This is an optimization exercise on Yosys and OpenROAD, whose aim is small area, not a production implementation.
Where RTL was checked, it was by simulation tests only, not by an equivalence proof against the original.
Some runs may be left out. An edit can pass the tests and still lose a function that they never use.
Only the layout flow was run in run 1; the RTL was not checked for function there.
In runs 5 and 6 the design's own scripts or RTL, not TritonCTS, make the clock network.
The clock port is modelled as an ideal driver, which makes a skipped or thinned clock tree look cheaper than it is; a real chip needs a root buffer or a tree.

[design.v]
`timescale  1ns/10ps
module neuron2
(
    input   input1,
    input   input2,
    input   [7:0]  weight1,
    input   [7:0]  weight2,
    input   [7:0]  bias,
    output  [9:0] neuron_out
);
    wire p_1_0 = input1 & weight1[0];
    wire p_2_0 = input2 & weight2[0];
    wire bb0 = bias[0];
    wire p_1_1 = input1 & weight1[1];
    wire p_2_1 = input2 & weight2[1];
    wire bb1 = bias[1];
    wire p_1_2 = input1 & weight1[2];
    wire p_2_2 = input2 & weight2[2];
    wire bb2 = bias[2];
    wire p_1_3 = input1 & weight1[3];
    wire p_2_3 = input2 & weight2[3];
    wire bb3 = bias[3];
    wire p_1_4 = input1 & weight1[4];
    wire p_2_4 = input2 & weight2[4];
    wire bb4 = bias[4];
    wire p_1_5 = input1 & weight1[5];
    wire p_2_5 = input2 & weight2[5];
    wire bb5 = bias[5];
    wire p_1_6 = input1 & weight1[6];
    wire p_2_6 = input2 & weight2[6];
    wire bb6 = bias[6];
    wire p_1_7 = input1 & weight1[7];
    wire p_2_7 = input2 & weight2[7];
    wire bb7 = bias[7];
    wire h_s2, h_c1;
    mlp_fa uh_s2 (.a(bb0), .b(p_1_0), .c(p_2_0), .s(h_s2), .co(h_c1));
    wire h_s4, h_c3;
    mlp_fa uh_s4 (.a(bb1), .b(p_1_1), .c(p_2_1), .s(h_s4), .co(h_c3));
    wire h_s6, h_c5;
    mlp_ha uh_s6 (.a(h_c1), .b(h_s4), .s(h_s6), .co(h_c5));
    wire h_s8, h_c7;
    mlp_fa uh_s8 (.a(bb2), .b(p_1_2), .c(p_2_2), .s(h_s8), .co(h_c7));
    wire h_s10, h_c9;
    mlp_fa uh_s10 (.a(h_c3), .b(h_s8), .c(h_c5), .s(h_s10), .co(h_c9));
    wire h_s12, h_c11;
    mlp_fa uh_s12 (.a(bb3), .b(p_1_3), .c(p_2_3), .s(h_s12), .co(h_c11));
    wire h_s14, h_c13;
    mlp_fa uh_s14 (.a(h_c7), .b(h_s12), .c(h_c9), .s(h_s14), .co(h_c13));
    wire h_s16, h_c15;
    mlp_fa uh_s16 (.a(bb4), .b(p_1_4), .c(p_2_4), .s(h_s16), .co(h_c15));
    wire h_s18, h_c17;
    mlp_fa uh_s18 (.a(h_c11), .b(h_s16), .c(h_c13), .s(h_s18), .co(h_c17));
    wire h_s20, h_c19;
    mlp_fa uh_s20 (.a(bb5), .b(p_1_5), .c(p_2_5), .s(h_s20), .co(h_c19));
    wire h_s22, h_c21;
    mlp_fa uh_s22 (.a(h_c15), .b(h_s20), .c(h_c17), .s(h_s22), .co(h_c21));
    wire h_s24, h_c23;
    mlp_fa uh_s24 (.a(bb6), .b(p_1_6), .c(p_2_6), .s(h_s24), .co(h_c23));
    wire h_s26, h_c25;
    mlp_fa uh_s26 (.a(h_c19), .b(h_s24), .c(h_c21), .s(h_s26), .co(h_c25));
    wire h_s28, h_c27;
    mlp_fa uh_s28 (.a(bb7), .b(p_1_7), .c(p_2_7), .s(h_s28), .co(h_c27));
    wire h_s30, h_c29;
    mlp_fa uh_s30 (.a(h_c23), .b(h_s28), .c(h_c25), .s(h_s30), .co(h_c29));
    wire h_s32, h_c31;
    mlp_ha uh_s32 (.a(h_c27), .b(h_c29), .s(h_s32), .co(h_c31));
    assign neuron_out = {h_c31, h_s32, h_s30, h_s26, h_s22, h_s18, h_s14, h_s10, h_s6, h_s2};
endmodule
`timescale  1ns/10ps
module neuron3
(
    input   [9:0] in1,
    input   [9:0] in2,
    input   [9:0] in3,
    input   [7:0]  w1,
    input   [7:0]  w2,
    input   [7:0]  w3,
    input   [7:0]  bias,
    output  msb_out
);
    wire p1_0_0 = ~(in1[0] & w1[0]);
    wire p1_1_0 = ~(in1[1] & w1[0]);
    wire p1_2_0 = ~(in1[2] & w1[0]);
    wire p1_3_0 = ~(in1[3] & w1[0]);
    wire p1_4_0 = ~(in1[4] & w1[0]);
    wire p1_5_0 = ~(in1[5] & w1[0]);
    wire p1_6_0 = ~(in1[6] & w1[0]);
    wire p1_7_0 = ~(in1[7] & w1[0]);
    wire p1_8_0 = ~(in1[8] & w1[0]);
    wire p1_9_0 = ~(in1[9] & w1[0]);
    wire p1_0_1 = ~(in1[0] & w1[1]);
    wire p1_1_1 = ~(in1[1] & w1[1]);
    wire p1_2_1 = ~(in1[2] & w1[1]);
    wire p1_3_1 = ~(in1[3] & w1[1]);
    wire p1_4_1 = ~(in1[4] & w1[1]);
    wire p1_5_1 = ~(in1[5] & w1[1]);
    wire p1_6_1 = ~(in1[6] & w1[1]);
    wire p1_7_1 = ~(in1[7] & w1[1]);
    wire p1_8_1 = ~(in1[8] & w1[1]);
    wire p1_9_1 = ~(in1[9] & w1[1]);
    wire p1_0_2 = ~(in1[0] & w1[2]);
    wire p1_1_2 = ~(in1[1] & w1[2]);
    wire p1_2_2 = ~(in1[2] & w1[2]);
    wire p1_3_2 = ~(in1[3] & w1[2]);
    wire p1_4_2 = ~(in1[4] & w1[2]);
    wire p1_5_2 = ~(in1[5] & w1[2]);
    wire p1_6_2 = ~(in1[6] & w1[2]);
    wire p1_7_2 = ~(in1[7] & w1[2]);
    wire p1_8_2 = ~(in1[8] & w1[2]);
    wire p1_0_3 = ~(in1[0] & w1[3]);
    wire p1_1_3 = ~(in1[1] & w1[3]);
    wire p1_2_3 = ~(in1[2] & w1[3]);
    wire p1_3_3 = ~(in1[3] & w1[3]);
    wire p1_4_3 = ~(in1[4] & w1[3]);
    wire p1_5_3 = ~(in1[5] & w1[3]);
    wire p1_6_3 = ~(in1[6] & w1[3]);
    wire p1_7_3 = ~(in1[7] & w1[3]);
    wire p1_0_4 = ~(in1[0] & w1[4]);
    wire p1_1_4 = ~(in1[1] & w1[4]);
    wire p1_2_4 = ~(in1[2] & w1[4]);
    wire p1_3_4 = ~(in1[3] & w1[4]);
    wire p1_4_4 = ~(in1[4] & w1[4]);
    wire p1_5_4 = ~(in1[5] & w1[4]);
    wire p1_6_4 = ~(in1[6] & w1[4]);
    wire p1_0_5 = ~(in1[0] & w1[5]);
    wire p1_1_5 = ~(in1[1] & w1[5]);
    wire p1_2_5 = ~(in1[2] & w1[5]);
    wire p1_3_5 = ~(in1[3] & w1[5]);
    wire p1_4_5 = ~(in1[4] & w1[5]);
    wire p1_5_5 = ~(in1[5] & w1[5]);
    wire p1_0_6 = ~(in1[0] & w1[6]);
    wire p1_1_6 = ~(in1[1] & w1[6]);
    wire p1_2_6 = ~(in1[2] & w1[6]);
    wire p1_3_6 = ~(in1[3] & w1[6]);
    wire p1_4_6 = ~(in1[4] & w1[6]);
    wire p1_0_7 = ~(in1[0] & w1[7]);
    wire p1_1_7 = ~(in1[1] & w1[7]);
    wire p1_2_7 = ~(in1[2] & w1[7]);
    wire p1_3_7 = ~(in1[3] & w1[7]);
    wire p2_0_0 = ~(in2[0] & w2[0]);
    wire p2_1_0 = ~(in2[1] & w2[0]);
    wire p2_2_0 = ~(in2[2] & w2[0]);
    wire p2_3_0 = ~(in2[3] & w2[0]);
    wire p2_4_0 = ~(in2[4] & w2[0]);
    wire p2_5_0 = ~(in2[5] & w2[0]);
    wire p2_6_0 = ~(in2[6] & w2[0]);
    wire p2_7_0 = ~(in2[7] & w2[0]);
    wire p2_8_0 = ~(in2[8] & w2[0]);
    wire p2_9_0 = ~(in2[9] & w2[0]);
    wire p2_0_1 = ~(in2[0] & w2[1]);
    wire p2_1_1 = ~(in2[1] & w2[1]);
    wire p2_2_1 = ~(in2[2] & w2[1]);
    wire p2_3_1 = ~(in2[3] & w2[1]);
    wire p2_4_1 = ~(in2[4] & w2[1]);
    wire p2_5_1 = ~(in2[5] & w2[1]);
    wire p2_6_1 = ~(in2[6] & w2[1]);
    wire p2_7_1 = ~(in2[7] & w2[1]);
    wire p2_8_1 = ~(in2[8] & w2[1]);
    wire p2_9_1 = ~(in2[9] & w2[1]);
    wire p2_0_2 = ~(in2[0] & w2[2]);
    wire p2_1_2 = ~(in2[1] & w2[2]);
    wire p2_2_2 = ~(in2[2] & w2[2]);
    wire p2_3_2 = ~(in2[3] & w2[2]);
    wire p2_4_2 = ~(in2[4] & w2[2]);
    wire p2_5_2 = ~(in2[5] & w2[2]);
    wire p2_6_2 = ~(in2[6] & w2[2]);
    wire p2_7_2 = ~(in2[7] & w2[2]);
    wire p2_8_2 = ~(in2[8] & w2[2]);
    wire p2_0_3 = ~(in2[0] & w2[3]);
    wire p2_1_3 = ~(in2[1] & w2[3]);
    wire p2_2_3 = ~(in2[2] & w2[3]);
    wire p2_3_3 = ~(in2[3] & w2[3]);
    wire p2_4_3 = ~(in2[4] & w2[3]);
    wire p2_5_3 = ~(in2[5] & w2[3]);
    wire p2_6_3 = ~(in2[6] & w2[3]);
    wire p2_7_3 = ~(in2[7] & w2[3]);
    wire p2_0_4 = ~(in2[0] & w2[4]);
    wire p2_1_4 = ~(in2[1] & w2[4]);
    wire p2_2_4 = ~(in2[2] & w2[4]);
    wire p2_3_4 = ~(in2[3] & w2[4]);
    wire p2_4_4 = ~(in2[4] & w2[4]);
    wire p2_5_4 = ~(in2[5] & w2[4]);
    wire p2_6_4 = ~(in2[6] & w2[4]);
    wire p2_0_5 = ~(in2[0] & w2[5]);
    wire p2_1_5 = ~(in2[1] & w2[5]);
    wire p2_2_5 = ~(in2[2] & w2[5]);
    wire p2_3_5 = ~(in2[3] & w2[5]);
    wire p2_4_5 = ~(in2[4] & w2[5]);
    wire p2_5_5 = ~(in2[5] & w2[5]);
    wire p2_0_6 = ~(in2[0] & w2[6]);
    wire p2_1_6 = ~(in2[1] & w2[6]);
    wire p2_2_6 = ~(in2[2] & w2[6]);
    wire p2_3_6 = ~(in2[3] & w2[6]);
    wire p2_4_6 = ~(in2[4] & w2[6]);
    wire p2_0_7 = ~(in2[0] & w2[7]);
    wire p2_1_7 = ~(in2[1] & w2[7]);
    wire p2_2_7 = ~(in2[2] & w2[7]);
    wire p2_3_7 = ~(in2[3] & w2[7]);
    wire p3_0_0 = ~(in3[0] & w3[0]);
    wire p3_1_0 = ~(in3[1] & w3[0]);
    wire p3_2_0 = ~(in3[2] & w3[0]);
    wire p3_3_0 = ~(in3[3] & w3[0]);
    wire p3_4_0 = ~(in3[4] & w3[0]);
    wire p3_5_0 = ~(in3[5] & w3[0]);
    wire p3_6_0 = ~(in3[6] & w3[0]);
    wire p3_7_0 = ~(in3[7] & w3[0]);
    wire p3_8_0 = ~(in3[8] & w3[0]);
    wire p3_9_0 = ~(in3[9] & w3[0]);
    wire p3_0_1 = ~(in3[0] & w3[1]);
    wire p3_1_1 = ~(in3[1] & w3[1]);
    wire p3_2_1 = ~(in3[2] & w3[1]);
    wire p3_3_1 = ~(in3[3] & w3[1]);
    wire p3_4_1 = ~(in3[4] & w3[1]);
    wire p3_5_1 = ~(in3[5] & w3[1]);
    wire p3_6_1 = ~(in3[6] & w3[1]);
    wire p3_7_1 = ~(in3[7] & w3[1]);
    wire p3_8_1 = ~(in3[8] & w3[1]);
    wire p3_9_1 = ~(in3[9] & w3[1]);
    wire p3_0_2 = ~(in3[0] & w3[2]);
    wire p3_1_2 = ~(in3[1] & w3[2]);
    wire p3_2_2 = ~(in3[2] & w3[2]);
    wire p3_3_2 = ~(in3[3] & w3[2]);
    wire p3_4_2 = ~(in3[4] & w3[2]);
    wire p3_5_2 = ~(in3[5] & w3[2]);
    wire p3_6_2 = ~(in3[6] & w3[2]);
    wire p3_7_2 = ~(in3[7] & w3[2]);
    wire p3_8_2 = ~(in3[8] & w3[2]);
    wire p3_0_3 = ~(in3[0] & w3[3]);
    wire p3_1_3 = ~(in3[1] & w3[3]);
    wire p3_2_3 = ~(in3[2] & w3[3]);
    wire p3_3_3 = ~(in3[3] & w3[3]);
    wire p3_4_3 = ~(in3[4] & w3[3]);
    wire p3_5_3 = ~(in3[5] & w3[3]);
    wire p3_6_3 = ~(in3[6] & w3[3]);
    wire p3_7_3 = ~(in3[7] & w3[3]);
    wire p3_0_4 = ~(in3[0] & w3[4]);
    wire p3_1_4 = ~(in3[1] & w3[4]);
    wire p3_2_4 = ~(in3[2] & w3[4]);
    wire p3_3_4 = ~(in3[3] & w3[4]);
    wire p3_4_4 = ~(in3[4] & w3[4]);
    wire p3_5_4 = ~(in3[5] & w3[4]);
    wire p3_6_4 = ~(in3[6] & w3[4]);
    wire p3_0_5 = ~(in3[0] & w3[5]);
    wire p3_1_5 = ~(in3[1] & w3[5]);
    wire p3_2_5 = ~(in3[2] & w3[5]);
    wire p3_3_5 = ~(in3[3] & w3[5]);
    wire p3_4_5 = ~(in3[4] & w3[5]);
    wire p3_5_5 = ~(in3[5] & w3[5]);
    wire p3_0_6 = ~(in3[0] & w3[6]);
    wire p3_1_6 = ~(in3[1] & w3[6]);
    wire p3_2_6 = ~(in3[2] & w3[6]);
    wire p3_3_6 = ~(in3[3] & w3[6]);
    wire p3_4_6 = ~(in3[4] & w3[6]);
    wire p3_0_7 = ~(in3[0] & w3[7]);
    wire p3_1_7 = ~(in3[1] & w3[7]);
    wire p3_2_7 = ~(in3[2] & w3[7]);
    wire p3_3_7 = ~(in3[3] & w3[7]);
    wire bb0 = ~bias[0];
    wire bb1 = ~bias[1];
    wire bb2 = ~bias[2];
    wire bb3 = ~bias[3];
    wire bb4 = ~bias[4];
    wire bb5 = ~bias[5];
    wire bb6 = ~bias[6];
    wire bb7 = ~bias[7];
    wire m_c1 = bb0 | p1_0_0;
    wire m_s2 = ~(bb0 ^ p1_0_0);
    wire m_s4, m_c3;
    mlp_fa um_s4 (.a(p2_0_0), .b(p3_0_0), .c(m_s2), .s(m_s4), .co(m_c3));
    wire m_s6, m_c5;
    mlp_fa um_s6 (.a(bb1), .b(p1_0_1), .c(p1_1_0), .s(m_s6), .co(m_c5));
    wire m_s8, m_c7;
    mlp_fa um_s8 (.a(p2_0_1), .b(p2_1_0), .c(p3_0_1), .s(m_s8), .co(m_c7));
    wire m_s10, m_c9;
    mlp_fa um_s10 (.a(p3_1_0), .b(m_c1), .c(m_s6), .s(m_s10), .co(m_c9));
    wire m_s12, m_c11;
    mlp_fa um_s12 (.a(m_s8), .b(m_c3), .c(m_s10), .s(m_s12), .co(m_c11));
    wire m_c13 = bb2 | p1_0_2;
    wire m_s14 = ~(bb2 ^ p1_0_2);
    wire m_s16, m_c15;
    mlp_fa um_s16 (.a(p1_1_1), .b(p1_2_0), .c(p2_0_2), .s(m_s16), .co(m_c15));
    wire m_s18, m_c17;
    mlp_fa um_s18 (.a(p2_1_1), .b(p2_2_0), .c(p3_0_2), .s(m_s18), .co(m_c17));
    wire m_s20, m_c19;
    mlp_fa um_s20 (.a(p3_1_1), .b(p3_2_0), .c(m_s14), .s(m_s20), .co(m_c19));
    wire m_s22, m_c21;
    mlp_fa um_s22 (.a(m_c5), .b(m_c7), .c(m_s16), .s(m_s22), .co(m_c21));
    wire m_s24, m_c23;
    mlp_fa um_s24 (.a(m_s18), .b(m_s20), .c(m_c9), .s(m_s24), .co(m_c23));
    wire m_s26, m_c25;
    mlp_fa um_s26 (.a(m_s22), .b(m_c11), .c(m_s24), .s(m_s26), .co(m_c25));
    wire m_c27 = bb3 | p1_0_3;
    wire m_s28 = ~(bb3 ^ p1_0_3);
    wire m_s30, m_c29;
    mlp_fa um_s30 (.a(p1_1_2), .b(p1_2_1), .c(p1_3_0), .s(m_s30), .co(m_c29));
    wire m_s32, m_c31;
    mlp_fa um_s32 (.a(p2_0_3), .b(p2_1_2), .c(p2_2_1), .s(m_s32), .co(m_c31));
    wire m_s34, m_c33;
    mlp_fa um_s34 (.a(p2_3_0), .b(p3_0_3), .c(p3_1_2), .s(m_s34), .co(m_c33));
    wire m_s36, m_c35;
    mlp_fa um_s36 (.a(p3_2_1), .b(p3_3_0), .c(m_s28), .s(m_s36), .co(m_c35));
    wire m_s38, m_c37;
    mlp_fa um_s38 (.a(m_c13), .b(m_c15), .c(m_c17), .s(m_s38), .co(m_c37));
    wire m_s40, m_c39;
    mlp_fa um_s40 (.a(m_s30), .b(m_s32), .c(m_s34), .s(m_s40), .co(m_c39));
    wire m_s42, m_c41;
    mlp_fa um_s42 (.a(m_c19), .b(m_s36), .c(m_c21), .s(m_s42), .co(m_c41));
    wire m_s44, m_c43;
    mlp_fa um_s44 (.a(m_s38), .b(m_s40), .c(m_c23), .s(m_s44), .co(m_c43));
    wire m_s46, m_c45;
    mlp_fa um_s46 (.a(m_s42), .b(m_c25), .c(m_s44), .s(m_s46), .co(m_c45));
    wire m_c47 = bb4 | p1_0_4;
    wire m_s48 = ~(bb4 ^ p1_0_4);
    wire m_s50, m_c49;
    mlp_fa um_s50 (.a(p1_1_3), .b(p1_2_2), .c(p1_3_1), .s(m_s50), .co(m_c49));
    wire m_s52, m_c51;
    mlp_fa um_s52 (.a(p1_4_0), .b(p2_0_4), .c(p2_1_3), .s(m_s52), .co(m_c51));
    wire m_s54, m_c53;
    mlp_fa um_s54 (.a(p2_2_2), .b(p2_3_1), .c(p2_4_0), .s(m_s54), .co(m_c53));
    wire m_s56, m_c55;
    mlp_fa um_s56 (.a(p3_0_4), .b(p3_1_3), .c(p3_2_2), .s(m_s56), .co(m_c55));
    wire m_s58, m_c57;
    mlp_fa um_s58 (.a(p3_3_1), .b(p3_4_0), .c(m_s48), .s(m_s58), .co(m_c57));
    wire m_s60, m_c59;
    mlp_fa um_s60 (.a(m_c27), .b(m_c29), .c(m_c31), .s(m_s60), .co(m_c59));
    wire m_s62, m_c61;
    mlp_fa um_s62 (.a(m_c33), .b(m_s50), .c(m_s52), .s(m_s62), .co(m_c61));
    wire m_s64, m_c63;
    mlp_fa um_s64 (.a(m_s54), .b(m_s56), .c(m_c35), .s(m_s64), .co(m_c63));
    wire m_s66, m_c65;
    mlp_fa um_s66 (.a(m_s58), .b(m_c37), .c(m_c39), .s(m_s66), .co(m_c65));
    wire m_s68, m_c67;
    mlp_fa um_s68 (.a(m_s60), .b(m_s62), .c(m_s64), .s(m_s68), .co(m_c67));
    wire m_s70, m_c69;
    mlp_fa um_s70 (.a(m_c41), .b(m_s66), .c(m_s68), .s(m_s70), .co(m_c69));
    wire m_s72, m_c71;
    mlp_fa um_s72 (.a(m_c43), .b(m_s70), .c(m_c45), .s(m_s72), .co(m_c71));
    wire m_c73 = bb5 | p1_0_5;
    wire m_s74 = ~(bb5 ^ p1_0_5);
    wire m_s76, m_c75;
    mlp_fa um_s76 (.a(p1_1_4), .b(p1_2_3), .c(p1_3_2), .s(m_s76), .co(m_c75));
    wire m_s78, m_c77;
    mlp_fa um_s78 (.a(p1_4_1), .b(p1_5_0), .c(p2_0_5), .s(m_s78), .co(m_c77));
    wire m_s80, m_c79;
    mlp_fa um_s80 (.a(p2_1_4), .b(p2_2_3), .c(p2_3_2), .s(m_s80), .co(m_c79));
    wire m_s82, m_c81;
    mlp_fa um_s82 (.a(p2_4_1), .b(p2_5_0), .c(p3_0_5), .s(m_s82), .co(m_c81));
    wire m_s84, m_c83;
    mlp_fa um_s84 (.a(p3_1_4), .b(p3_2_3), .c(p3_3_2), .s(m_s84), .co(m_c83));
    wire m_s86, m_c85;
    mlp_fa um_s86 (.a(p3_4_1), .b(p3_5_0), .c(m_s74), .s(m_s86), .co(m_c85));
    wire m_s88, m_c87;
    mlp_fa um_s88 (.a(m_c47), .b(m_c49), .c(m_c51), .s(m_s88), .co(m_c87));
    wire m_s90, m_c89;
    mlp_fa um_s90 (.a(m_c53), .b(m_c55), .c(m_s76), .s(m_s90), .co(m_c89));
    wire m_s92, m_c91;
    mlp_fa um_s92 (.a(m_s78), .b(m_s80), .c(m_s82), .s(m_s92), .co(m_c91));
    wire m_s94, m_c93;
    mlp_fa um_s94 (.a(m_s84), .b(m_c57), .c(m_s86), .s(m_s94), .co(m_c93));
    wire m_s96, m_c95;
    mlp_fa um_s96 (.a(m_c59), .b(m_c61), .c(m_s88), .s(m_s96), .co(m_c95));
    wire m_s98, m_c97;
    mlp_fa um_s98 (.a(m_s90), .b(m_s92), .c(m_c63), .s(m_s98), .co(m_c97));
    wire m_s100, m_c99;
    mlp_fa um_s100 (.a(m_s94), .b(m_c65), .c(m_s96), .s(m_s100), .co(m_c99));
    wire m_s102, m_c101;
    mlp_fa um_s102 (.a(m_c67), .b(m_s98), .c(m_s100), .s(m_s102), .co(m_c101));
    wire m_s104, m_c103;
    mlp_fa um_s104 (.a(m_c69), .b(m_s102), .c(m_c71), .s(m_s104), .co(m_c103));
    wire m_c105 = bb6 | p1_0_6;
    wire m_s106 = ~(bb6 ^ p1_0_6);
    wire m_s108, m_c107;
    mlp_fa um_s108 (.a(p1_1_5), .b(p1_2_4), .c(p1_3_3), .s(m_s108), .co(m_c107));
    wire m_s110, m_c109;
    mlp_fa um_s110 (.a(p1_4_2), .b(p1_5_1), .c(p1_6_0), .s(m_s110), .co(m_c109));
    wire m_s112, m_c111;
    mlp_fa um_s112 (.a(p2_0_6), .b(p2_1_5), .c(p2_2_4), .s(m_s112), .co(m_c111));
    wire m_s114, m_c113;
    mlp_fa um_s114 (.a(p2_3_3), .b(p2_4_2), .c(p2_5_1), .s(m_s114), .co(m_c113));
    wire m_s116, m_c115;
    mlp_fa um_s116 (.a(p2_6_0), .b(p3_0_6), .c(p3_1_5), .s(m_s116), .co(m_c115));
    wire m_s118, m_c117;
    mlp_fa um_s118 (.a(p3_2_4), .b(p3_3_3), .c(p3_4_2), .s(m_s118), .co(m_c117));
    wire m_s120, m_c119;
    mlp_fa um_s120 (.a(p3_5_1), .b(p3_6_0), .c(m_s106), .s(m_s120), .co(m_c119));
    wire m_s122, m_c121;
    mlp_fa um_s122 (.a(m_c73), .b(m_c75), .c(m_c77), .s(m_s122), .co(m_c121));
    wire m_s124, m_c123;
    mlp_fa um_s124 (.a(m_c79), .b(m_c81), .c(m_c83), .s(m_s124), .co(m_c123));
    wire m_s126, m_c125;
    mlp_fa um_s126 (.a(m_s108), .b(m_s110), .c(m_s112), .s(m_s126), .co(m_c125));
    wire m_s128, m_c127;
    mlp_fa um_s128 (.a(m_s114), .b(m_s116), .c(m_s118), .s(m_s128), .co(m_c127));
    wire m_s130, m_c129;
    mlp_fa um_s130 (.a(m_c85), .b(m_s120), .c(m_c87), .s(m_s130), .co(m_c129));
    wire m_s132, m_c131;
    mlp_fa um_s132 (.a(m_c89), .b(m_c91), .c(m_s122), .s(m_s132), .co(m_c131));
    wire m_s134, m_c133;
    mlp_fa um_s134 (.a(m_s124), .b(m_s126), .c(m_s128), .s(m_s134), .co(m_c133));
    wire m_s136, m_c135;
    mlp_fa um_s136 (.a(m_c93), .b(m_c95), .c(m_s130), .s(m_s136), .co(m_c135));
    wire m_s138, m_c137;
    mlp_fa um_s138 (.a(m_s132), .b(m_s134), .c(m_c97), .s(m_s138), .co(m_c137));
    wire m_s140, m_c139;
    mlp_fa um_s140 (.a(m_c99), .b(m_s136), .c(m_s138), .s(m_s140), .co(m_c139));
    wire m_s142, m_c141;
    mlp_fa um_s142 (.a(m_c101), .b(m_s140), .c(m_c103), .s(m_s142), .co(m_c141));
    wire m_c143 = bb7 | p1_0_7;
    wire m_s144 = ~(bb7 ^ p1_0_7);
    wire m_s146, m_c145;
    mlp_fa um_s146 (.a(p1_1_6), .b(p1_2_5), .c(p1_3_4), .s(m_s146), .co(m_c145));
    wire m_s148, m_c147;
    mlp_fa um_s148 (.a(p1_4_3), .b(p1_5_2), .c(p1_6_1), .s(m_s148), .co(m_c147));
    wire m_s150, m_c149;
    mlp_fa um_s150 (.a(p1_7_0), .b(p2_0_7), .c(p2_1_6), .s(m_s150), .co(m_c149));
    wire m_s152, m_c151;
    mlp_fa um_s152 (.a(p2_2_5), .b(p2_3_4), .c(p2_4_3), .s(m_s152), .co(m_c151));
    wire m_s154, m_c153;
    mlp_fa um_s154 (.a(p2_5_2), .b(p2_6_1), .c(p2_7_0), .s(m_s154), .co(m_c153));
    wire m_s156, m_c155;
    mlp_fa um_s156 (.a(p3_0_7), .b(p3_1_6), .c(p3_2_5), .s(m_s156), .co(m_c155));
    wire m_s158, m_c157;
    mlp_fa um_s158 (.a(p3_3_4), .b(p3_4_3), .c(p3_5_2), .s(m_s158), .co(m_c157));
    wire m_s160, m_c159;
    mlp_fa um_s160 (.a(p3_6_1), .b(p3_7_0), .c(m_s144), .s(m_s160), .co(m_c159));
    wire m_s162, m_c161;
    mlp_fa um_s162 (.a(m_c105), .b(m_c107), .c(m_c109), .s(m_s162), .co(m_c161));
    wire m_s164, m_c163;
    mlp_fa um_s164 (.a(m_c111), .b(m_c113), .c(m_c115), .s(m_s164), .co(m_c163));
    wire m_s166, m_c165;
    mlp_fa um_s166 (.a(m_c117), .b(m_s146), .c(m_s148), .s(m_s166), .co(m_c165));
    wire m_s168, m_c167;
    mlp_fa um_s168 (.a(m_s150), .b(m_s152), .c(m_s154), .s(m_s168), .co(m_c167));
    wire m_s170, m_c169;
    mlp_fa um_s170 (.a(m_s156), .b(m_s158), .c(m_c119), .s(m_s170), .co(m_c169));
    wire m_s172, m_c171;
    mlp_fa um_s172 (.a(m_s160), .b(m_c121), .c(m_c123), .s(m_s172), .co(m_c171));
    wire m_s174, m_c173;
    mlp_fa um_s174 (.a(m_c125), .b(m_c127), .c(m_s162), .s(m_s174), .co(m_c173));
    wire m_s176, m_c175;
    mlp_fa um_s176 (.a(m_s164), .b(m_s166), .c(m_s168), .s(m_s176), .co(m_c175));
    wire m_s178, m_c177;
    mlp_fa um_s178 (.a(m_s170), .b(m_c129), .c(m_c131), .s(m_s178), .co(m_c177));
    wire m_s180, m_c179;
    mlp_fa um_s180 (.a(m_s172), .b(m_c133), .c(m_s174), .s(m_s180), .co(m_c179));
    wire m_s182, m_c181;
    mlp_fa um_s182 (.a(m_s176), .b(m_c135), .c(m_s178), .s(m_s182), .co(m_c181));
    wire m_s184, m_c183;
    mlp_fa um_s184 (.a(m_s180), .b(m_c137), .c(m_s182), .s(m_s184), .co(m_c183));
    wire m_s186, m_c185;
    mlp_fa um_s186 (.a(m_c139), .b(m_s184), .c(m_c141), .s(m_s186), .co(m_c185));
    wire m_c187 = p1_1_7 | p1_2_6;
    wire m_s188 = ~(p1_1_7 ^ p1_2_6);
    wire m_s190, m_c189;
    mlp_fa um_s190 (.a(p1_3_5), .b(p1_4_4), .c(p1_5_3), .s(m_s190), .co(m_c189));
    wire m_s192, m_c191;
    mlp_fa um_s192 (.a(p1_6_2), .b(p1_7_1), .c(p1_8_0), .s(m_s192), .co(m_c191));
    wire m_s194, m_c193;
    mlp_fa um_s194 (.a(p2_1_7), .b(p2_2_6), .c(p2_3_5), .s(m_s194), .co(m_c193));
    wire m_s196, m_c195;
    mlp_fa um_s196 (.a(p2_4_4), .b(p2_5_3), .c(p2_6_2), .s(m_s196), .co(m_c195));
    wire m_s198, m_c197;
    mlp_fa um_s198 (.a(p2_7_1), .b(p2_8_0), .c(p3_1_7), .s(m_s198), .co(m_c197));
    wire m_s200, m_c199;
    mlp_fa um_s200 (.a(p3_2_6), .b(p3_3_5), .c(p3_4_4), .s(m_s200), .co(m_c199));
    wire m_s202, m_c201;
    mlp_fa um_s202 (.a(p3_5_3), .b(p3_6_2), .c(p3_7_1), .s(m_s202), .co(m_c201));
    wire m_s204, m_c203;
    mlp_fa um_s204 (.a(p3_8_0), .b(m_s188), .c(m_c143), .s(m_s204), .co(m_c203));
    wire m_s206, m_c205;
    mlp_fa um_s206 (.a(m_c145), .b(m_c147), .c(m_c149), .s(m_s206), .co(m_c205));
    wire m_s208, m_c207;
    mlp_fa um_s208 (.a(m_c151), .b(m_c153), .c(m_c155), .s(m_s208), .co(m_c207));
    wire m_s210, m_c209;
    mlp_fa um_s210 (.a(m_c157), .b(m_s190), .c(m_s192), .s(m_s210), .co(m_c209));
    wire m_s212, m_c211;
    mlp_fa um_s212 (.a(m_s194), .b(m_s196), .c(m_s198), .s(m_s212), .co(m_c211));
    wire m_s214, m_c213;
    mlp_fa um_s214 (.a(m_s200), .b(m_s202), .c(m_c159), .s(m_s214), .co(m_c213));
    wire m_s216, m_c215;
    mlp_fa um_s216 (.a(m_s204), .b(m_c161), .c(m_c163), .s(m_s216), .co(m_c215));
    wire m_s218, m_c217;
    mlp_fa um_s218 (.a(m_c165), .b(m_c167), .c(m_s206), .s(m_s218), .co(m_c217));
    wire m_s220, m_c219;
    mlp_fa um_s220 (.a(m_s208), .b(m_s210), .c(m_s212), .s(m_s220), .co(m_c219));
    wire m_s222, m_c221;
    mlp_fa um_s222 (.a(m_c169), .b(m_s214), .c(m_c171), .s(m_s222), .co(m_c221));
    wire m_s224, m_c223;
    mlp_fa um_s224 (.a(m_c173), .b(m_s216), .c(m_c175), .s(m_s224), .co(m_c223));
    wire m_s226, m_c225;
    mlp_fa um_s226 (.a(m_s218), .b(m_s220), .c(m_c177), .s(m_s226), .co(m_c225));
    wire m_s228, m_c227;
    mlp_fa um_s228 (.a(m_s222), .b(m_c179), .c(m_s224), .s(m_s228), .co(m_c227));
    wire m_s230, m_c229;
    mlp_fa um_s230 (.a(m_s226), .b(m_c181), .c(m_s228), .s(m_s230), .co(m_c229));
    wire m_s232, m_c231;
    mlp_fa um_s232 (.a(m_c183), .b(m_s230), .c(m_c185), .s(m_s232), .co(m_c231));
    wire m_s234, m_c233;
    mlp_fa um_s234 (.a(p1_2_7), .b(p1_3_6), .c(p1_4_5), .s(m_s234), .co(m_c233));
    wire m_s236, m_c235;
    mlp_fa um_s236 (.a(p1_5_4), .b(p1_6_3), .c(p1_7_2), .s(m_s236), .co(m_c235));
    wire m_s238, m_c237;
    mlp_fa um_s238 (.a(p1_8_1), .b(p1_9_0), .c(p2_2_7), .s(m_s238), .co(m_c237));
    wire m_s240, m_c239;
    mlp_fa um_s240 (.a(p2_3_6), .b(p2_4_5), .c(p2_5_4), .s(m_s240), .co(m_c239));
    wire m_s242, m_c241;
    mlp_fa um_s242 (.a(p2_6_3), .b(p2_7_2), .c(p2_8_1), .s(m_s242), .co(m_c241));
    wire m_s244, m_c243;
    mlp_fa um_s244 (.a(p2_9_0), .b(p3_2_7), .c(p3_3_6), .s(m_s244), .co(m_c243));
    wire m_s246, m_c245;
    mlp_fa um_s246 (.a(p3_4_5), .b(p3_5_4), .c(p3_6_3), .s(m_s246), .co(m_c245));
    wire m_s248, m_c247;
    mlp_fa um_s248 (.a(p3_7_2), .b(p3_8_1), .c(p3_9_0), .s(m_s248), .co(m_c247));
    wire m_s250, m_c249;
    mlp_fa um_s250 (.a(m_c187), .b(m_c189), .c(m_c191), .s(m_s250), .co(m_c249));
    wire m_s252, m_c251;
    mlp_fa um_s252 (.a(m_c193), .b(m_c195), .c(m_c197), .s(m_s252), .co(m_c251));
    wire m_s254, m_c253;
    mlp_fa um_s254 (.a(m_c199), .b(m_c201), .c(m_s234), .s(m_s254), .co(m_c253));
    wire m_s256, m_c255;
    mlp_fa um_s256 (.a(m_s236), .b(m_s238), .c(m_s240), .s(m_s256), .co(m_c255));
    wire m_s258, m_c257;
    mlp_fa um_s258 (.a(m_s242), .b(m_s244), .c(m_s246), .s(m_s258), .co(m_c257));
    wire m_s260, m_c259;
    mlp_fa um_s260 (.a(m_s248), .b(m_c203), .c(m_c205), .s(m_s260), .co(m_c259));
    wire m_s262, m_c261;
    mlp_fa um_s262 (.a(m_c207), .b(m_c209), .c(m_c211), .s(m_s262), .co(m_c261));
    wire m_s264, m_c263;
    mlp_fa um_s264 (.a(m_s250), .b(m_s252), .c(m_s254), .s(m_s264), .co(m_c263));
    wire m_s266, m_c265;
    mlp_fa um_s266 (.a(m_s256), .b(m_s258), .c(m_c213), .s(m_s266), .co(m_c265));
    wire m_s268, m_c267;
    mlp_fa um_s268 (.a(m_c215), .b(m_c217), .c(m_s260), .s(m_s268), .co(m_c267));
    wire m_s270, m_c269;
    mlp_fa um_s270 (.a(m_c219), .b(m_s262), .c(m_s264), .s(m_s270), .co(m_c269));
    wire m_s272, m_c271;
    mlp_fa um_s272 (.a(m_s266), .b(m_c221), .c(m_c223), .s(m_s272), .co(m_c271));
    wire m_s274, m_c273;
    mlp_fa um_s274 (.a(m_s268), .b(m_s270), .c(m_c225), .s(m_s274), .co(m_c273));
    wire m_s276, m_c275;
    mlp_fa um_s276 (.a(m_c227), .b(m_s272), .c(m_s274), .s(m_s276), .co(m_c275));
    wire m_c277 = (m_c229 & m_s276) | (m_c229 & m_c231) | (m_s276 & m_c231);
    wire m_x278 = p1_3_7 ^ p1_4_6;
    wire m_x279 = p1_5_5 ^ p1_6_4;
    wire m_x280 = p1_7_3 ^ p1_8_2;
    wire m_x281 = p1_9_1 ^ p2_3_7;
    wire m_x282 = p2_4_6 ^ p2_5_5;
    wire m_x283 = p2_6_4 ^ p2_7_3;
    wire m_x284 = p2_8_2 ^ p2_9_1;
    wire m_x285 = p3_3_7 ^ p3_4_6;
    wire m_x286 = p3_5_5 ^ p3_6_4;
    wire m_x287 = p3_7_3 ^ p3_8_2;
    wire m_x288 = p3_9_1 ^ m_x278;
    wire m_x289 = m_x279 ^ m_x280;
    wire m_x290 = m_x281 ^ m_x282;
    wire m_x291 = m_x283 ^ m_x284;
    wire m_x292 = m_x285 ^ m_x286;
    wire m_x293 = m_x287 ^ m_c233;
    wire m_x294 = m_c235 ^ m_c237;
    wire m_x295 = m_c239 ^ m_c241;
    wire m_x296 = m_c243 ^ m_c245;
    wire m_x297 = m_c247 ^ m_x288;
    wire m_x298 = m_x289 ^ m_x290;
    wire m_x299 = m_x291 ^ m_x292;
    wire m_x300 = m_x293 ^ m_x294;
    wire m_x301 = m_x295 ^ m_x296;
    wire m_x302 = m_x297 ^ m_x298;
    wire m_x303 = m_x299 ^ m_c249;
    wire m_x304 = m_c251 ^ m_x300;
    wire m_x305 = m_x301 ^ m_c253;
    wire m_x306 = m_c255 ^ m_c257;
    wire m_x307 = m_x302 ^ m_x303;
    wire m_x308 = m_x304 ^ m_x305;
    wire m_x309 = m_x306 ^ m_c259;
    wire m_x310 = m_x307 ^ m_c261;
    wire m_x311 = m_x308 ^ m_c263;
    wire m_x312 = m_c265 ^ m_x309;
    wire m_x313 = m_x310 ^ m_x311;
    wire m_x314 = m_x312 ^ m_c267;
    wire m_x315 = m_x313 ^ m_c269;
    wire m_x316 = m_x314 ^ m_x315;
    wire m_x317 = m_c271 ^ m_x316;
    wire m_x318 = m_x317 ^ m_c273;
    wire m_x319 = m_x318 ^ m_c275;
    wire m_x320 = m_x319 ^ m_c277;
    wire m_n321 = ~m_x320;
    assign msb_out = ~m_n321;
endmodule
module mlp_fa (input a, input b, input c, output s, output co);
    assign s  = a ^ b ^ c;
    assign co = (a & b) | (a & c) | (b & c);
endmodule
module mlp_ha (input a, input b, output s, output co);
    assign s  = a ^ b;
    assign co = a & b;
endmodule
`timescale 1ns/10ps
module  MLP (
    input clk,               
    input reset,             
    input in1,               
    input in2,               
    input signed [7:0] hidden_weight1,
    input signed [7:0] hidden_weight2,
    input signed [7:0] hidden_bias1,
    input signed [7:0] hidden_weight3,
    input signed [7:0] hidden_weight4,
    input signed [7:0] hidden_bias2  ,
    input signed [7:0] hidden_weight5,
    input signed [7:0] hidden_weight6,
    input signed [7:0] hidden_bias3  ,
    input signed [7:0] output_weight1,
    input signed [7:0] output_weight2,
    input signed [7:0] output_weight3,
    input signed [7:0] output_bias   ,
    output reg final_out     
);
    wire [9:0] h1, h2, h3;
    neuron2 hidden_neuron1(
        .input1(in1), .input2(in2),
        .weight1(hidden_weight1), .weight2(hidden_weight2), .bias(hidden_bias1),
        .neuron_out(h1)
    );
    neuron2 hidden_neuron2(
        .input1(in1), .input2(in2),
        .weight1(hidden_weight3), .weight2(hidden_weight4), .bias(hidden_bias2),
        .neuron_out(h2)
    );
    neuron2 hidden_neuron3(
        .input1(in1), .input2(in2),
        .weight1(hidden_weight5), .weight2(hidden_weight6), .bias(hidden_bias3),
        .neuron_out(h3)
    );
    reg [9:0] hid1_q1, hid1_q2, hid1_q3;    
    reg [9:0] hid2_q1, hid2_q2, hid2_q3;    
    always @(posedge clk) begin
        hid1_q1 <= h1;
        hid1_q2 <= h2;
        hid1_q3 <= h3;
        hid2_q1 <= hid1_q1;
        hid2_q2 <= hid1_q2;
        hid2_q3 <= hid1_q3;
    end
    wire msb;
    neuron3 output_neuron(
        .in1(hid2_q1), .in2(hid2_q2), .in3(hid2_q3),
        .w1(output_weight1), .w2(output_weight2), .w3(output_weight3),
        .bias(output_bias),
        .msb_out(msb)
    );
    reg msb1_q, msb2_q;
    always @(posedge clk) begin
        msb1_q <= msb;
        msb2_q <= msb1_q;
        if (reset)
            final_out <= 1'b0;
        else
            final_out <= msb2_q;
    end
endmodule
[run.sh]
#!/bin/bash
# synth_recipe.tcl (not shown) runs the flow's synth.tcl, then flattens the netlist and writes it again
# the make line also repeats each setting of config.mk as NAME=value (left out here)
make -C /OpenROAD-flow-scripts/flow DESIGN_CONFIG=/design/flow/config.mk WORK_HOME=/design/flow/orfs CLKGATE_MAP_FILE= SYNTH_SCRIPT=/design/flow/synth_recipe.tcl finish
[config.mk]
export PLATFORM = sky130hd
export DESIGN_NAME = MLP
export DESIGN_NICKNAME = MLP
export VERILOG_FILES = /design/flow/design.v
export SDC_FILE = /design/flow/constraint.sdc
export NUM_CORES = 4
export LEC_CHECK = 0
export ABC_AREA = 1
export CAP_MARGIN = 20
export CORE_MARGIN = 2
export CORE_UTILIZATION = 40
export SLEW_MARGIN = 20
export SYNTH_HIERARCHICAL = 1
export SYNTH_MINIMUM_KEEP_SIZE = 0
[constraint.sdc]
create_clock -name core_clock -period 7.0 [get_ports {clk}]
set_input_delay 1.4000 -clock core_clock [delete_from_list [all_inputs] [get_ports {clk}]]
set_output_delay 1.4000 -clock core_clock [all_outputs]
set_load 0.01 [all_outputs]
### Met1 routing, run 1

Drawn at 3 px/micron. Supply wires on this layer in gray.
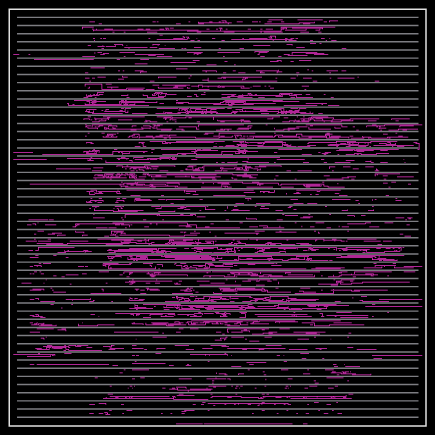
1040 nets have wire on it. The longest straight run is 43.5 microns. The layer carries 6580 microns of wire. The wires run mostly horizontal. The layer holds 40% of the routed length.
met1 Use GR: 0.2316
WL final: 16.58 mm
via count: 5018

### Worst path highlighted, run 1

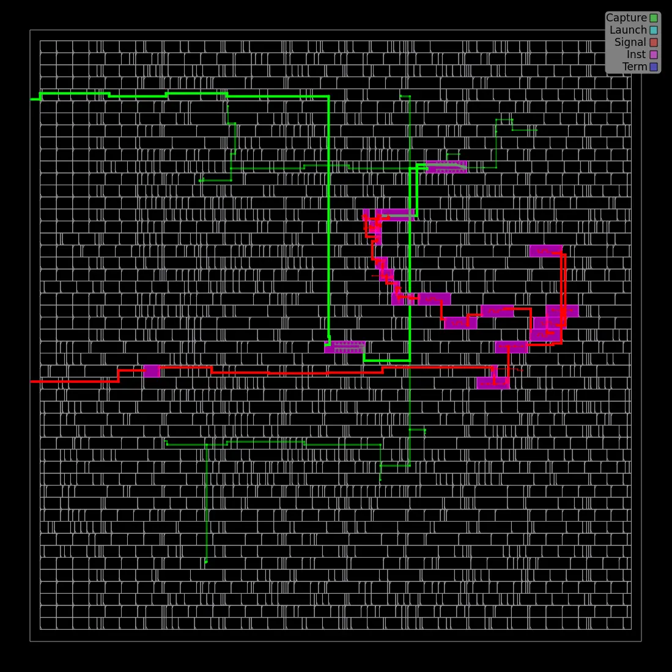
Finished Layout Cells: 1099
post-layout min period: 6.754 ns
Finished Core Util: 0.4853
PnR worst setup slack: 0.2462 ns

### Metal layers overlaid, run 1

Drawn at 3 px/micron.
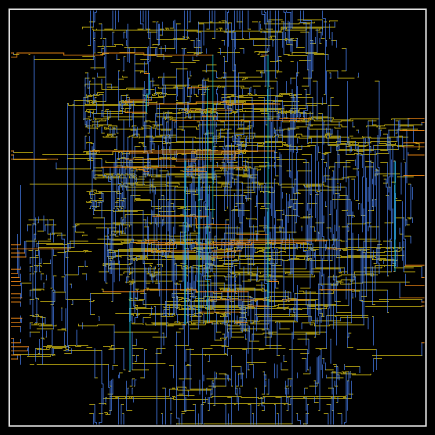
Key: yellow = metal 1 [wire length 6580 microns]; blue = metal 2 [wire length 8700 microns]; cyan = metal 4 [wire length 393 microns]; orange = metal 3 [wire length 899 microns]

==> results.json, run 1 <==
{
  "status": "complete, no violations",
  "yosysMostFrequentCell": "nand2_1",
  "critical_path.most_common_cell": "fa_1",
  "final_layout_size_suffix_gt1_frac": 0.07931,
  "worstReg2RegStart": "hid2_q1[0]$_DFF_P_",
  "h-tree-depth": 3,
  "endpoint": "msb1_q$_DFF_P_",
  "whs_ns": 0.3204,
  "synth_seq_area_share": 0.1744,
  "clkTransAtPathRegs_ns": 0.05,
  "grt_start_max_net_pins": 25,
  "worst_setup_path_start_kind": "input pin",
  "ios": 109,
  "cts-root-buf": "clkbuf_16",
  "r2r-end": "msb1_q$_DFF_P_",
  "grtUsageTotal": 0.1902,
  "cts_setup_buffers": 0,
  "fillCellCount": 1706,
  "crit_cells": 22,
  "holdBufCountCts": 0,
  "synth.top_cells.by_count": "nand2_1 (305), fa_1 (172), inv_1 (101)",
  "path_buf_inv": 3,
  "antenna_left": 0,
  "io_buffers": 108,
  "ys_types": 23,
  "final-setup-viol-count": 0,
  "maxCapViolations": 0,
  "first_pass_iters": 4,
  "clk_latency_ns": 0.34,
  "tightest_slew_ns": 0.9200,
  "slew_headroom": 0.3848,
  "cts-resized-gates": 0,
  "slew_violations": 0,
  "grt_pass1_wl_mm": 27.97,
  "dieArea_sq_um": 19170
}
-- run 1: cell families (layout without fill, tap and decap cells) --
| kind of cell | Yosys count | count (layout) | share of synthesized area |
|---|---|---|---|
| xor gates and xnor gates | 12 | 12 | 0.01661 |
| adders and majority gates | 186 | 186 | 0.5004 |
| buffers and inverters | 168 | 254 | 0.1087 |
| AOI/OAI and AO/OA | 1 | 1 | 0.001039 |
| and+or+nand+nor | 354 | 354 | 0.1988 |
| DFF | 63 | 63 | 0.1744 |
-- run 1: Yosys stat by module (local to each module, per instance) --
module	copies in the design	flip-flops and latches	cell area, sq um	cells inside
MLP	1	63	1271	65
neuron3	1	0	1826	409
neuron2	3	0	205.2	44
mlp_ha	6	0	12.51	1
mlp_fa	172	0	20.02	1
-- run 1: through the flow --
step	setup WS (ns)	instance area [sq um]	utilization	setup TNS, ns	std cells
after floorplan	0.3882	7231	-	0	784
after global placement	-0.004852	8394	0.4705	-0.004852	1084
after detailed placement	-0.07342	8394	0.4705	-0.07342	1084
after CTS	0.2816	8658	0.4853	0	1099
after global routing	0.04597	8658	0.4853	0	1099
final	0.2462	8658	0.4853	0	1099
-- run 1: worst reg2reg max path: stages, from the launching register on --
cell and delay [ns]:
dfxtp_1 0.49, nand2_1 0.12, fa_1 0.55, fa_1 0.43
fa_1 0.40, fa_1 0.43, fa_1 0.41, fa_1 0.39
fa_1 0.39, fa_1 0.39, fa_1 0.39, fa_1 0.36
inv_1 0.07, o21bai_1 0.06, nand2_1 0.10, xor2_1 0.16
nand2_1 0.07, nand2_1 0.08, inv_1 0.05, nand2_1 0.06
nand2_1 0.06, nor2_1 0.09, nor2_1 0.05
-- run 1: area by class of cell --
cell class,count,area (sq um),area share
repair buffers,132,1261,0.1457
clock inverters,6,38.79,0.004480
well taps,229,286.5,0.03309
clock buffers,9,225.2,0.02601
flip-flops and latches,63,1261,0.1457
inverters,107,401.6,0.04639
multi-input cells,553,5184,0.5987
-- run 1: flip-flops by register name, indices dropped and copies added, names as in the netlist, 10 cells and up --
name	cells
hid1_q2	10
hid1_q1	10
hid1_q3	10
hid2_q1	10
hid2_q2	10
hid2_q3	10
-- run 1: cell usage in the layout, fill, tap and decap left out, drive strengths merged --
| cell type | synthesis | layout |
|---|---|---|
| nand2 | 323 | 323 |
| fa | 172 | 172 |
| clkdlybuf4s50 | 0 | 108 |
| inv | 105 | 105 |
| dfxtp | 63 | 63 |
| buf | 49 | 24 |
| nand3 | 22 | 22 |
| ha | 14 | 14 |
| clkbuf | 12 | 9 |
| xor2 | 7 | 7 |
| clkinv | 2 | 6 |
| xnor2 | 5 | 5 |
| nand3b | 3 | 3 |
| nor2 | 3 | 3 |
| or2 | 2 | 2 |
| clkinvlp | 0 | 2 |
| nand4 | 1 | 1 |
| o21bai | 1 | 1 |
-- run 1: how the worst min path moves through the flow --
stage                          to                from  cells past startpoint
3_3_place_gp   hid2_q2[7]$_DFF_P_  hid1_q2[7]$_DFF_P_                      0
3_5_place_dp   hid2_q1[4]$_DFF_P_  hid1_q1[4]$_DFF_P_                      0
4_1_cts        hid2_q1[9]$_DFF_P_  hid1_q1[9]$_DFF_P_                      0
5_1_grt        hid2_q1[9]$_DFF_P_  hid1_q1[9]$_DFF_P_                      0
2_1_floorplan  hid2_q1[0]$_DFF_P_  hid1_q1[0]$_DFF_P_                      0
6_report       hid2_q1[9]$_DFF_P_  hid1_q1[9]$_DFF_P_                      0
-- run 1: layer usage --
| layer | track usage | vias up | share of wire |
|---|---|---|---|
| met5 | 0 | - | 0 |
| met4 | 0.06122 | 0 | 0.024 |
| met3 | 0.04503 | 20 | 0.054 |
| met2 | 0.3343 | 120 | 0.52 |
| met1 | 0.2316 | 2488 | 0.40 |
| li1 | - | 2390 | - |
### Port wiring, run 1

Drawn at 3 px/micron.
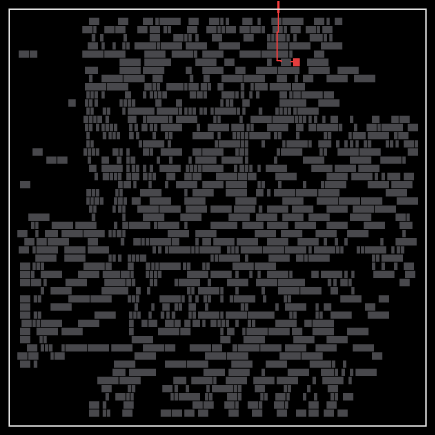

## Run 2: large edit since run 1, in outline
design.v: 660 -> 649 lines; modules unchanged: 3
  neuron2: edited, 67 -> 67 lines
  neuron3: edited, 519 -> 508 lines
==> module neuron2 as of run 2 <==
module neuron2
(
    input   input1,
    input   input2,
    input   [7:0]  weight1,
    input   [7:0]  weight2,
    input   [7:0]  bias,
    output  [9:0] neuron_out
);
    wire p_1_0 = input1 & weight1[0];
    wire p_2_0 = input2 & weight2[0];
    wire bb0 = bias[0];
    wire p_1_1 = input1 & weight1[1];
    wire p_2_1 = input2 & weight2[1];
    wire bb1 = bias[1];
    wire p_1_2 = input1 & weight1[2];
    wire p_2_2 = input2 & weight2[2];
    wire bb2 = bias[2];
    wire p_1_3 = input1 & weight1[3];
    wire p_2_3 = input2 & weight2[3];
    wire bb3 = bias[3];
    wire p_1_4 = input1 & weight1[4];
    wire p_2_4 = input2 & weight2[4];
    wire bb4 = bias[4];
    wire p_1_5 = input1 & weight1[5];
    wire p_2_5 = input2 & weight2[5];
    wire bb5 = bias[5];
    wire p_1_6 = input1 & weight1[6];
    wire p_2_6 = input2 & weight2[6];
    wire bb6 = bias[6];
    wire p_1_7 = input1 & weight1[7];
    wire p_2_7 = input2 & weight2[7];
    wire bb7 = bias[7];
    wire h_s2, h_c1;
    mlp_fa uh_s2 (.a(bb0), .b(p_1_0), .c(p_2_0), .s(h_s2), .co(h_c1));
    wire h_s4, h_c3;
    mlp_fa uh_s4 (.a(bb1), .b(p_1_1), .c(p_2_1), .s(h_s4), .co(h_c3));
    wire h_s5, h_c6;
    mlp_ha uh_s5 (.a(h_c1), .b(h_s4), .s(h_s5), .co(h_c6));
    wire h_s8, h_c7;
    mlp_fa uh_s8 (.a(bb2), .b(p_1_2), .c(p_2_2), .s(h_s8), .co(h_c7));
    wire h_s10, h_c9;
    mlp_fa uh_s10 (.a(h_c3), .b(h_s8), .c(h_c6), .s(h_s10), .co(h_c9));
    wire h_s12, h_c11;
    mlp_fa uh_s12 (.a(bb3), .b(p_1_3), .c(p_2_3), .s(h_s12), .co(h_c11));
    wire h_s14, h_c13;
    mlp_fa uh_s14 (.a(h_c7), .b(h_s12), .c(h_c9), .s(h_s14), .co(h_c13));
    wire h_s16, h_c15;
    mlp_fa uh_s16 (.a(bb4), .b(p_1_4), .c(p_2_4), .s(h_s16), .co(h_c15));
    wire h_s18, h_c17;
    mlp_fa uh_s18 (.a(h_c11), .b(h_s16), .c(h_c13), .s(h_s18), .co(h_c17));
    wire h_s20, h_c19;
    mlp_fa uh_s20 (.a(bb5), .b(p_1_5), .c(p_2_5), .s(h_s20), .co(h_c19));
    wire h_s22, h_c21;
    mlp_fa uh_s22 (.a(h_c15), .b(h_s20), .c(h_c17), .s(h_s22), .co(h_c21));
    wire h_s24, h_c23;
    mlp_fa uh_s24 (.a(bb6), .b(p_1_6), .c(p_2_6), .s(h_s24), .co(h_c23));
    wire h_s26, h_c25;
    mlp_fa uh_s26 (.a(h_c19), .b(h_s24), .c(h_c21), .s(h_s26), .co(h_c25));
    wire h_s28, h_c27;
    mlp_fa uh_s28 (.a(bb7), .b(p_1_7), .c(p_2_7), .s(h_s28), .co(h_c27));
    wire h_s30, h_c29;
    mlp_fa uh_s30 (.a(h_c23), .b(h_s28), .c(h_c25), .s(h_s30), .co(h_c29));
    wire h_s31, h_c32;
    mlp_ha uh_s31 (.a(h_c27), .b(h_c29), .s(h_s31), .co(h_c32));
    assign neuron_out = {h_c32, h_s31, h_s30, h_s26, h_s22, h_s18, h_s14, h_s10, h_s5, h_s2};
endmodule
==> flow/run.sh (new file) <==
#!/bin/bash
# Own layout flow: the standard flow (standard.sh) with smaller port
# buffers, synthesis buffers removed at floorplan, and a leaner clock tree.
set -euo pipefail
bash standard.sh \
  'BUFFER_PORTS_ARGS=-buffer_cell sky130_fd_sc_hd__buf_1' \
  REMOVE_ABC_BUFFERS=1 \
  'CTS_ARGS=-sink_clustering_enable -repair_clock_nets -dont_use_dummy_load -buf_list sky130_fd_sc_hd__clkbuf_4' \
  finish > standard_flow.log 2>&1
==> standard.sh (new file) <==
#!/bin/bash
# synth_recipe.tcl (not shown) runs the flow's synth.tcl, then flattens the netlist and writes it again
# the make line also repeats each setting of config.mk as NAME=value (left out here)
make -C /OpenROAD-flow-scripts/flow DESIGN_CONFIG=/design/flow/config.mk WORK_HOME=/design/flow/orfs CLKGATE_MAP_FILE= SYNTH_SCRIPT=/design/flow/synth_recipe.tcl "${@:-finish}"
--- a/config.mk
+++ b/config.mk
@@ -6,9 +6,9 @@
 export NUM_CORES = 4
 export LEC_CHECK = 0
-export ABC_AREA = 1
-export CAP_MARGIN = 20
+export CAP_MARGIN = 0
 export CORE_MARGIN = 2
 export CORE_UTILIZATION = 40
-export SLEW_MARGIN = 20
+export GPL_TIMING_DRIVEN = 0
+export SLEW_MARGIN = 0
 export SYNTH_HIERARCHICAL = 1
 export SYNTH_MINIMUM_KEEP_SIZE = 0
removed: run.sh
### Port wiring, run 2

Drawn at 4 px/micron.
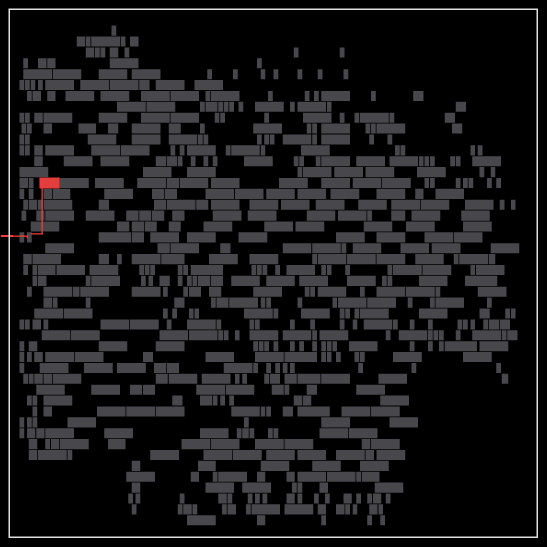
Key: red = reset [bits 1, direction input, end cells 1, buffers 1, wire 20.1 microns]

### Worst path highlighted, run 2

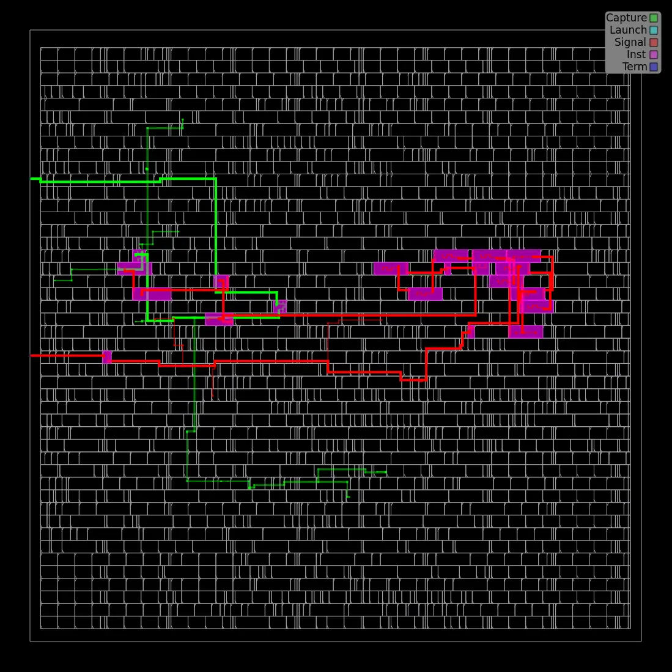
Finished Layout Cells: 840
Finished Core Util: 0.4380
post-route setup TNS: 0 ns

==> results.json, run 2 <==
{
  "status": "complete, no violations",
  "path_buf_inv": 1,
  "grtUsageTotal": 0.1828,
  "synth.top_cells.by_count": "fa_1 (171), nand2_1 (162), dfxtp_1 (63)",
  "slew_headroom": 0.4010,
  "synth_top_family_by_area": "adder cells",
  "synthMuxAreaShare": 0,
  "worstReg2RegStart": "hid2_q2[0]$_DFF_P_",
  "grt_start_max_net_pins": 25,
  "layout_common_cells": "fa_1 (169), nand2_1 (162), buf_1 (98)",
  "holdBufCountCts": 0,
  "r2r-end": "msb1_q$_DFF_P_",
  "cts_setup_buffers": 0,
  "critical_path.most_common_cell": "fa_1",
  "h-tree-depth": 3,
  "dp.cells": 831,
  "slew_violations": 0,
  "final-setup-viol-count": 0,
  "tightest_slew_ns": 0.8985,
  "hold_depth": 0,
  "clk_latency_ns": 0.40,
  "synth_xor_area_frac": 0.05663,
  "layout_commonest_cell": "fa_1",
  "endpoint": "msb1_q$_DFF_P_",
  "postRouteWirelength_mm": 14.20,
  "synth_fa_ha_area_frac": 0.5368
}
### Metal layers overlaid, run 2

Drawn at 3 px/micron.
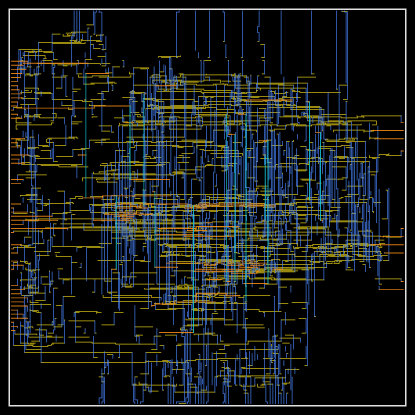
Key: yellow = metal 1 [wire length 5470 microns]; blue = metal 2 [wire length 7450 microns]; cyan = metal 4 [wire length 494 microns]; orange = metal 3 [wire length 783 microns]

### Met1 routing, run 2

Drawn at 3 px/micron. Supply wires on this layer in gray.
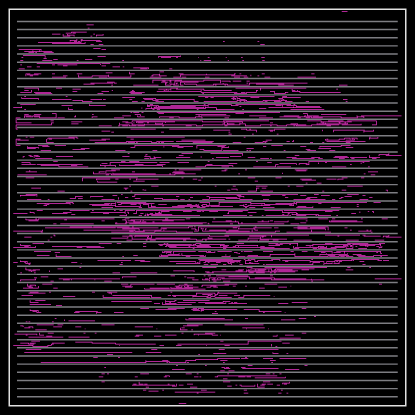
The layer holds 39% of the routed length. The wires run mostly horizontal. The longest straight run is 54.3 microns.

==> run 2: changes by cell type in the layout (fill, tap and decap cells not counted), moves of 24 or more <==
cell             change
inv_1               -93
buf_1               +98
clkdlybuf4s50_1    -108
buf_4               -24
and2_1              +48
nand2_1            -143
==> run 2: cell type report <==
type / instances / area [sq um]
clock buffer: 9 / 67.56
timing repair buffer: 108 / 435.4
multi-input combinational: 436 / 4893
inverter: 8 / 30.03
fill: 1552 / 8927
sequential: 63 / 1261
tap: 216 / 270.3
==> run 2: repair_timing <==
action,in CTS,in global routing
hold endpoints to repair,0,0
endpoints found under the setup margin,1,1
resized for setup,10,11
pin swaps,0,4
==> run 2: metal layers <==
metal	wire length, microns	global-route usage
met1	5466	0.2197
met2	7452	0.3296
met3	783	0.02701
met4	493	0.07186
met5	0	0
==> run 2: how the worst min path moves through the flow <==
stage,from,end,slack [ns]
floorplan,hid1_q1[0]$_DFF_P_,hid2_q1[0]$_DFF_P_,0.31
CTS,hid1_q3[5]$_DFF_P_,hid2_q3[5]$_DFF_P_,0.32
global placement,hid1_q2[7]$_DFF_P_,hid2_q2[7]$_DFF_P_,0.31
global route,hid1_q3[5]$_DFF_P_,hid2_q3[5]$_DFF_P_,0.32
detailed placement,hid1_q1[4]$_DFF_P_,hid2_q1[4]$_DFF_P_,0.31
finish,hid1_q3[5]$_DFF_P_,hid2_q3[5]$_DFF_P_,0.31
==> run 2: logic make-up after synthesis <==
group / after synthesis
simple gates: 218
fa+ha+maj: 177
flops: 63
buf+inv: 62
xor+xnor: 35
compound gates: 6
==> run 2: per-module statistics from Yosys, one instance, submodules excluded <==
module | cells inside | flops+latches | times used | area (sq um)
mlp_ha | 1 | 0 | 6 | 12.51
mlp_fa | 1 | 0 | 171 | 20.02
neuron2 | 26 | 0 | 3 | 175.2
neuron3 | 242 | 0 | 1 | 1219
MLP | 64 | 63 | 1 | 1275
==> run 2: through the flow <==
stage                 util  setup slack [ns]
detailed placement  0.4308           -0.6169
floorplan                -            0.3695
CTS                 0.4358           0.03874
finish              0.4380            0.2961
global placement    0.4308           -0.4496
global route        0.4380            0.1304
### Clock network drawn from the DEF, run 2

Drawn at 4 px/micron.
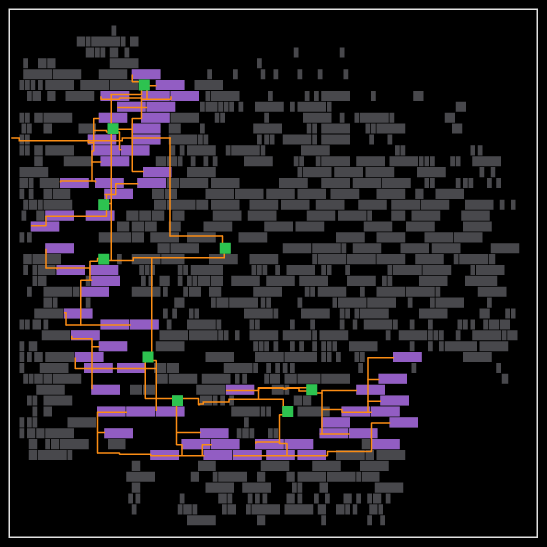

## Run 3: what changed since run 2
--- a/design.v
+++ b/design.v
@@ -533,47 +533,85 @@
     mlp_fa um_s274 (.a(m_c227), .b(m_s272), .c(m_c229), .s(m_s274), .co(m_c273));
     wire m_c275 = m_c231 | m_s274;
     wire m_s276 = ~(m_c231 ^ m_s274);
-    wire m_x277 = p1_3_7 ^ p1_4_6;
-    wire m_x278 = p1_5_5 ^ p1_6_4;
-    wire m_x279 = p1_7_3 ^ p2_3_7;
-    wire m_x280 = p2_4_6 ^ p2_5_5;
-    wire m_x281 = p2_6_4 ^ p2_7_3;
-    wire m_x282 = p3_3_7 ^ p3_4_6;
-    wire m_x283 = p3_5_5 ^ p3_6_4;
-    wire m_x284 = p3_7_3 ^ q1_10;
-    wire m_x285 = q2_10 ^ q3_10;
-    wire m_x286 = m_x277 ^ m_x278;
-    wire m_x287 = m_x279 ^ m_x280;
-    wire m_x288 = m_x281 ^ m_x282;
-    wire m_x289 = m_x283 ^ m_x284;
-    wire m_x290 = m_x285 ^ m_c233;
-    wire m_x291 = m_c235 ^ m_c237;
-    wire m_x292 = m_c239 ^ m_c241;
-    wire m_x293 = m_c243 ^ m_x286;
-    wire m_x294 = m_x287 ^ m_x288;
-    wire m_x295 = m_c245 ^ m_x289;
-    wire m_x296 = m_x290 ^ m_x291;
-    wire m_x297 = m_x292 ^ m_x293;
-    wire m_x298 = m_x294 ^ m_x295;
-    wire m_x299 = m_c247 ^ m_c249;
-    wire m_x300 = m_x296 ^ m_x297;
-    wire m_x301 = m_c251 ^ m_c253;
-    wire m_x302 = m_x298 ^ m_c255;
-    wire m_x303 = m_x299 ^ m_x300;
-    wire m_x304 = m_x301 ^ m_x302;
-    wire m_x305 = m_c257 ^ m_x303;
-    wire m_x306 = m_c259 ^ m_c261;
-    wire m_x307 = m_x304 ^ m_x305;
-    wire m_x308 = m_x306 ^ m_c263;
-    wire m_x309 = m_x307 ^ m_c265;
-    wire m_x310 = m_x308 ^ m_x309;
-    wire m_x311 = m_c267 ^ m_x310;
-    wire m_x312 = m_c269 ^ m_x311;
-    wire m_x313 = m_x312 ^ m_c271;
-    wire m_x314 = m_x313 ^ m_c273;
-    wire m_x315 = m_x314 ^ m_c275;
-    wire m_n316 = ~m_x315;
-    assign msb_out = ~m_n316;
+    wire m_x277;
+    mlp_xor um_x277 (.a(p1_3_7), .b(p1_4_6), .y(m_x277));
+    wire m_x278;
+    mlp_xor um_x278 (.a(p1_5_5), .b(p1_6_4), .y(m_x278));
+    wire m_x279;
+    mlp_xor um_x279 (.a(p1_7_3), .b(p2_3_7), .y(m_x279));
+    wire m_x280;
+    mlp_xor um_x280 (.a(p2_4_6), .b(p2_5_5), .y(m_x280));
+    wire m_x281;
+    mlp_xor um_x281 (.a(p2_6_4), .b(p2_7_3), .y(m_x281));
+    wire m_x282;
+    mlp_xor um_x282 (.a(p3_3_7), .b(p3_4_6), .y(m_x282));
+    wire m_x283;
+    mlp_xor um_x283 (.a(p3_5_5), .b(p3_6_4), .y(m_x283));
+    wire m_x284;
+    mlp_xor um_x284 (.a(p3_7_3), .b(q1_10), .y(m_x284));
+    wire m_x285;
+    mlp_xor um_x285 (.a(q2_10), .b(q3_10), .y(m_x285));
+    wire m_x286;
+    mlp_xor um_x286 (.a(m_x277), .b(m_x278), .y(m_x286));
+    wire m_x287;
+    mlp_xor um_x287 (.a(m_x279), .b(m_x280), .y(m_x287));
+    wire m_x288;
+    mlp_xor um_x288 (.a(m_x281), .b(m_x282), .y(m_x288));
+    wire m_x289;
+    mlp_xor um_x289 (.a(m_x283), .b(m_x284), .y(m_x289));
+    wire m_x290;
+    mlp_xor um_x290 (.a(m_x285), .b(m_c233), .y(m_x290));
+    wire m_x291;
+    mlp_xor um_x291 (.a(m_c235), .b(m_c237), .y(m_x291));
+    wire m_x292;
+    mlp_xor um_x292 (.a(m_c239), .b(m_c241), .y(m_x292));
+    wire m_x293;
+    mlp_xor um_x293 (.a(m_c243), .b(m_x286), .y(m_x293));
+    wire m_x294;
+    mlp_xor um_x294 (.a(m_x287), .b(m_x288), .y(m_x294));
+    wire m_x295;
+    mlp_xor um_x295 (.a(m_c245), .b(m_x289), .y(m_x295));
+    wire m_x296;
+    mlp_xor um_x296 (.a(m_x290), .b(m_x291), .y(m_x296));
+    wire m_x297;
+    mlp_xor um_x297 (.a(m_x292), .b(m_x293), .y(m_x297));
+    wire m_x298;
+    mlp_xor um_x298 (.a(m_x294), .b(m_x295), .y(m_x298));
+    wire m_x299;
+    mlp_xor um_x299 (.a(m_c247), .b(m_c249), .y(m_x299));
+    wire m_x300;
+    mlp_xor um_x300 (.a(m_x296), .b(m_x297), .y(m_x300));
+    wire m_x301;
+    mlp_xor um_x301 (.a(m_c251), .b(m_c253), .y(m_x301));
+    wire m_x302;
+    mlp_xor um_x302 (.a(m_x298), .b(m_c255), .y(m_x302));
+    wire m_x303;
+    mlp_xor um_x303 (.a(m_x299), .b(m_x300), .y(m_x303));
+    wire m_x304;
+    mlp_xor um_x304 (.a(m_x301), .b(m_x302), .y(m_x304));
+    wire m_x305;
+    mlp_xor um_x305 (.a(m_c257), .b(m_x303), .y(m_x305));
+    wire m_x306;
+    mlp_xor um_x306 (.a(m_c259), .b(m_c261), .y(m_x306));
+    wire m_x307;
+    mlp_xor um_x307 (.a(m_x304), .b(m_x305), .y(m_x307));
+    wire m_x308;
+    mlp_xor um_x308 (.a(m_x306), .b(m_c263), .y(m_x308));
+    wire m_x309;
+    mlp_xor um_x309 (.a(m_x307), .b(m_c265), .y(m_x309));
+    wire m_x310;
+    mlp_xor um_x310 (.a(m_x308), .b(m_x309), .y(m_x310));
+    wire m_x311;
+    mlp_xor um_x311 (.a(m_c267), .b(m_x310), .y(m_x311));
+    wire m_x312;
+    mlp_xor um_x312 (.a(m_c269), .b(m_x311), .y(m_x312));
+    wire m_x313;
+    mlp_xor um_x313 (.a(m_x312), .b(m_c271), .y(m_x313));
+    wire m_x314;
+    mlp_xor um_x314 (.a(m_x313), .b(m_c273), .y(m_x314));
+    wire m_x315;
+    mlp_xor um_x315 (.a(m_x314), .b(m_c275), .y(m_x315));
+    assign msb_out = m_x315;
 endmodule
 module mlp_fa (input a, input b, input c, output s, output co);
     assign s  = a ^ b ^ c;
@@ -583,6 +621,12 @@
     assign s  = a ^ b;
     assign co = a & b;
 endmodule
+module mlp_xor (input a, input b, output y);
+    assign y = a ^ b;
+endmodule
+module mlp_xnor (input a, input b, output y);
+    assign y = ~(a ^ b);
+endmodule
 `timescale 1ns/10ps
 module  MLP (
     input clk,               
--- a/flow/run.sh
+++ b/flow/run.sh
@@ -4,6 +4,6 @@
 set -euo pipefail
 bash standard.sh \
   'BUFFER_PORTS_ARGS=-buffer_cell sky130_fd_sc_hd__buf_1' \
-  REMOVE_ABC_BUFFERS=1 \
+  REMOVE_ABC_BUFFERS=1 RECOVER_POWER=100 \
   'CTS_ARGS=-sink_clustering_enable -repair_clock_nets -dont_use_dummy_load -buf_list sky130_fd_sc_hd__clkbuf_4' \
   finish > standard_flow.log 2>&1
### Clock network drawn from the DEF, run 3

Drawn at 4 px/micron.
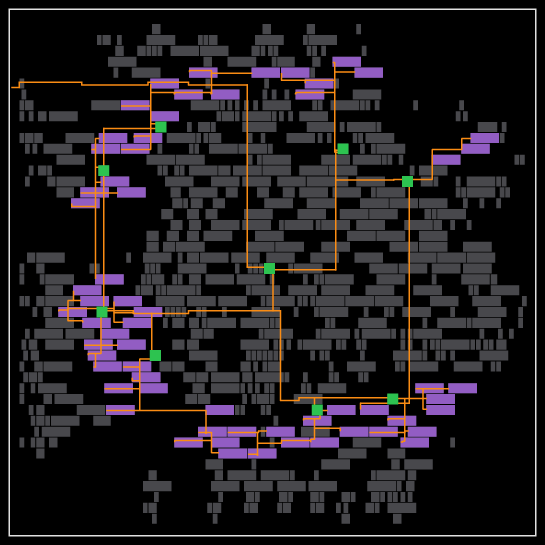
Key: green = clock drivers [count 9]; orange = clock wires [length 891 microns]; purple = flip-flops [count 63]
Position of the flops: spread over the die.

### Port wiring, run 3

Drawn at 4 px/micron.
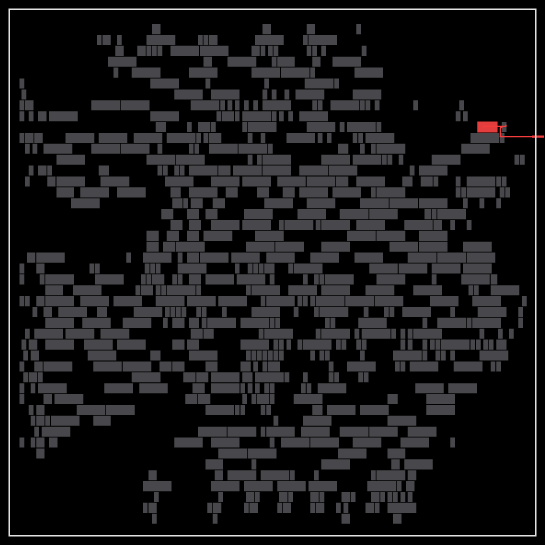
Key: red = reset [bits 1, direction input, end cells 1, buffers 1, wire 17.4 microns]

### Metal layers overlaid, run 3

Drawn at 3 px/micron.
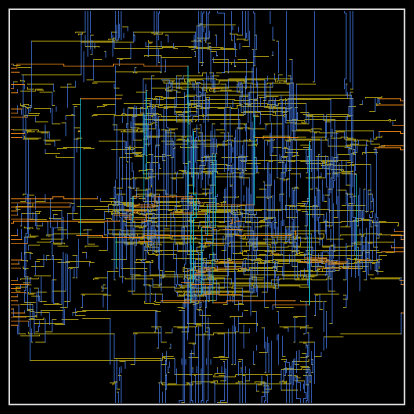
Key: orange = metal 3 [wire length 745 microns]; yellow = metal 1 [wire length 5300 microns]; cyan = metal 4 [wire length 473 microns]; blue = metal 2 [wire length 7370 microns]
WL final: 13.89 mm
Tot GR Track Use: 0.1776
Routed wire per std cell: 16.45 microns
via count: 4010

### Worst path highlighted, run 3

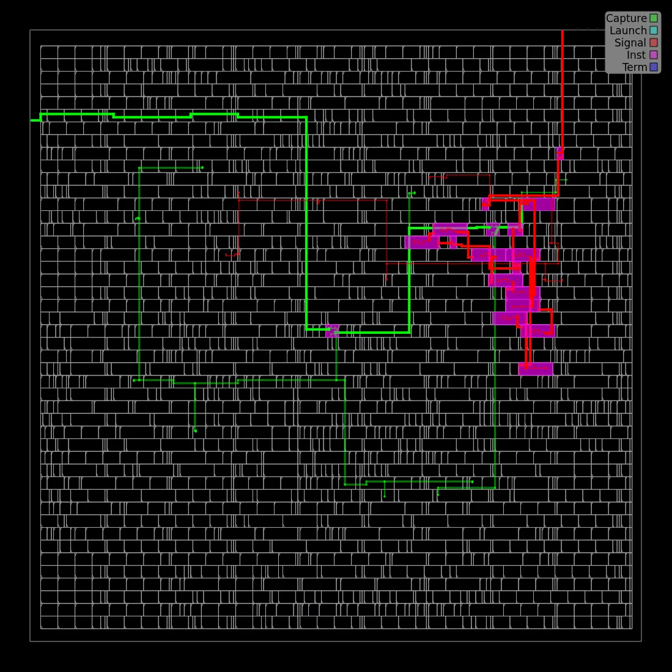
Finished Layout Cells: 844
PnR worst setup slack: 0.5131 ns

==> results.json, run 3 <==
{
  "antenna_left": 0,
  "holdBufCountCts": 0,
  "synth_top_area_frac": 0.5284,
  "final-setup-viol-count": 0,
  "first_pass_iters": 4,
  "ys_types": 16,
  "clk_latency_ns": 0.44,
  "clkTransAtPathRegs_ns": 0.09,
  "via_per_inst": 4.751,
  "cp.required_ns": 7.31,
  "yosysMostFrequentCell": "fa_1",
  "cts-resized-gates": 0,
  "path_buf_inv": 1,
  "multi_input_area_sq_um": 4842,
  "grt_start_max_net_pins": 25,
  "synth_fa_ha_area_frac": 0.5400,
  "dpl_worst_slack_ns": 0.08684,
  "register_area_sq_um": 1261,
  "critical_path.most_common_cell": "fa_1",
  "setup_tns_ns": 0,
  "tightest_slew_ns": 0.9244,
  "synth.top_cells.by_count": "fa_1 (171), nand2_1 (164), dfxtp_1 (63)",
  "synth_top_family_by_area": "adder cells",
  "period_needed_ns": 6.487,
  "synth_xor_area_frac": 0.05272,
  "layout_common_cells": "fa_1 (171), nand2_1 (164), buf_1 (106)",
  "layout_commonest_cell": "fa_1",
  "slew_violations": 0,
  "final_layout_size_suffix_gt1_frac": 0.01592,
  "cts_setup_buffers": 0,
  "ios": 109,
  "io_buffers": 108,
  "worst_setup_path_start_kind": "input pin",
  "fillCellCount": 1547,
  "maxCapViolations": 0,
  "synth_seq_area_share": 0.1947,
  "status": "complete, no violations",
  "synthMuxAreaShare": 0,
  "dieArea_sq_um": 17230,
  "dp.cells": 835
}
[run 3: cell types whose count changed in the layout (fill, tap and decap cells not counted), sizes merged]
| cell | previous run | this run |
|---|---|---|
| xnor3 | 4 | 0 |
| buf | 101 | 106 |
| xnor2 | 27 | 0 |
| a22o | 1 | 0 |
| a22oi | 5 | 6 |
| xor2 | 4 | 39 |
| clkbuf | 16 | 11 |
[run 3: per-stage QoR]
step / area (sq um) / hold slack, ns / util
2_1_floorplan: 6133 / 0.3096 / -
3_5_place_dp: 6809 / 0.3121 / 0.4286
3_3_place_gp: 6809 / 0.3132 / 0.4286
6_report: 6877 / 0.3166 / 0.4329
4_1_cts: 6877 / 0.3125 / 0.4329
5_1_grt: 6877 / 0.3166 / 0.4329
[run 3: path summary, 6_finish.rpt]
| kind | start | end | slack (ns) | cells after the start |
|---|---|---|---|---|
| hold / removal | hid1_q1[7]$_DFF_P_ | hid2_q1[7]$_DFF_P_ | 0.32 | 0 |
| hold reg to reg | hid1_q1[7]$_DFF_P_ | hid2_q1[7]$_DFF_P_ | 0.32 | 0 |
| setup / recovery | output_weight1[0] | msb1_q$_DFF_P_ | 0.51 | 15 |
| setup reg to reg | hid2_q2[2]$_DFF_P_ | msb1_q$_DFF_P_ | 1.43 | 14 |
[run 3: worst reg2reg max path, cell delays in order (launching register included)]
cell	delay, ns
dfxtp_1	0.56
nand2_1	0.15
fa_1	0.49
fa_1	0.44
fa_1	0.47
fa_1	0.44
fa_1	0.48
fa_1	0.42
fa_1	0.39
fa_1	0.39
fa_1	0.39
fa_1	0.43
nor2_1	0.12
nand3_1	0.10
xor2_1	0.17
[run 3: cells by family after synthesis]
group / Yosys count
buf+inv: 62
compound gates: 6
fa+ha+maj: 177
xor+xnor: 39
simple gates: 218
flops: 63
[run 3: layout make-up]
| class | count | area share |
|---|---|---|
| Multi-Input combinational cell | 440 | 0.7041 |
| Inverter | 8 | 0.004367 |
| Timing Repair Buffer | 108 | 0.05895 |
| Sequential cell | 63 | 0.1834 |
| Clock buffer | 9 | 0.009825 |
| Tap cell | 216 | 0.03930 |
[run 3: per-module statistics from Yosys, one instance, submodules excluded]
module / times used / area (sq um) / cells
MLP: 1 / 1275 / 64
neuron2: 3 / 175.2 / 26
mlp_ha: 6 / 12.51 / 1
mlp_xor: 39 / 8.758 / 1
mlp_fa: 171 / 20.02 / 1
neuron3: 1 / 838.3 / 207
[run 3: per-layer routing]
layer | vias up | GRT usage | wire length, microns
met5 | - | 0 | 0
met4 | 0 | 0.07307 | 472
met3 | 35 | 0.04012 | 744
met2 | 144 | 0.3199 | 7366
met1 | 2043 | 0.2038 | 5303
li1 | 1788 | - | -
### Met1 routing, run 3

Drawn at 3 px/micron. Supply wires on this layer in gray.
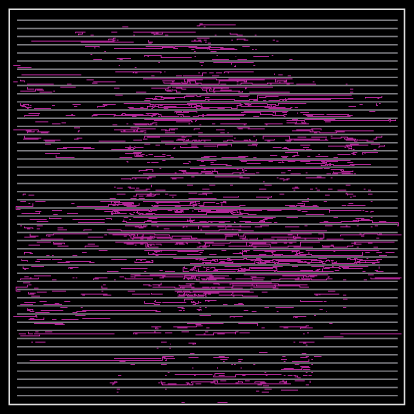

## Run 4: what changed since run 3
--- a/flow/run.sh
+++ b/flow/run.sh
@@ -4,6 +4,6 @@
 set -euo pipefail
 bash standard.sh \
   'BUFFER_PORTS_ARGS=-buffer_cell sky130_fd_sc_hd__buf_1' \
-  REMOVE_ABC_BUFFERS=1 RECOVER_POWER=100 \
+  REMOVE_ABC_BUFFERS=1 \
   'CTS_ARGS=-sink_clustering_enable -repair_clock_nets -dont_use_dummy_load -buf_list sky130_fd_sc_hd__clkbuf_4' \
   finish > standard_flow.log 2>&1
### Met1 routing, run 4

Drawn at 3 px/micron. Supply wires on this layer in gray.
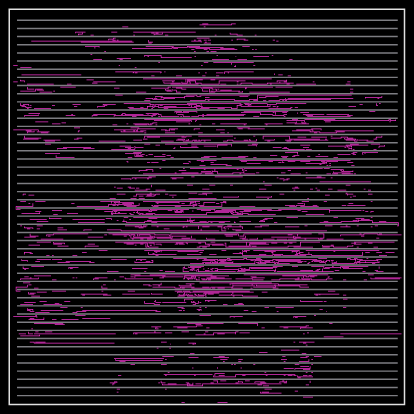
The layer holds 38% of the routed length. The layer carries 5270 microns of wire. The wires run mostly horizontal. The longest straight run is 42.8 microns. 762 nets have wire on it.
met1 Use GR: 0.2038
via count: 4017
WL final: 13.90 mm

### Clock network drawn from the DEF, run 4

Drawn at 4 px/micron.
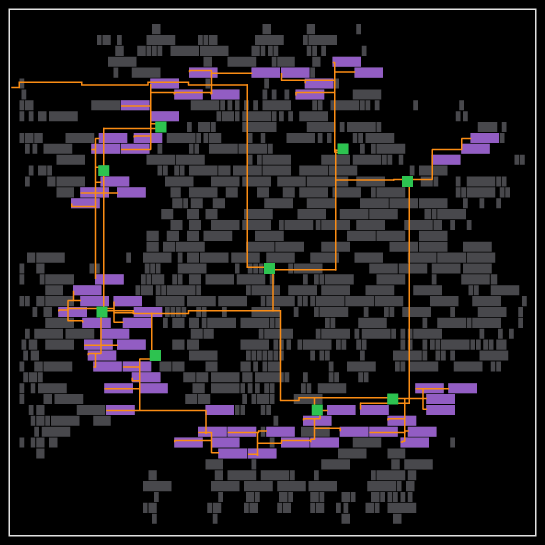
Key: orange = clock wires [length 892 microns]; green = clock drivers [count 9]; purple = flip-flops [count 63]
There are 10 routed clock nets.

### Metal layers overlaid, run 4

Drawn at 3 px/micron.
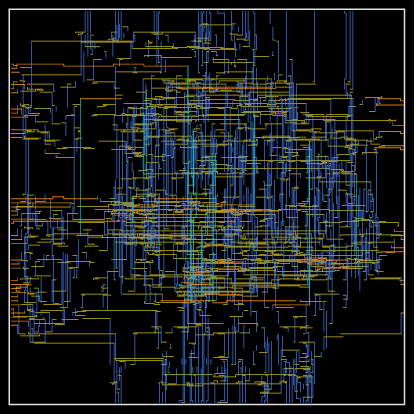
Key: yellow = metal 1 [wire length 5270 microns]; blue = metal 2 [wire length 7370 microns]; orange = metal 3 [wire length 790 microns]; cyan = metal 4 [wire length 468 microns]

### Worst path highlighted, run 4

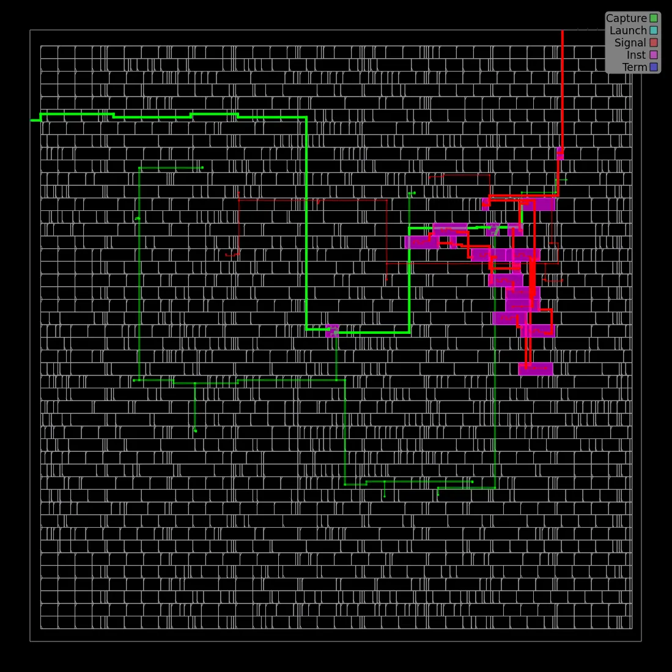
PnR worst setup slack: 0.5123 ns
Finished Core Util: 0.4329
post-layout min period: 6.488 ns

==> results.json, run 4 <==
{
  "layout_commonest_cell": "fa_1",
  "wl_met1_mm": 5.271,
  "grt_pass1_wl_mm": 23.32,
  "cp.required_ns": 7.31,
  "final-setup-viol-count": 0,
  "grt_start_max_net_pins": 25,
  "hold_depth": 0,
  "holdBufCountCts": 0,
  "r2r-end": "msb1_q$_DFF_P_",
  "routed.top_layer": "met4",
  "setup_tns_ns": 0,
  "first_pass_iters": 5,
  "via_per_inst": 4.759,
  "tightest_slew_ns": 0.9494,
  "whs_ns": 0.3166,
  "worst_setup_path_start_kind": "input pin",
  "min_to": "hid2_q1[7]$_DFF_P_",
  "ys_types": 16,
  "cts_setup_buffers": 0,
  "synth.top_cells.by_count": "fa_1 (171), nand2_1 (164), dfxtp_1 (63)",
  "r2r_cells": 14,
  "critical_path.most_common_cell": "fa_1",
  "wl_per_cell_microns": 16.46,
  "slew_violations": 0,
  "slew_headroom": 0.3671,
  "status": "complete, no violations",
  "dieArea_sq_um": 17230,
  "wl_met3_microns": 790,
  "cts-resized-gates": 0,
  "ios": 109,
  "wl_met2_mm": 7.365,
  "synth_top_area_frac": 0.5284,
  "cts-root-buf": "clkbuf_4",
  "r2r_slack_ns": 1.43,
  "yosysMostFrequentCell": "fa_1",
  "grtUsageTotal": 0.1776
}
==> run 4: through the flow <==
stage / instance area (sq um) / utilization
2_1_floorplan: 6133 / -
3_3_place_gp: 6809 / 0.4286
3_5_place_dp: 6809 / 0.4286
4_1_cts: 6877 / 0.4329
5_1_grt: 6877 / 0.4329
6_report: 6877 / 0.4329
==> run 4: worst reg2reg max path: stages, from the launching register on <==
cell and delay, ns:
dfxtp_1 0.57, nand2_1 0.15, fa_1 0.49, fa_1 0.44, fa_1 0.47, fa_1 0.44
fa_1 0.48, fa_1 0.42, fa_1 0.39, fa_1 0.39, fa_1 0.39, fa_1 0.43
nor2_1 0.12, nand3_1 0.10, xor2_1 0.17
==> run 4: final cells by class <==
class / count / area, sq um / share of cell area
well taps: 216 / 270.3 / 0.03930
inverters: 8 / 30.03 / 0.004367
flip-flops and latches: 63 / 1261 / 0.1834
multi-input cells: 440 / 4842 / 0.7041
clock buffers: 9 / 67.56 / 0.009825
repair buffers: 108 / 405.4 / 0.05895
==> run 4: routing by layer <==
layer / GRT usage / up-vias
met5: 0 / -
met4: 0.07307 / 0
met3: 0.04012 / 34
met2: 0.3199 / 151
met1: 0.2038 / 2045
li1: - / 1787
==> run 4: kinds of logic (layout without fill, tap and decap cells) <==
family | after synthesis | after routing | share of synthesized area
simple gates | 218 | 218 | 0.1477
buf+inv | 62 | 125 | 0.05794
xor+xnor | 39 | 39 | 0.05272
compound gates | 6 | 6 | 0.006952
flops | 63 | 63 | 0.1947
fa+ha+maj | 177 | 177 | 0.5400
==> run 4: how the worst max path moves through the flow <==
| stage | startpoint | endpoint | slack [ns] |
|---|---|---|---|
| floorplan | output_weight1[3] | msb1_q$_DFF_P_ | 0.91 |
| global placement | output_weight1[1] | msb1_q$_DFF_P_ | 0.18 |
| detailed placement | output_weight1[0] | msb1_q$_DFF_P_ | 0.09 |
| CTS | output_weight1[0] | msb1_q$_DFF_P_ | 0.57 |
| global route | output_weight1[1] | msb1_q$_DFF_P_ | 0.35 |
| finish | output_weight1[0] | msb1_q$_DFF_P_ | 0.51 |
==> run 4: modules after synthesis (local to each module, per instance) <==
module   times used  cells inside
MLP               1            64
mlp_ha            6             1
neuron2           3            26
neuron3           1           207
mlp_fa          171             1
mlp_xor          39             1
## Run 5: what changed since run 4
==> flow/run.sh (replaced) <==
#!/bin/bash
# Own layout flow: the standard flow (standard.sh) with smaller port
# buffers, synthesis buffers removed at floorplan, and a small fixed clock
# tree (flow/manual_cts.tcl: four clock buffers, one per group of flip-flops,
# in place of TritonCTS's nine).
set -euo pipefail
bash standard.sh \
  'BUFFER_PORTS_ARGS=-buffer_cell sky130_fd_sc_hd__buf_1' \
  REMOVE_ABC_BUFFERS=1 \
  "PRE_CTS_TCL=$PWD/flow/manual_cts.tcl" \
  finish > standard_flow.log 2>&1
==> flow/manual_cts.tcl (new file) <==

proc manual_clock_tree { cell k } {
  set block [ord::get_db_block]
  set clknet [$block findNet clk]
  set master [[ord::get_db] findMaster $cell]
  set sinks {}
  foreach it [$clknet getITerms] {
    set loc [[$it getInst] getLocation]
    lappend sinks [list $it [lindex $loc 0] [lindex $loc 1]]
  }
  set sorted [lsort -integer -index 1 $sinks]
  set n [llength $sorted]
  set cent {}
  for {set i 0} {$i < $k} {incr i} {
    set s [lindex $sorted [expr {($i * $n) / $k + $n / (2 * $k)}]]
    lappend cent [list [lindex $s 1] [lindex $s 2]]
  }
  for {set iter 0} {$iter < 50} {incr iter} {
    set sumx [lrepeat $k 0]; set sumy [lrepeat $k 0]; set cnt [lrepeat $k 0]
    set assign {}
    foreach s $sinks {
      set best 0; set bd -1
      for {set i 0} {$i < $k} {incr i} {
        set c [lindex $cent $i]
        set d [expr {abs([lindex $s 1] - [lindex $c 0]) + abs([lindex $s 2] - [lindex $c 1])}]
        if {$bd < 0 || $d < $bd} { set bd $d; set best $i }
      }
      lappend assign $best
      lset sumx $best [expr {[lindex $sumx $best] + [lindex $s 1]}]
      lset sumy $best [expr {[lindex $sumy $best] + [lindex $s 2]}]
      lset cnt $best [expr {[lindex $cnt $best] + 1}]
    }
    set newcent {}
    for {set i 0} {$i < $k} {incr i} {
      if {[lindex $cnt $i] > 0} {
        lappend newcent [list [expr {[lindex $sumx $i] / [lindex $cnt $i]}] [expr {[lindex $sumy $i] / [lindex $cnt $i]}]]
      } else {
        lappend newcent [lindex $cent $i]
      }
    }
    set cent $newcent
  }
  for {set i 0} {$i < $k} {incr i} {
    set inst [odb::dbInst_create $block $master clkbuf_m$i]
    set net [odb::dbNet_create $block clknet_m$i]
    $net setSigType CLOCK
    [$inst findITerm A] connect $clknet
    [$inst findITerm X] connect $net
    set c [lindex $cent $i]
    $inst setLocation [lindex $c 0] [lindex $c 1]
    $inst setPlacementStatus PLACED
    set nets($i) $net
  }
  foreach s $sinks a $assign {
    set it [lindex $s 0]
    $it disconnect
    $it connect $nets($a)
  }
  puts "manual clock tree: $k x $cell, group sizes $cnt"
}

rename clock_tree_synthesis orig_clock_tree_synthesis
proc clock_tree_synthesis { args } {
  manual_clock_tree sky130_fd_sc_hd__clkbuf_8 4
  # the ORFS CTS step legalises the placement and repairs timing next
}
### Met1 routing, run 5

Drawn at 3 px/micron. Supply wires on this layer in gray.
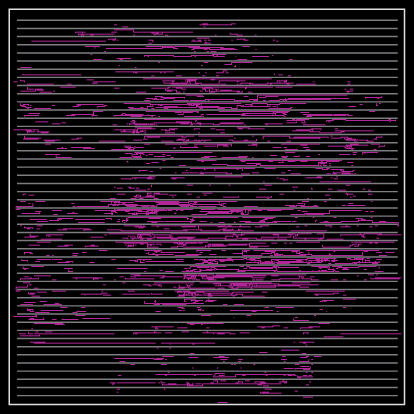
753 nets have wire on it. The layer carries 5250 microns of wire. The wires run mostly horizontal. The layer holds 38% of the routed length.
met1 Use GR: 0.2025
WL final: 13.68 mm

### Metal layers overlaid, run 5

Drawn at 3 px/micron.
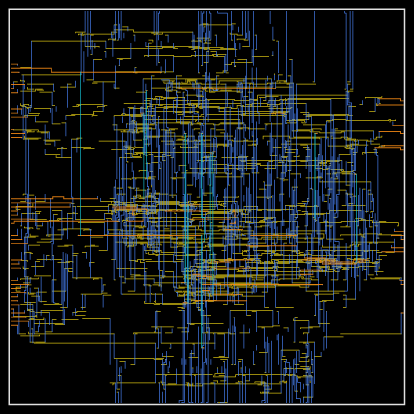
Key: cyan = metal 4 [wire length 410 microns]; orange = metal 3 [wire length 684 microns]; yellow = metal 1 [wire length 5250 microns]; blue = metal 2 [wire length 7340 microns]
Routed wire per std cell: 16.31 microns
Tot GR Track Use: 0.1669
via count: 3953

### Worst path highlighted, run 5

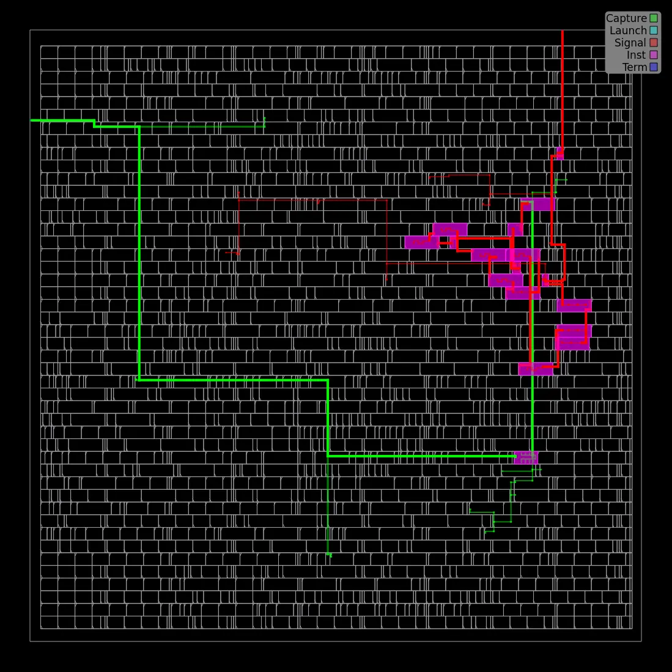
post-layout min period: 6.759 ns
Finished Layout Cells: 839

### Clock network drawn from the DEF, run 5

Drawn at 4 px/micron.
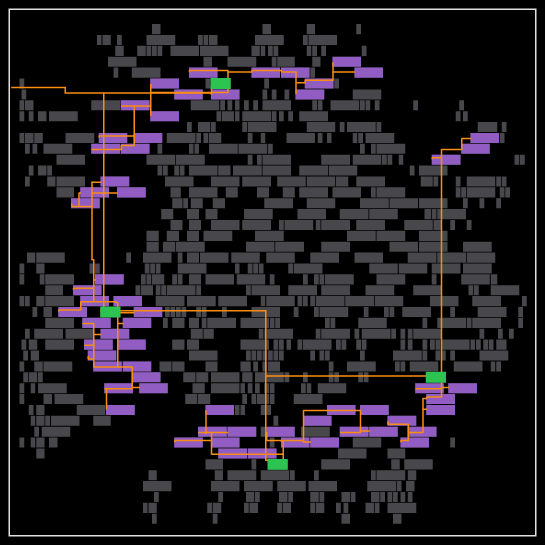
Key: orange = clock wires [length 709 microns]; purple = flip-flops [count 63]; green = clock drivers [count 4]
Position of the flops: spread over the die. There are 5 routed clock nets.
Clock Skews: 0.02783 ns
clk latency of the worst-skew pair: 0.17 ns

==> results.json, run 5 <==
{
  "status": "complete, no violations",
  "post-route-util": 0.4321,
  "register_area_sq_um": 1261,
  "maxCapViolations": 0,
  "synth_seq_area_share": 0.1947,
  "cp.required_ns": 7.02,
  "slew_violations": 0,
  "path_buf_inv": 1,
  "crit_chain": "buf_1 > nand2_1 > fa_1 > fa_1 > fa_1 > fa_1 > fa_1 > fa_1 > fa_1 > fa_1 > fa_1 > fa_1 > nor2_1 > nand3_1 > xor2_1",
  "yosysMostFrequentCell": "fa_1",
  "tightest_slew_ns": 0.9301,
  "critPathKind": "in -> reg",
  "layout_common_cells": "fa_1 (171), nand2_1 (164), buf_1 (108)",
  "area_growth_pct": 5.948,
  "multi_input_area_sq_um": 4842,
  "final_layout_size_suffix_gt1_frac": 0.008026,
  "end_kind": "register",
  "critical_path.most_common_cell": "fa_1",
  "via_per_inst": 4.712,
  "grt_start_max_net_pins": 25,
  "holdBufCountCts": 0,
  "antenna_left": 0,
  "start_util": 0.4078,
  "synth.top_cells.by_count": "fa_1 (171), nand2_1 (164), dfxtp_1 (63)",
  "synth_warnings": 7,
  "fillCellCount": 1542,
  "grt_pass1_vias": 4631,
  "io_buffers": 108,
  "whs_ns": 0.3318,
  "synth-simple-area-share": 0.1477,
  "ys_types": 16,
  "synthMuxAreaShare": 0,
  "synth_xor_area_frac": 0.05272,
  "final_hold_viol_count": 0,
  "worst_setup_path_start_kind": "input pin",
  "synth_top_family_by_area": "adder cells",
  "grt_pass1_wl_mm": 23.03,
  "slew_headroom": 0.3799,
  "synth_top_area_frac": 0.5284,
  "die_h_microns": 131.3,
  "setup_tns_ns": 0,
  "layout_commonest_cell": "fa_1",
  "first_pass_iters": 5,
  "clkTransAtPathRegs_ns": 0.07,
  "ios": 109,
  "period_share": 0.9656,
  "final-setup-viol-count": 0,
  "cts-resized-gates": 0,
  "synth_fa_ha_area_frac": 0.5400,
  "synth.largest_area_cell": "fa_1",
  "cts_setup_buffers": 0,
  "dieArea_sq_um": 17230,
  "synth_compound_area_frac": 0.006952
}
run 5: changes by cell type in the layout (fill, tap and decap cells not counted):
cell      delta
clkbuf_4     -9
clkbuf_8     +4
run 5: worst paths after layout:
path                 startpoint              to  slack [ns]  cells past startpoint
max reg2reg  hid2_q2[2]$_DFF_P_  msb1_q$_DFF_P_        1.37                     14
max           output_weight1[0]  msb1_q$_DFF_P_        0.24                     15
min reg2reg      msb1_q$_DFF_P_  msb2_q$_DFF_P_        0.33                      0
min              msb1_q$_DFF_P_  msb2_q$_DFF_P_        0.33                      0
run 5: cell families (layout without fill, tap and decap cells):
logic type | after synthesis | count (layout)
simple gates | 218 | 218
buf+inv | 62 | 120
flops | 63 | 63
compound gates | 6 | 6
fa+ha+maj | 177 | 177
xor+xnor | 39 | 39
run 5: area by class of cell:
cell class | count | share of cell area
multi-input combinational | 440 | 0.7054
sequential | 63 | 0.1837
timing repair buffer | 108 | 0.05906
tap | 216 | 0.03937
buffer | 4 | 0.008020
inverter | 8 | 0.004375
run 5: Yosys stat by module (local to each module, per instance):
module / cell area, sq um / cells / times used
MLP: 1275 / 64 / 1
mlp_fa: 20.02 / 1 / 171
mlp_ha: 12.51 / 1 / 6
mlp_xor: 8.758 / 1 / 39
neuron2: 175.2 / 26 / 3
neuron3: 838.3 / 207 / 1
run 5: per-stage QoR:
stage | setup slack, ns | instance area, sq um | instances
after CTS | 0.08039 | 6864 | 839
after floorplan | 0.9148 | 6133 | 511
after global routing | 0.03374 | 6864 | 839
after detailed placement | 0.08684 | 6809 | 835
final | 0.2411 | 6864 | 839
after global placement | 0.1760 | 6809 | 835
run 5: layer usage:
layer / share of wire / global-route usage
met4: 0.030 / 0.03986
met2: 0.54 / 0.3181
met3: 0.050 / 0.01659
met1: 0.38 / 0.2025
met5: 0 / 0
### Port wiring, run 5

Drawn at 4 px/micron.
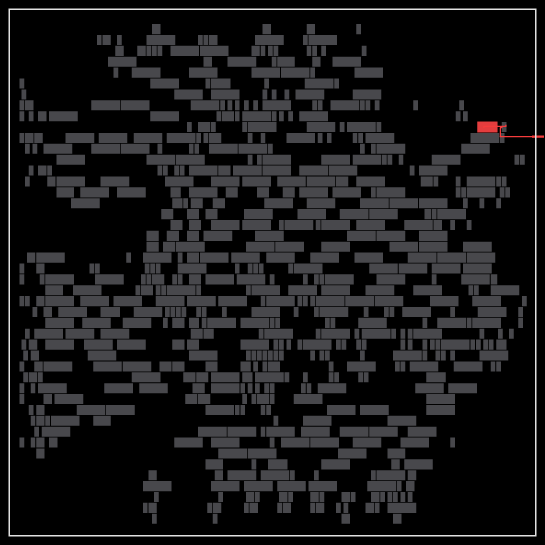

## Run 6: what changed since run 5
--- a/flow/manual_cts.tcl
+++ b/flow/manual_cts.tcl
@@ -64,3 +64,23 @@
   manual_clock_tree sky130_fd_sc_hd__clkbuf_8 4
   # the ORFS CTS step legalises the placement and repairs timing next
 }
+
+# Logic cells that synthesis sized up (drive 2 or more) go back to drive 1
+# where the library has one; the CTS step's timing repair that follows
+# sizes up again whatever needs it.
+proc downsize_logic { } {
+  set db [ord::get_db]
+  set n 0
+  foreach inst [[ord::get_db_block] getInsts] {
+    set m [[$inst getMaster] getName]
+    if {![regexp {^(sky130_fd_sc_hd__\w+)_([0-9]+)$} $m -> base drive]} { continue }
+    if {$drive <= 1} { continue }
+    if {[regexp {buf|inv|dfx|dfr|conb|tap|fill|decap|dly} $base]} { continue }
+    set small [$db findMaster ${base}_1]
+    if {$small eq "NULL" || $small eq ""} { continue }
+    $inst swapMaster $small
+    incr n
+  }
+  puts "downsize_logic: $n cells set to drive 1"
+}
+downsize_logic
### Port wiring, run 6

Drawn at 4 px/micron.
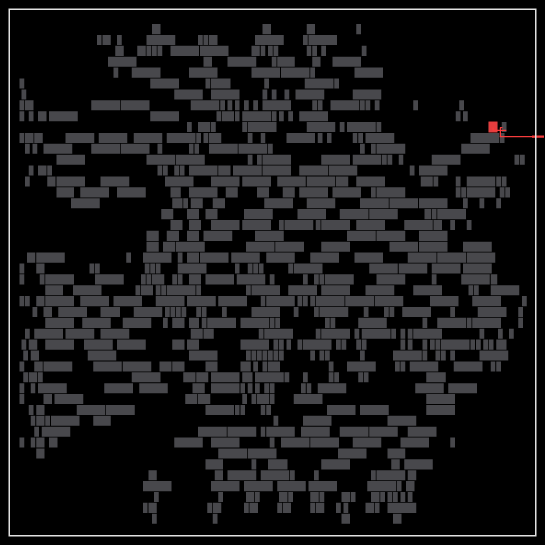
Key: red = reset [bits 1, direction input, end cells 1, buffers 1, wire 15.1 microns]
Ports: 109
Port Buffers: 108

### Met1 routing, run 6

Drawn at 3 px/micron. Supply wires on this layer in gray.
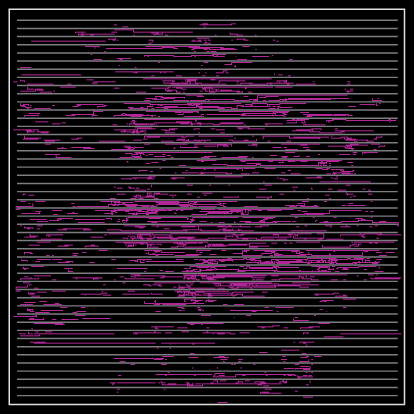
The layer holds 38% of the routed length. 751 nets have wire on it. The longest straight run is 43.7 microns.

### Worst path highlighted, run 6

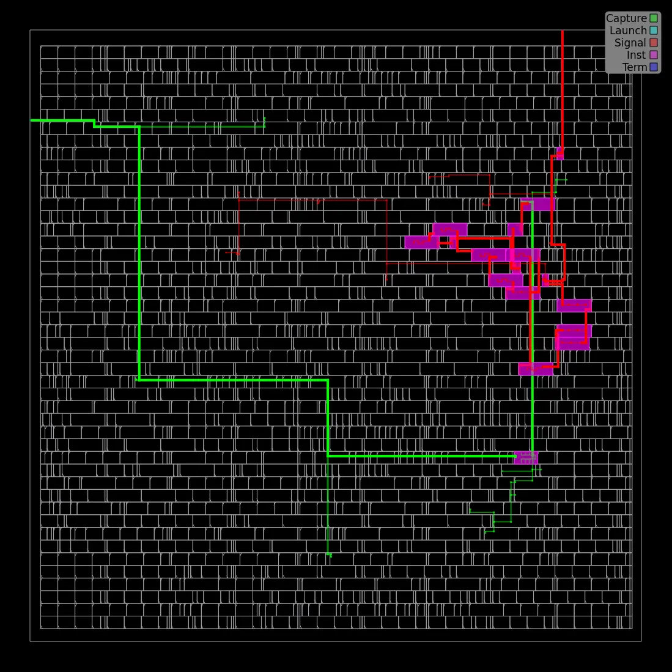
post-layout min period: 6.759 ns
PnR worst setup slack: 0.2407 ns

### Clock network drawn from the DEF, run 6

Drawn at 4 px/micron.
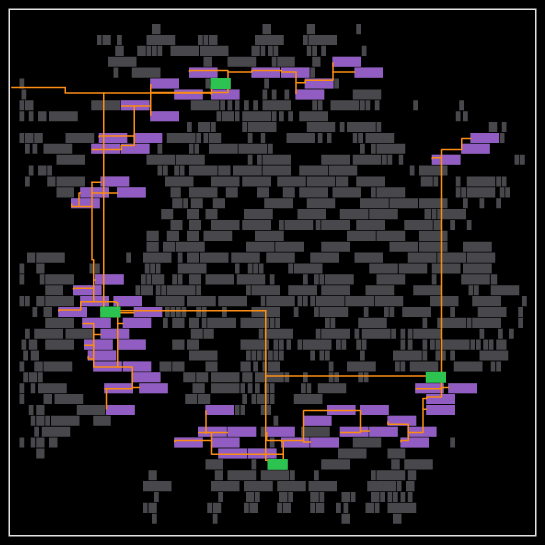
Key: purple = flip-flops [count 63]; orange = clock wires [length 709 microns]; green = clock drivers [count 4]
There are 5 routed clock nets.

==> results.json, run 6 <==
{
  "status": "complete, no violations",
  "slew_headroom": 0.3799,
  "period_share": 0.9656,
  "layout_commonest_cell": "fa_1",
  "synth_warnings": 7,
  "fillCellCount": 1542,
  "grt_pass1_wl_mm": 23.03,
  "slew_violations": 0,
  "crit_chain": "buf_1 > nand2_1 > fa_1 > fa_1 > fa_1 > fa_1 > fa_1 > fa_1 > fa_1 > fa_1 > fa_1 > fa_1 > nor2_1 > nand3_1 > xor2_1",
  "grt_pass1_vias": 4631,
  "start_util": 0.4078,
  "dieArea_sq_um": 17230,
  "multi_input_area_sq_um": 4835,
  "synth.largest_area_cell": "fa_1",
  "use_met1": 0.2025,
  "antenna_left": 0,
  "synth_top_area_frac": 0.5284,
  "critPathKind": "in -> reg",
  "top_usage_layer": "met2",
  "synth.top_cells.by_count": "fa_1 (171), nand2_1 (164), dfxtp_1 (63)",
  "area_growth_pct": 5.832,
  "tightest_slew_ns": 0.9301,
  "first_pass_iters": 4,
  "worst_setup_path_start_kind": "input pin",
  "grtUsageMet2": 0.3181,
  "wl_per_cell_microns": 16.30,
  "register_area_sq_um": 1261,
  "post-route-util": 0.4316,
  "maxCapViolations": 0,
  "end_kind": "register",
  "via_per_inst": 4.703,
  "critical_path.most_common_cell": "fa_1",
  "holdBufCountCts": 0,
  "ys_types": 16,
  "clk_latency_ns": 0.17,
  "cts_setup_buffers": 0,
  "final-setup-viol-count": 0,
  "vias": 3946,
  "slowest_stage": "fa_1"
}
==> run 6: cell counts after synthesis <==
Identical to the previous run, type by type.
==> run 6: layer usage <==
metal | vias up | routed length [microns]
met1 | 2017 | 5256
li1 | 1774 | -
met3 | 23 | 679
met5 | - | 0
met2 | 132 | 7327
met4 | 0 | 410
==> run 6: path summary, 6_finish.rpt <==
| check | from | end | slack [ns] | cells after the start |
|---|---|---|---|---|
| setup / recovery | output_weight1[0] | msb1_q$_DFF_P_ | 0.24 | 15 |
| hold / removal | msb1_q$_DFF_P_ | msb2_q$_DFF_P_ | 0.33 | 0 |
| setup reg to reg | hid2_q2[2]$_DFF_P_ | msb1_q$_DFF_P_ | 1.38 | 14 |
| hold reg to reg | msb1_q$_DFF_P_ | msb2_q$_DFF_P_ | 0.33 | 0 |
==> run 6: critical path: cells and delay by family <==
kind | cells | cell delay (ns)
xor gates and xnor gates | 1 | 0.17
adders and majority gates | 10 | 4.32
and+or+nand+nor | 3 | 0.42
buffers and inverters | 1 | 0.47
==> run 6: cell type report <==
class / instances / share of cell area
Tap cell: 216 / 0.03942
Sequential cell: 63 / 0.1839
Timing Repair Buffer: 108 / 0.05912
Inverter: 8 / 0.004380
Buffer: 4 / 0.008029
Multi-Input combinational cell: 440 / 0.7051
==> run 6: per-module statistics from Yosys, one instance, submodules excluded <==
module / times used / cells
mlp_xor: 39 / 1
mlp_ha: 6 / 1
neuron2: 3 / 26
mlp_fa: 171 / 1
neuron3: 1 / 207
MLP: 1 / 64
==> run 6: stage by stage <==
step / instances / setup slack, ns / instance area (sq um) / hold slack [ns]
2_1_floorplan: 511 / 0.9148 / 6133 / 0.3096
3_3_place_gp: 835 / 0.1760 / 6809 / 0.3132
5_1_grt: 839 / 0.03374 / 6857 / 0.3364
6_report: 839 / 0.2407 / 6857 / 0.3317
4_1_cts: 839 / 0.08039 / 6857 / 0.3121
3_5_place_dp: 835 / 0.08684 / 6809 / 0.3121
==> run 6: cells by family (layout without fill, tap and decap cells) <==
kind of cell             Yosys count  after routing  synth area share
adder cells (fa/ha/maj)          177            177            0.5400
XOR/XNOR                          39             39           0.05272
AO/OA/AOI/OAI                      6              6          0.006952
flip-flops                        63             63            0.1947
buffers and inverters             62            120           0.05794
AND/OR/NAND/NOR                  218            218            0.1477

-- afterwards: timing with drivers on the ports --
The flow's constraints put no driver on any port. The routed layouts listed below were extracted and timed again, unchanged, in two steps.
Step 1, drivers: a clkbuf_16 drives clk and a buf_2 each remaining input, both assumed.
Step 2 adds t to the input delays and takes it off the output delays; t is the mean of the earliest and latest rising clock arrival at the registers after step 1. Input paths then give back, and output paths get back, about the clock's delay inside the block.
Slacks: no drivers / after step 1 / after step 2; pairs: no drivers / after step 1.
run	t, ns	setup slack, ns	hold WS [ns]	worst setup path after step 2
run 1	0.384	0.246 / 0.247 / -0.137	0.320 / 0.320 / 0.320	input to register
run 2	0.413	0.296 / 0.293 / -0.121	0.311 / 0.311 / 0.311	input to register
run 3	0.456	0.513 / 0.509 / 0.053	0.317 / 0.317 / 0.317	input to register
run 4	0.456	0.512 / 0.508 / 0.052	0.317 / 0.317 / 0.317	input to register
run 5	0.221	0.241 / 0.274 / 0.052	0.332 / 0.332 / 0.332	input to register
run 6	0.221	0.241 / 0.273 / 0.052	0.332 / 0.332 / 0.332	input to register
With both steps, setup timing fails in run 1 and run 2, where it was met with ideal ports.
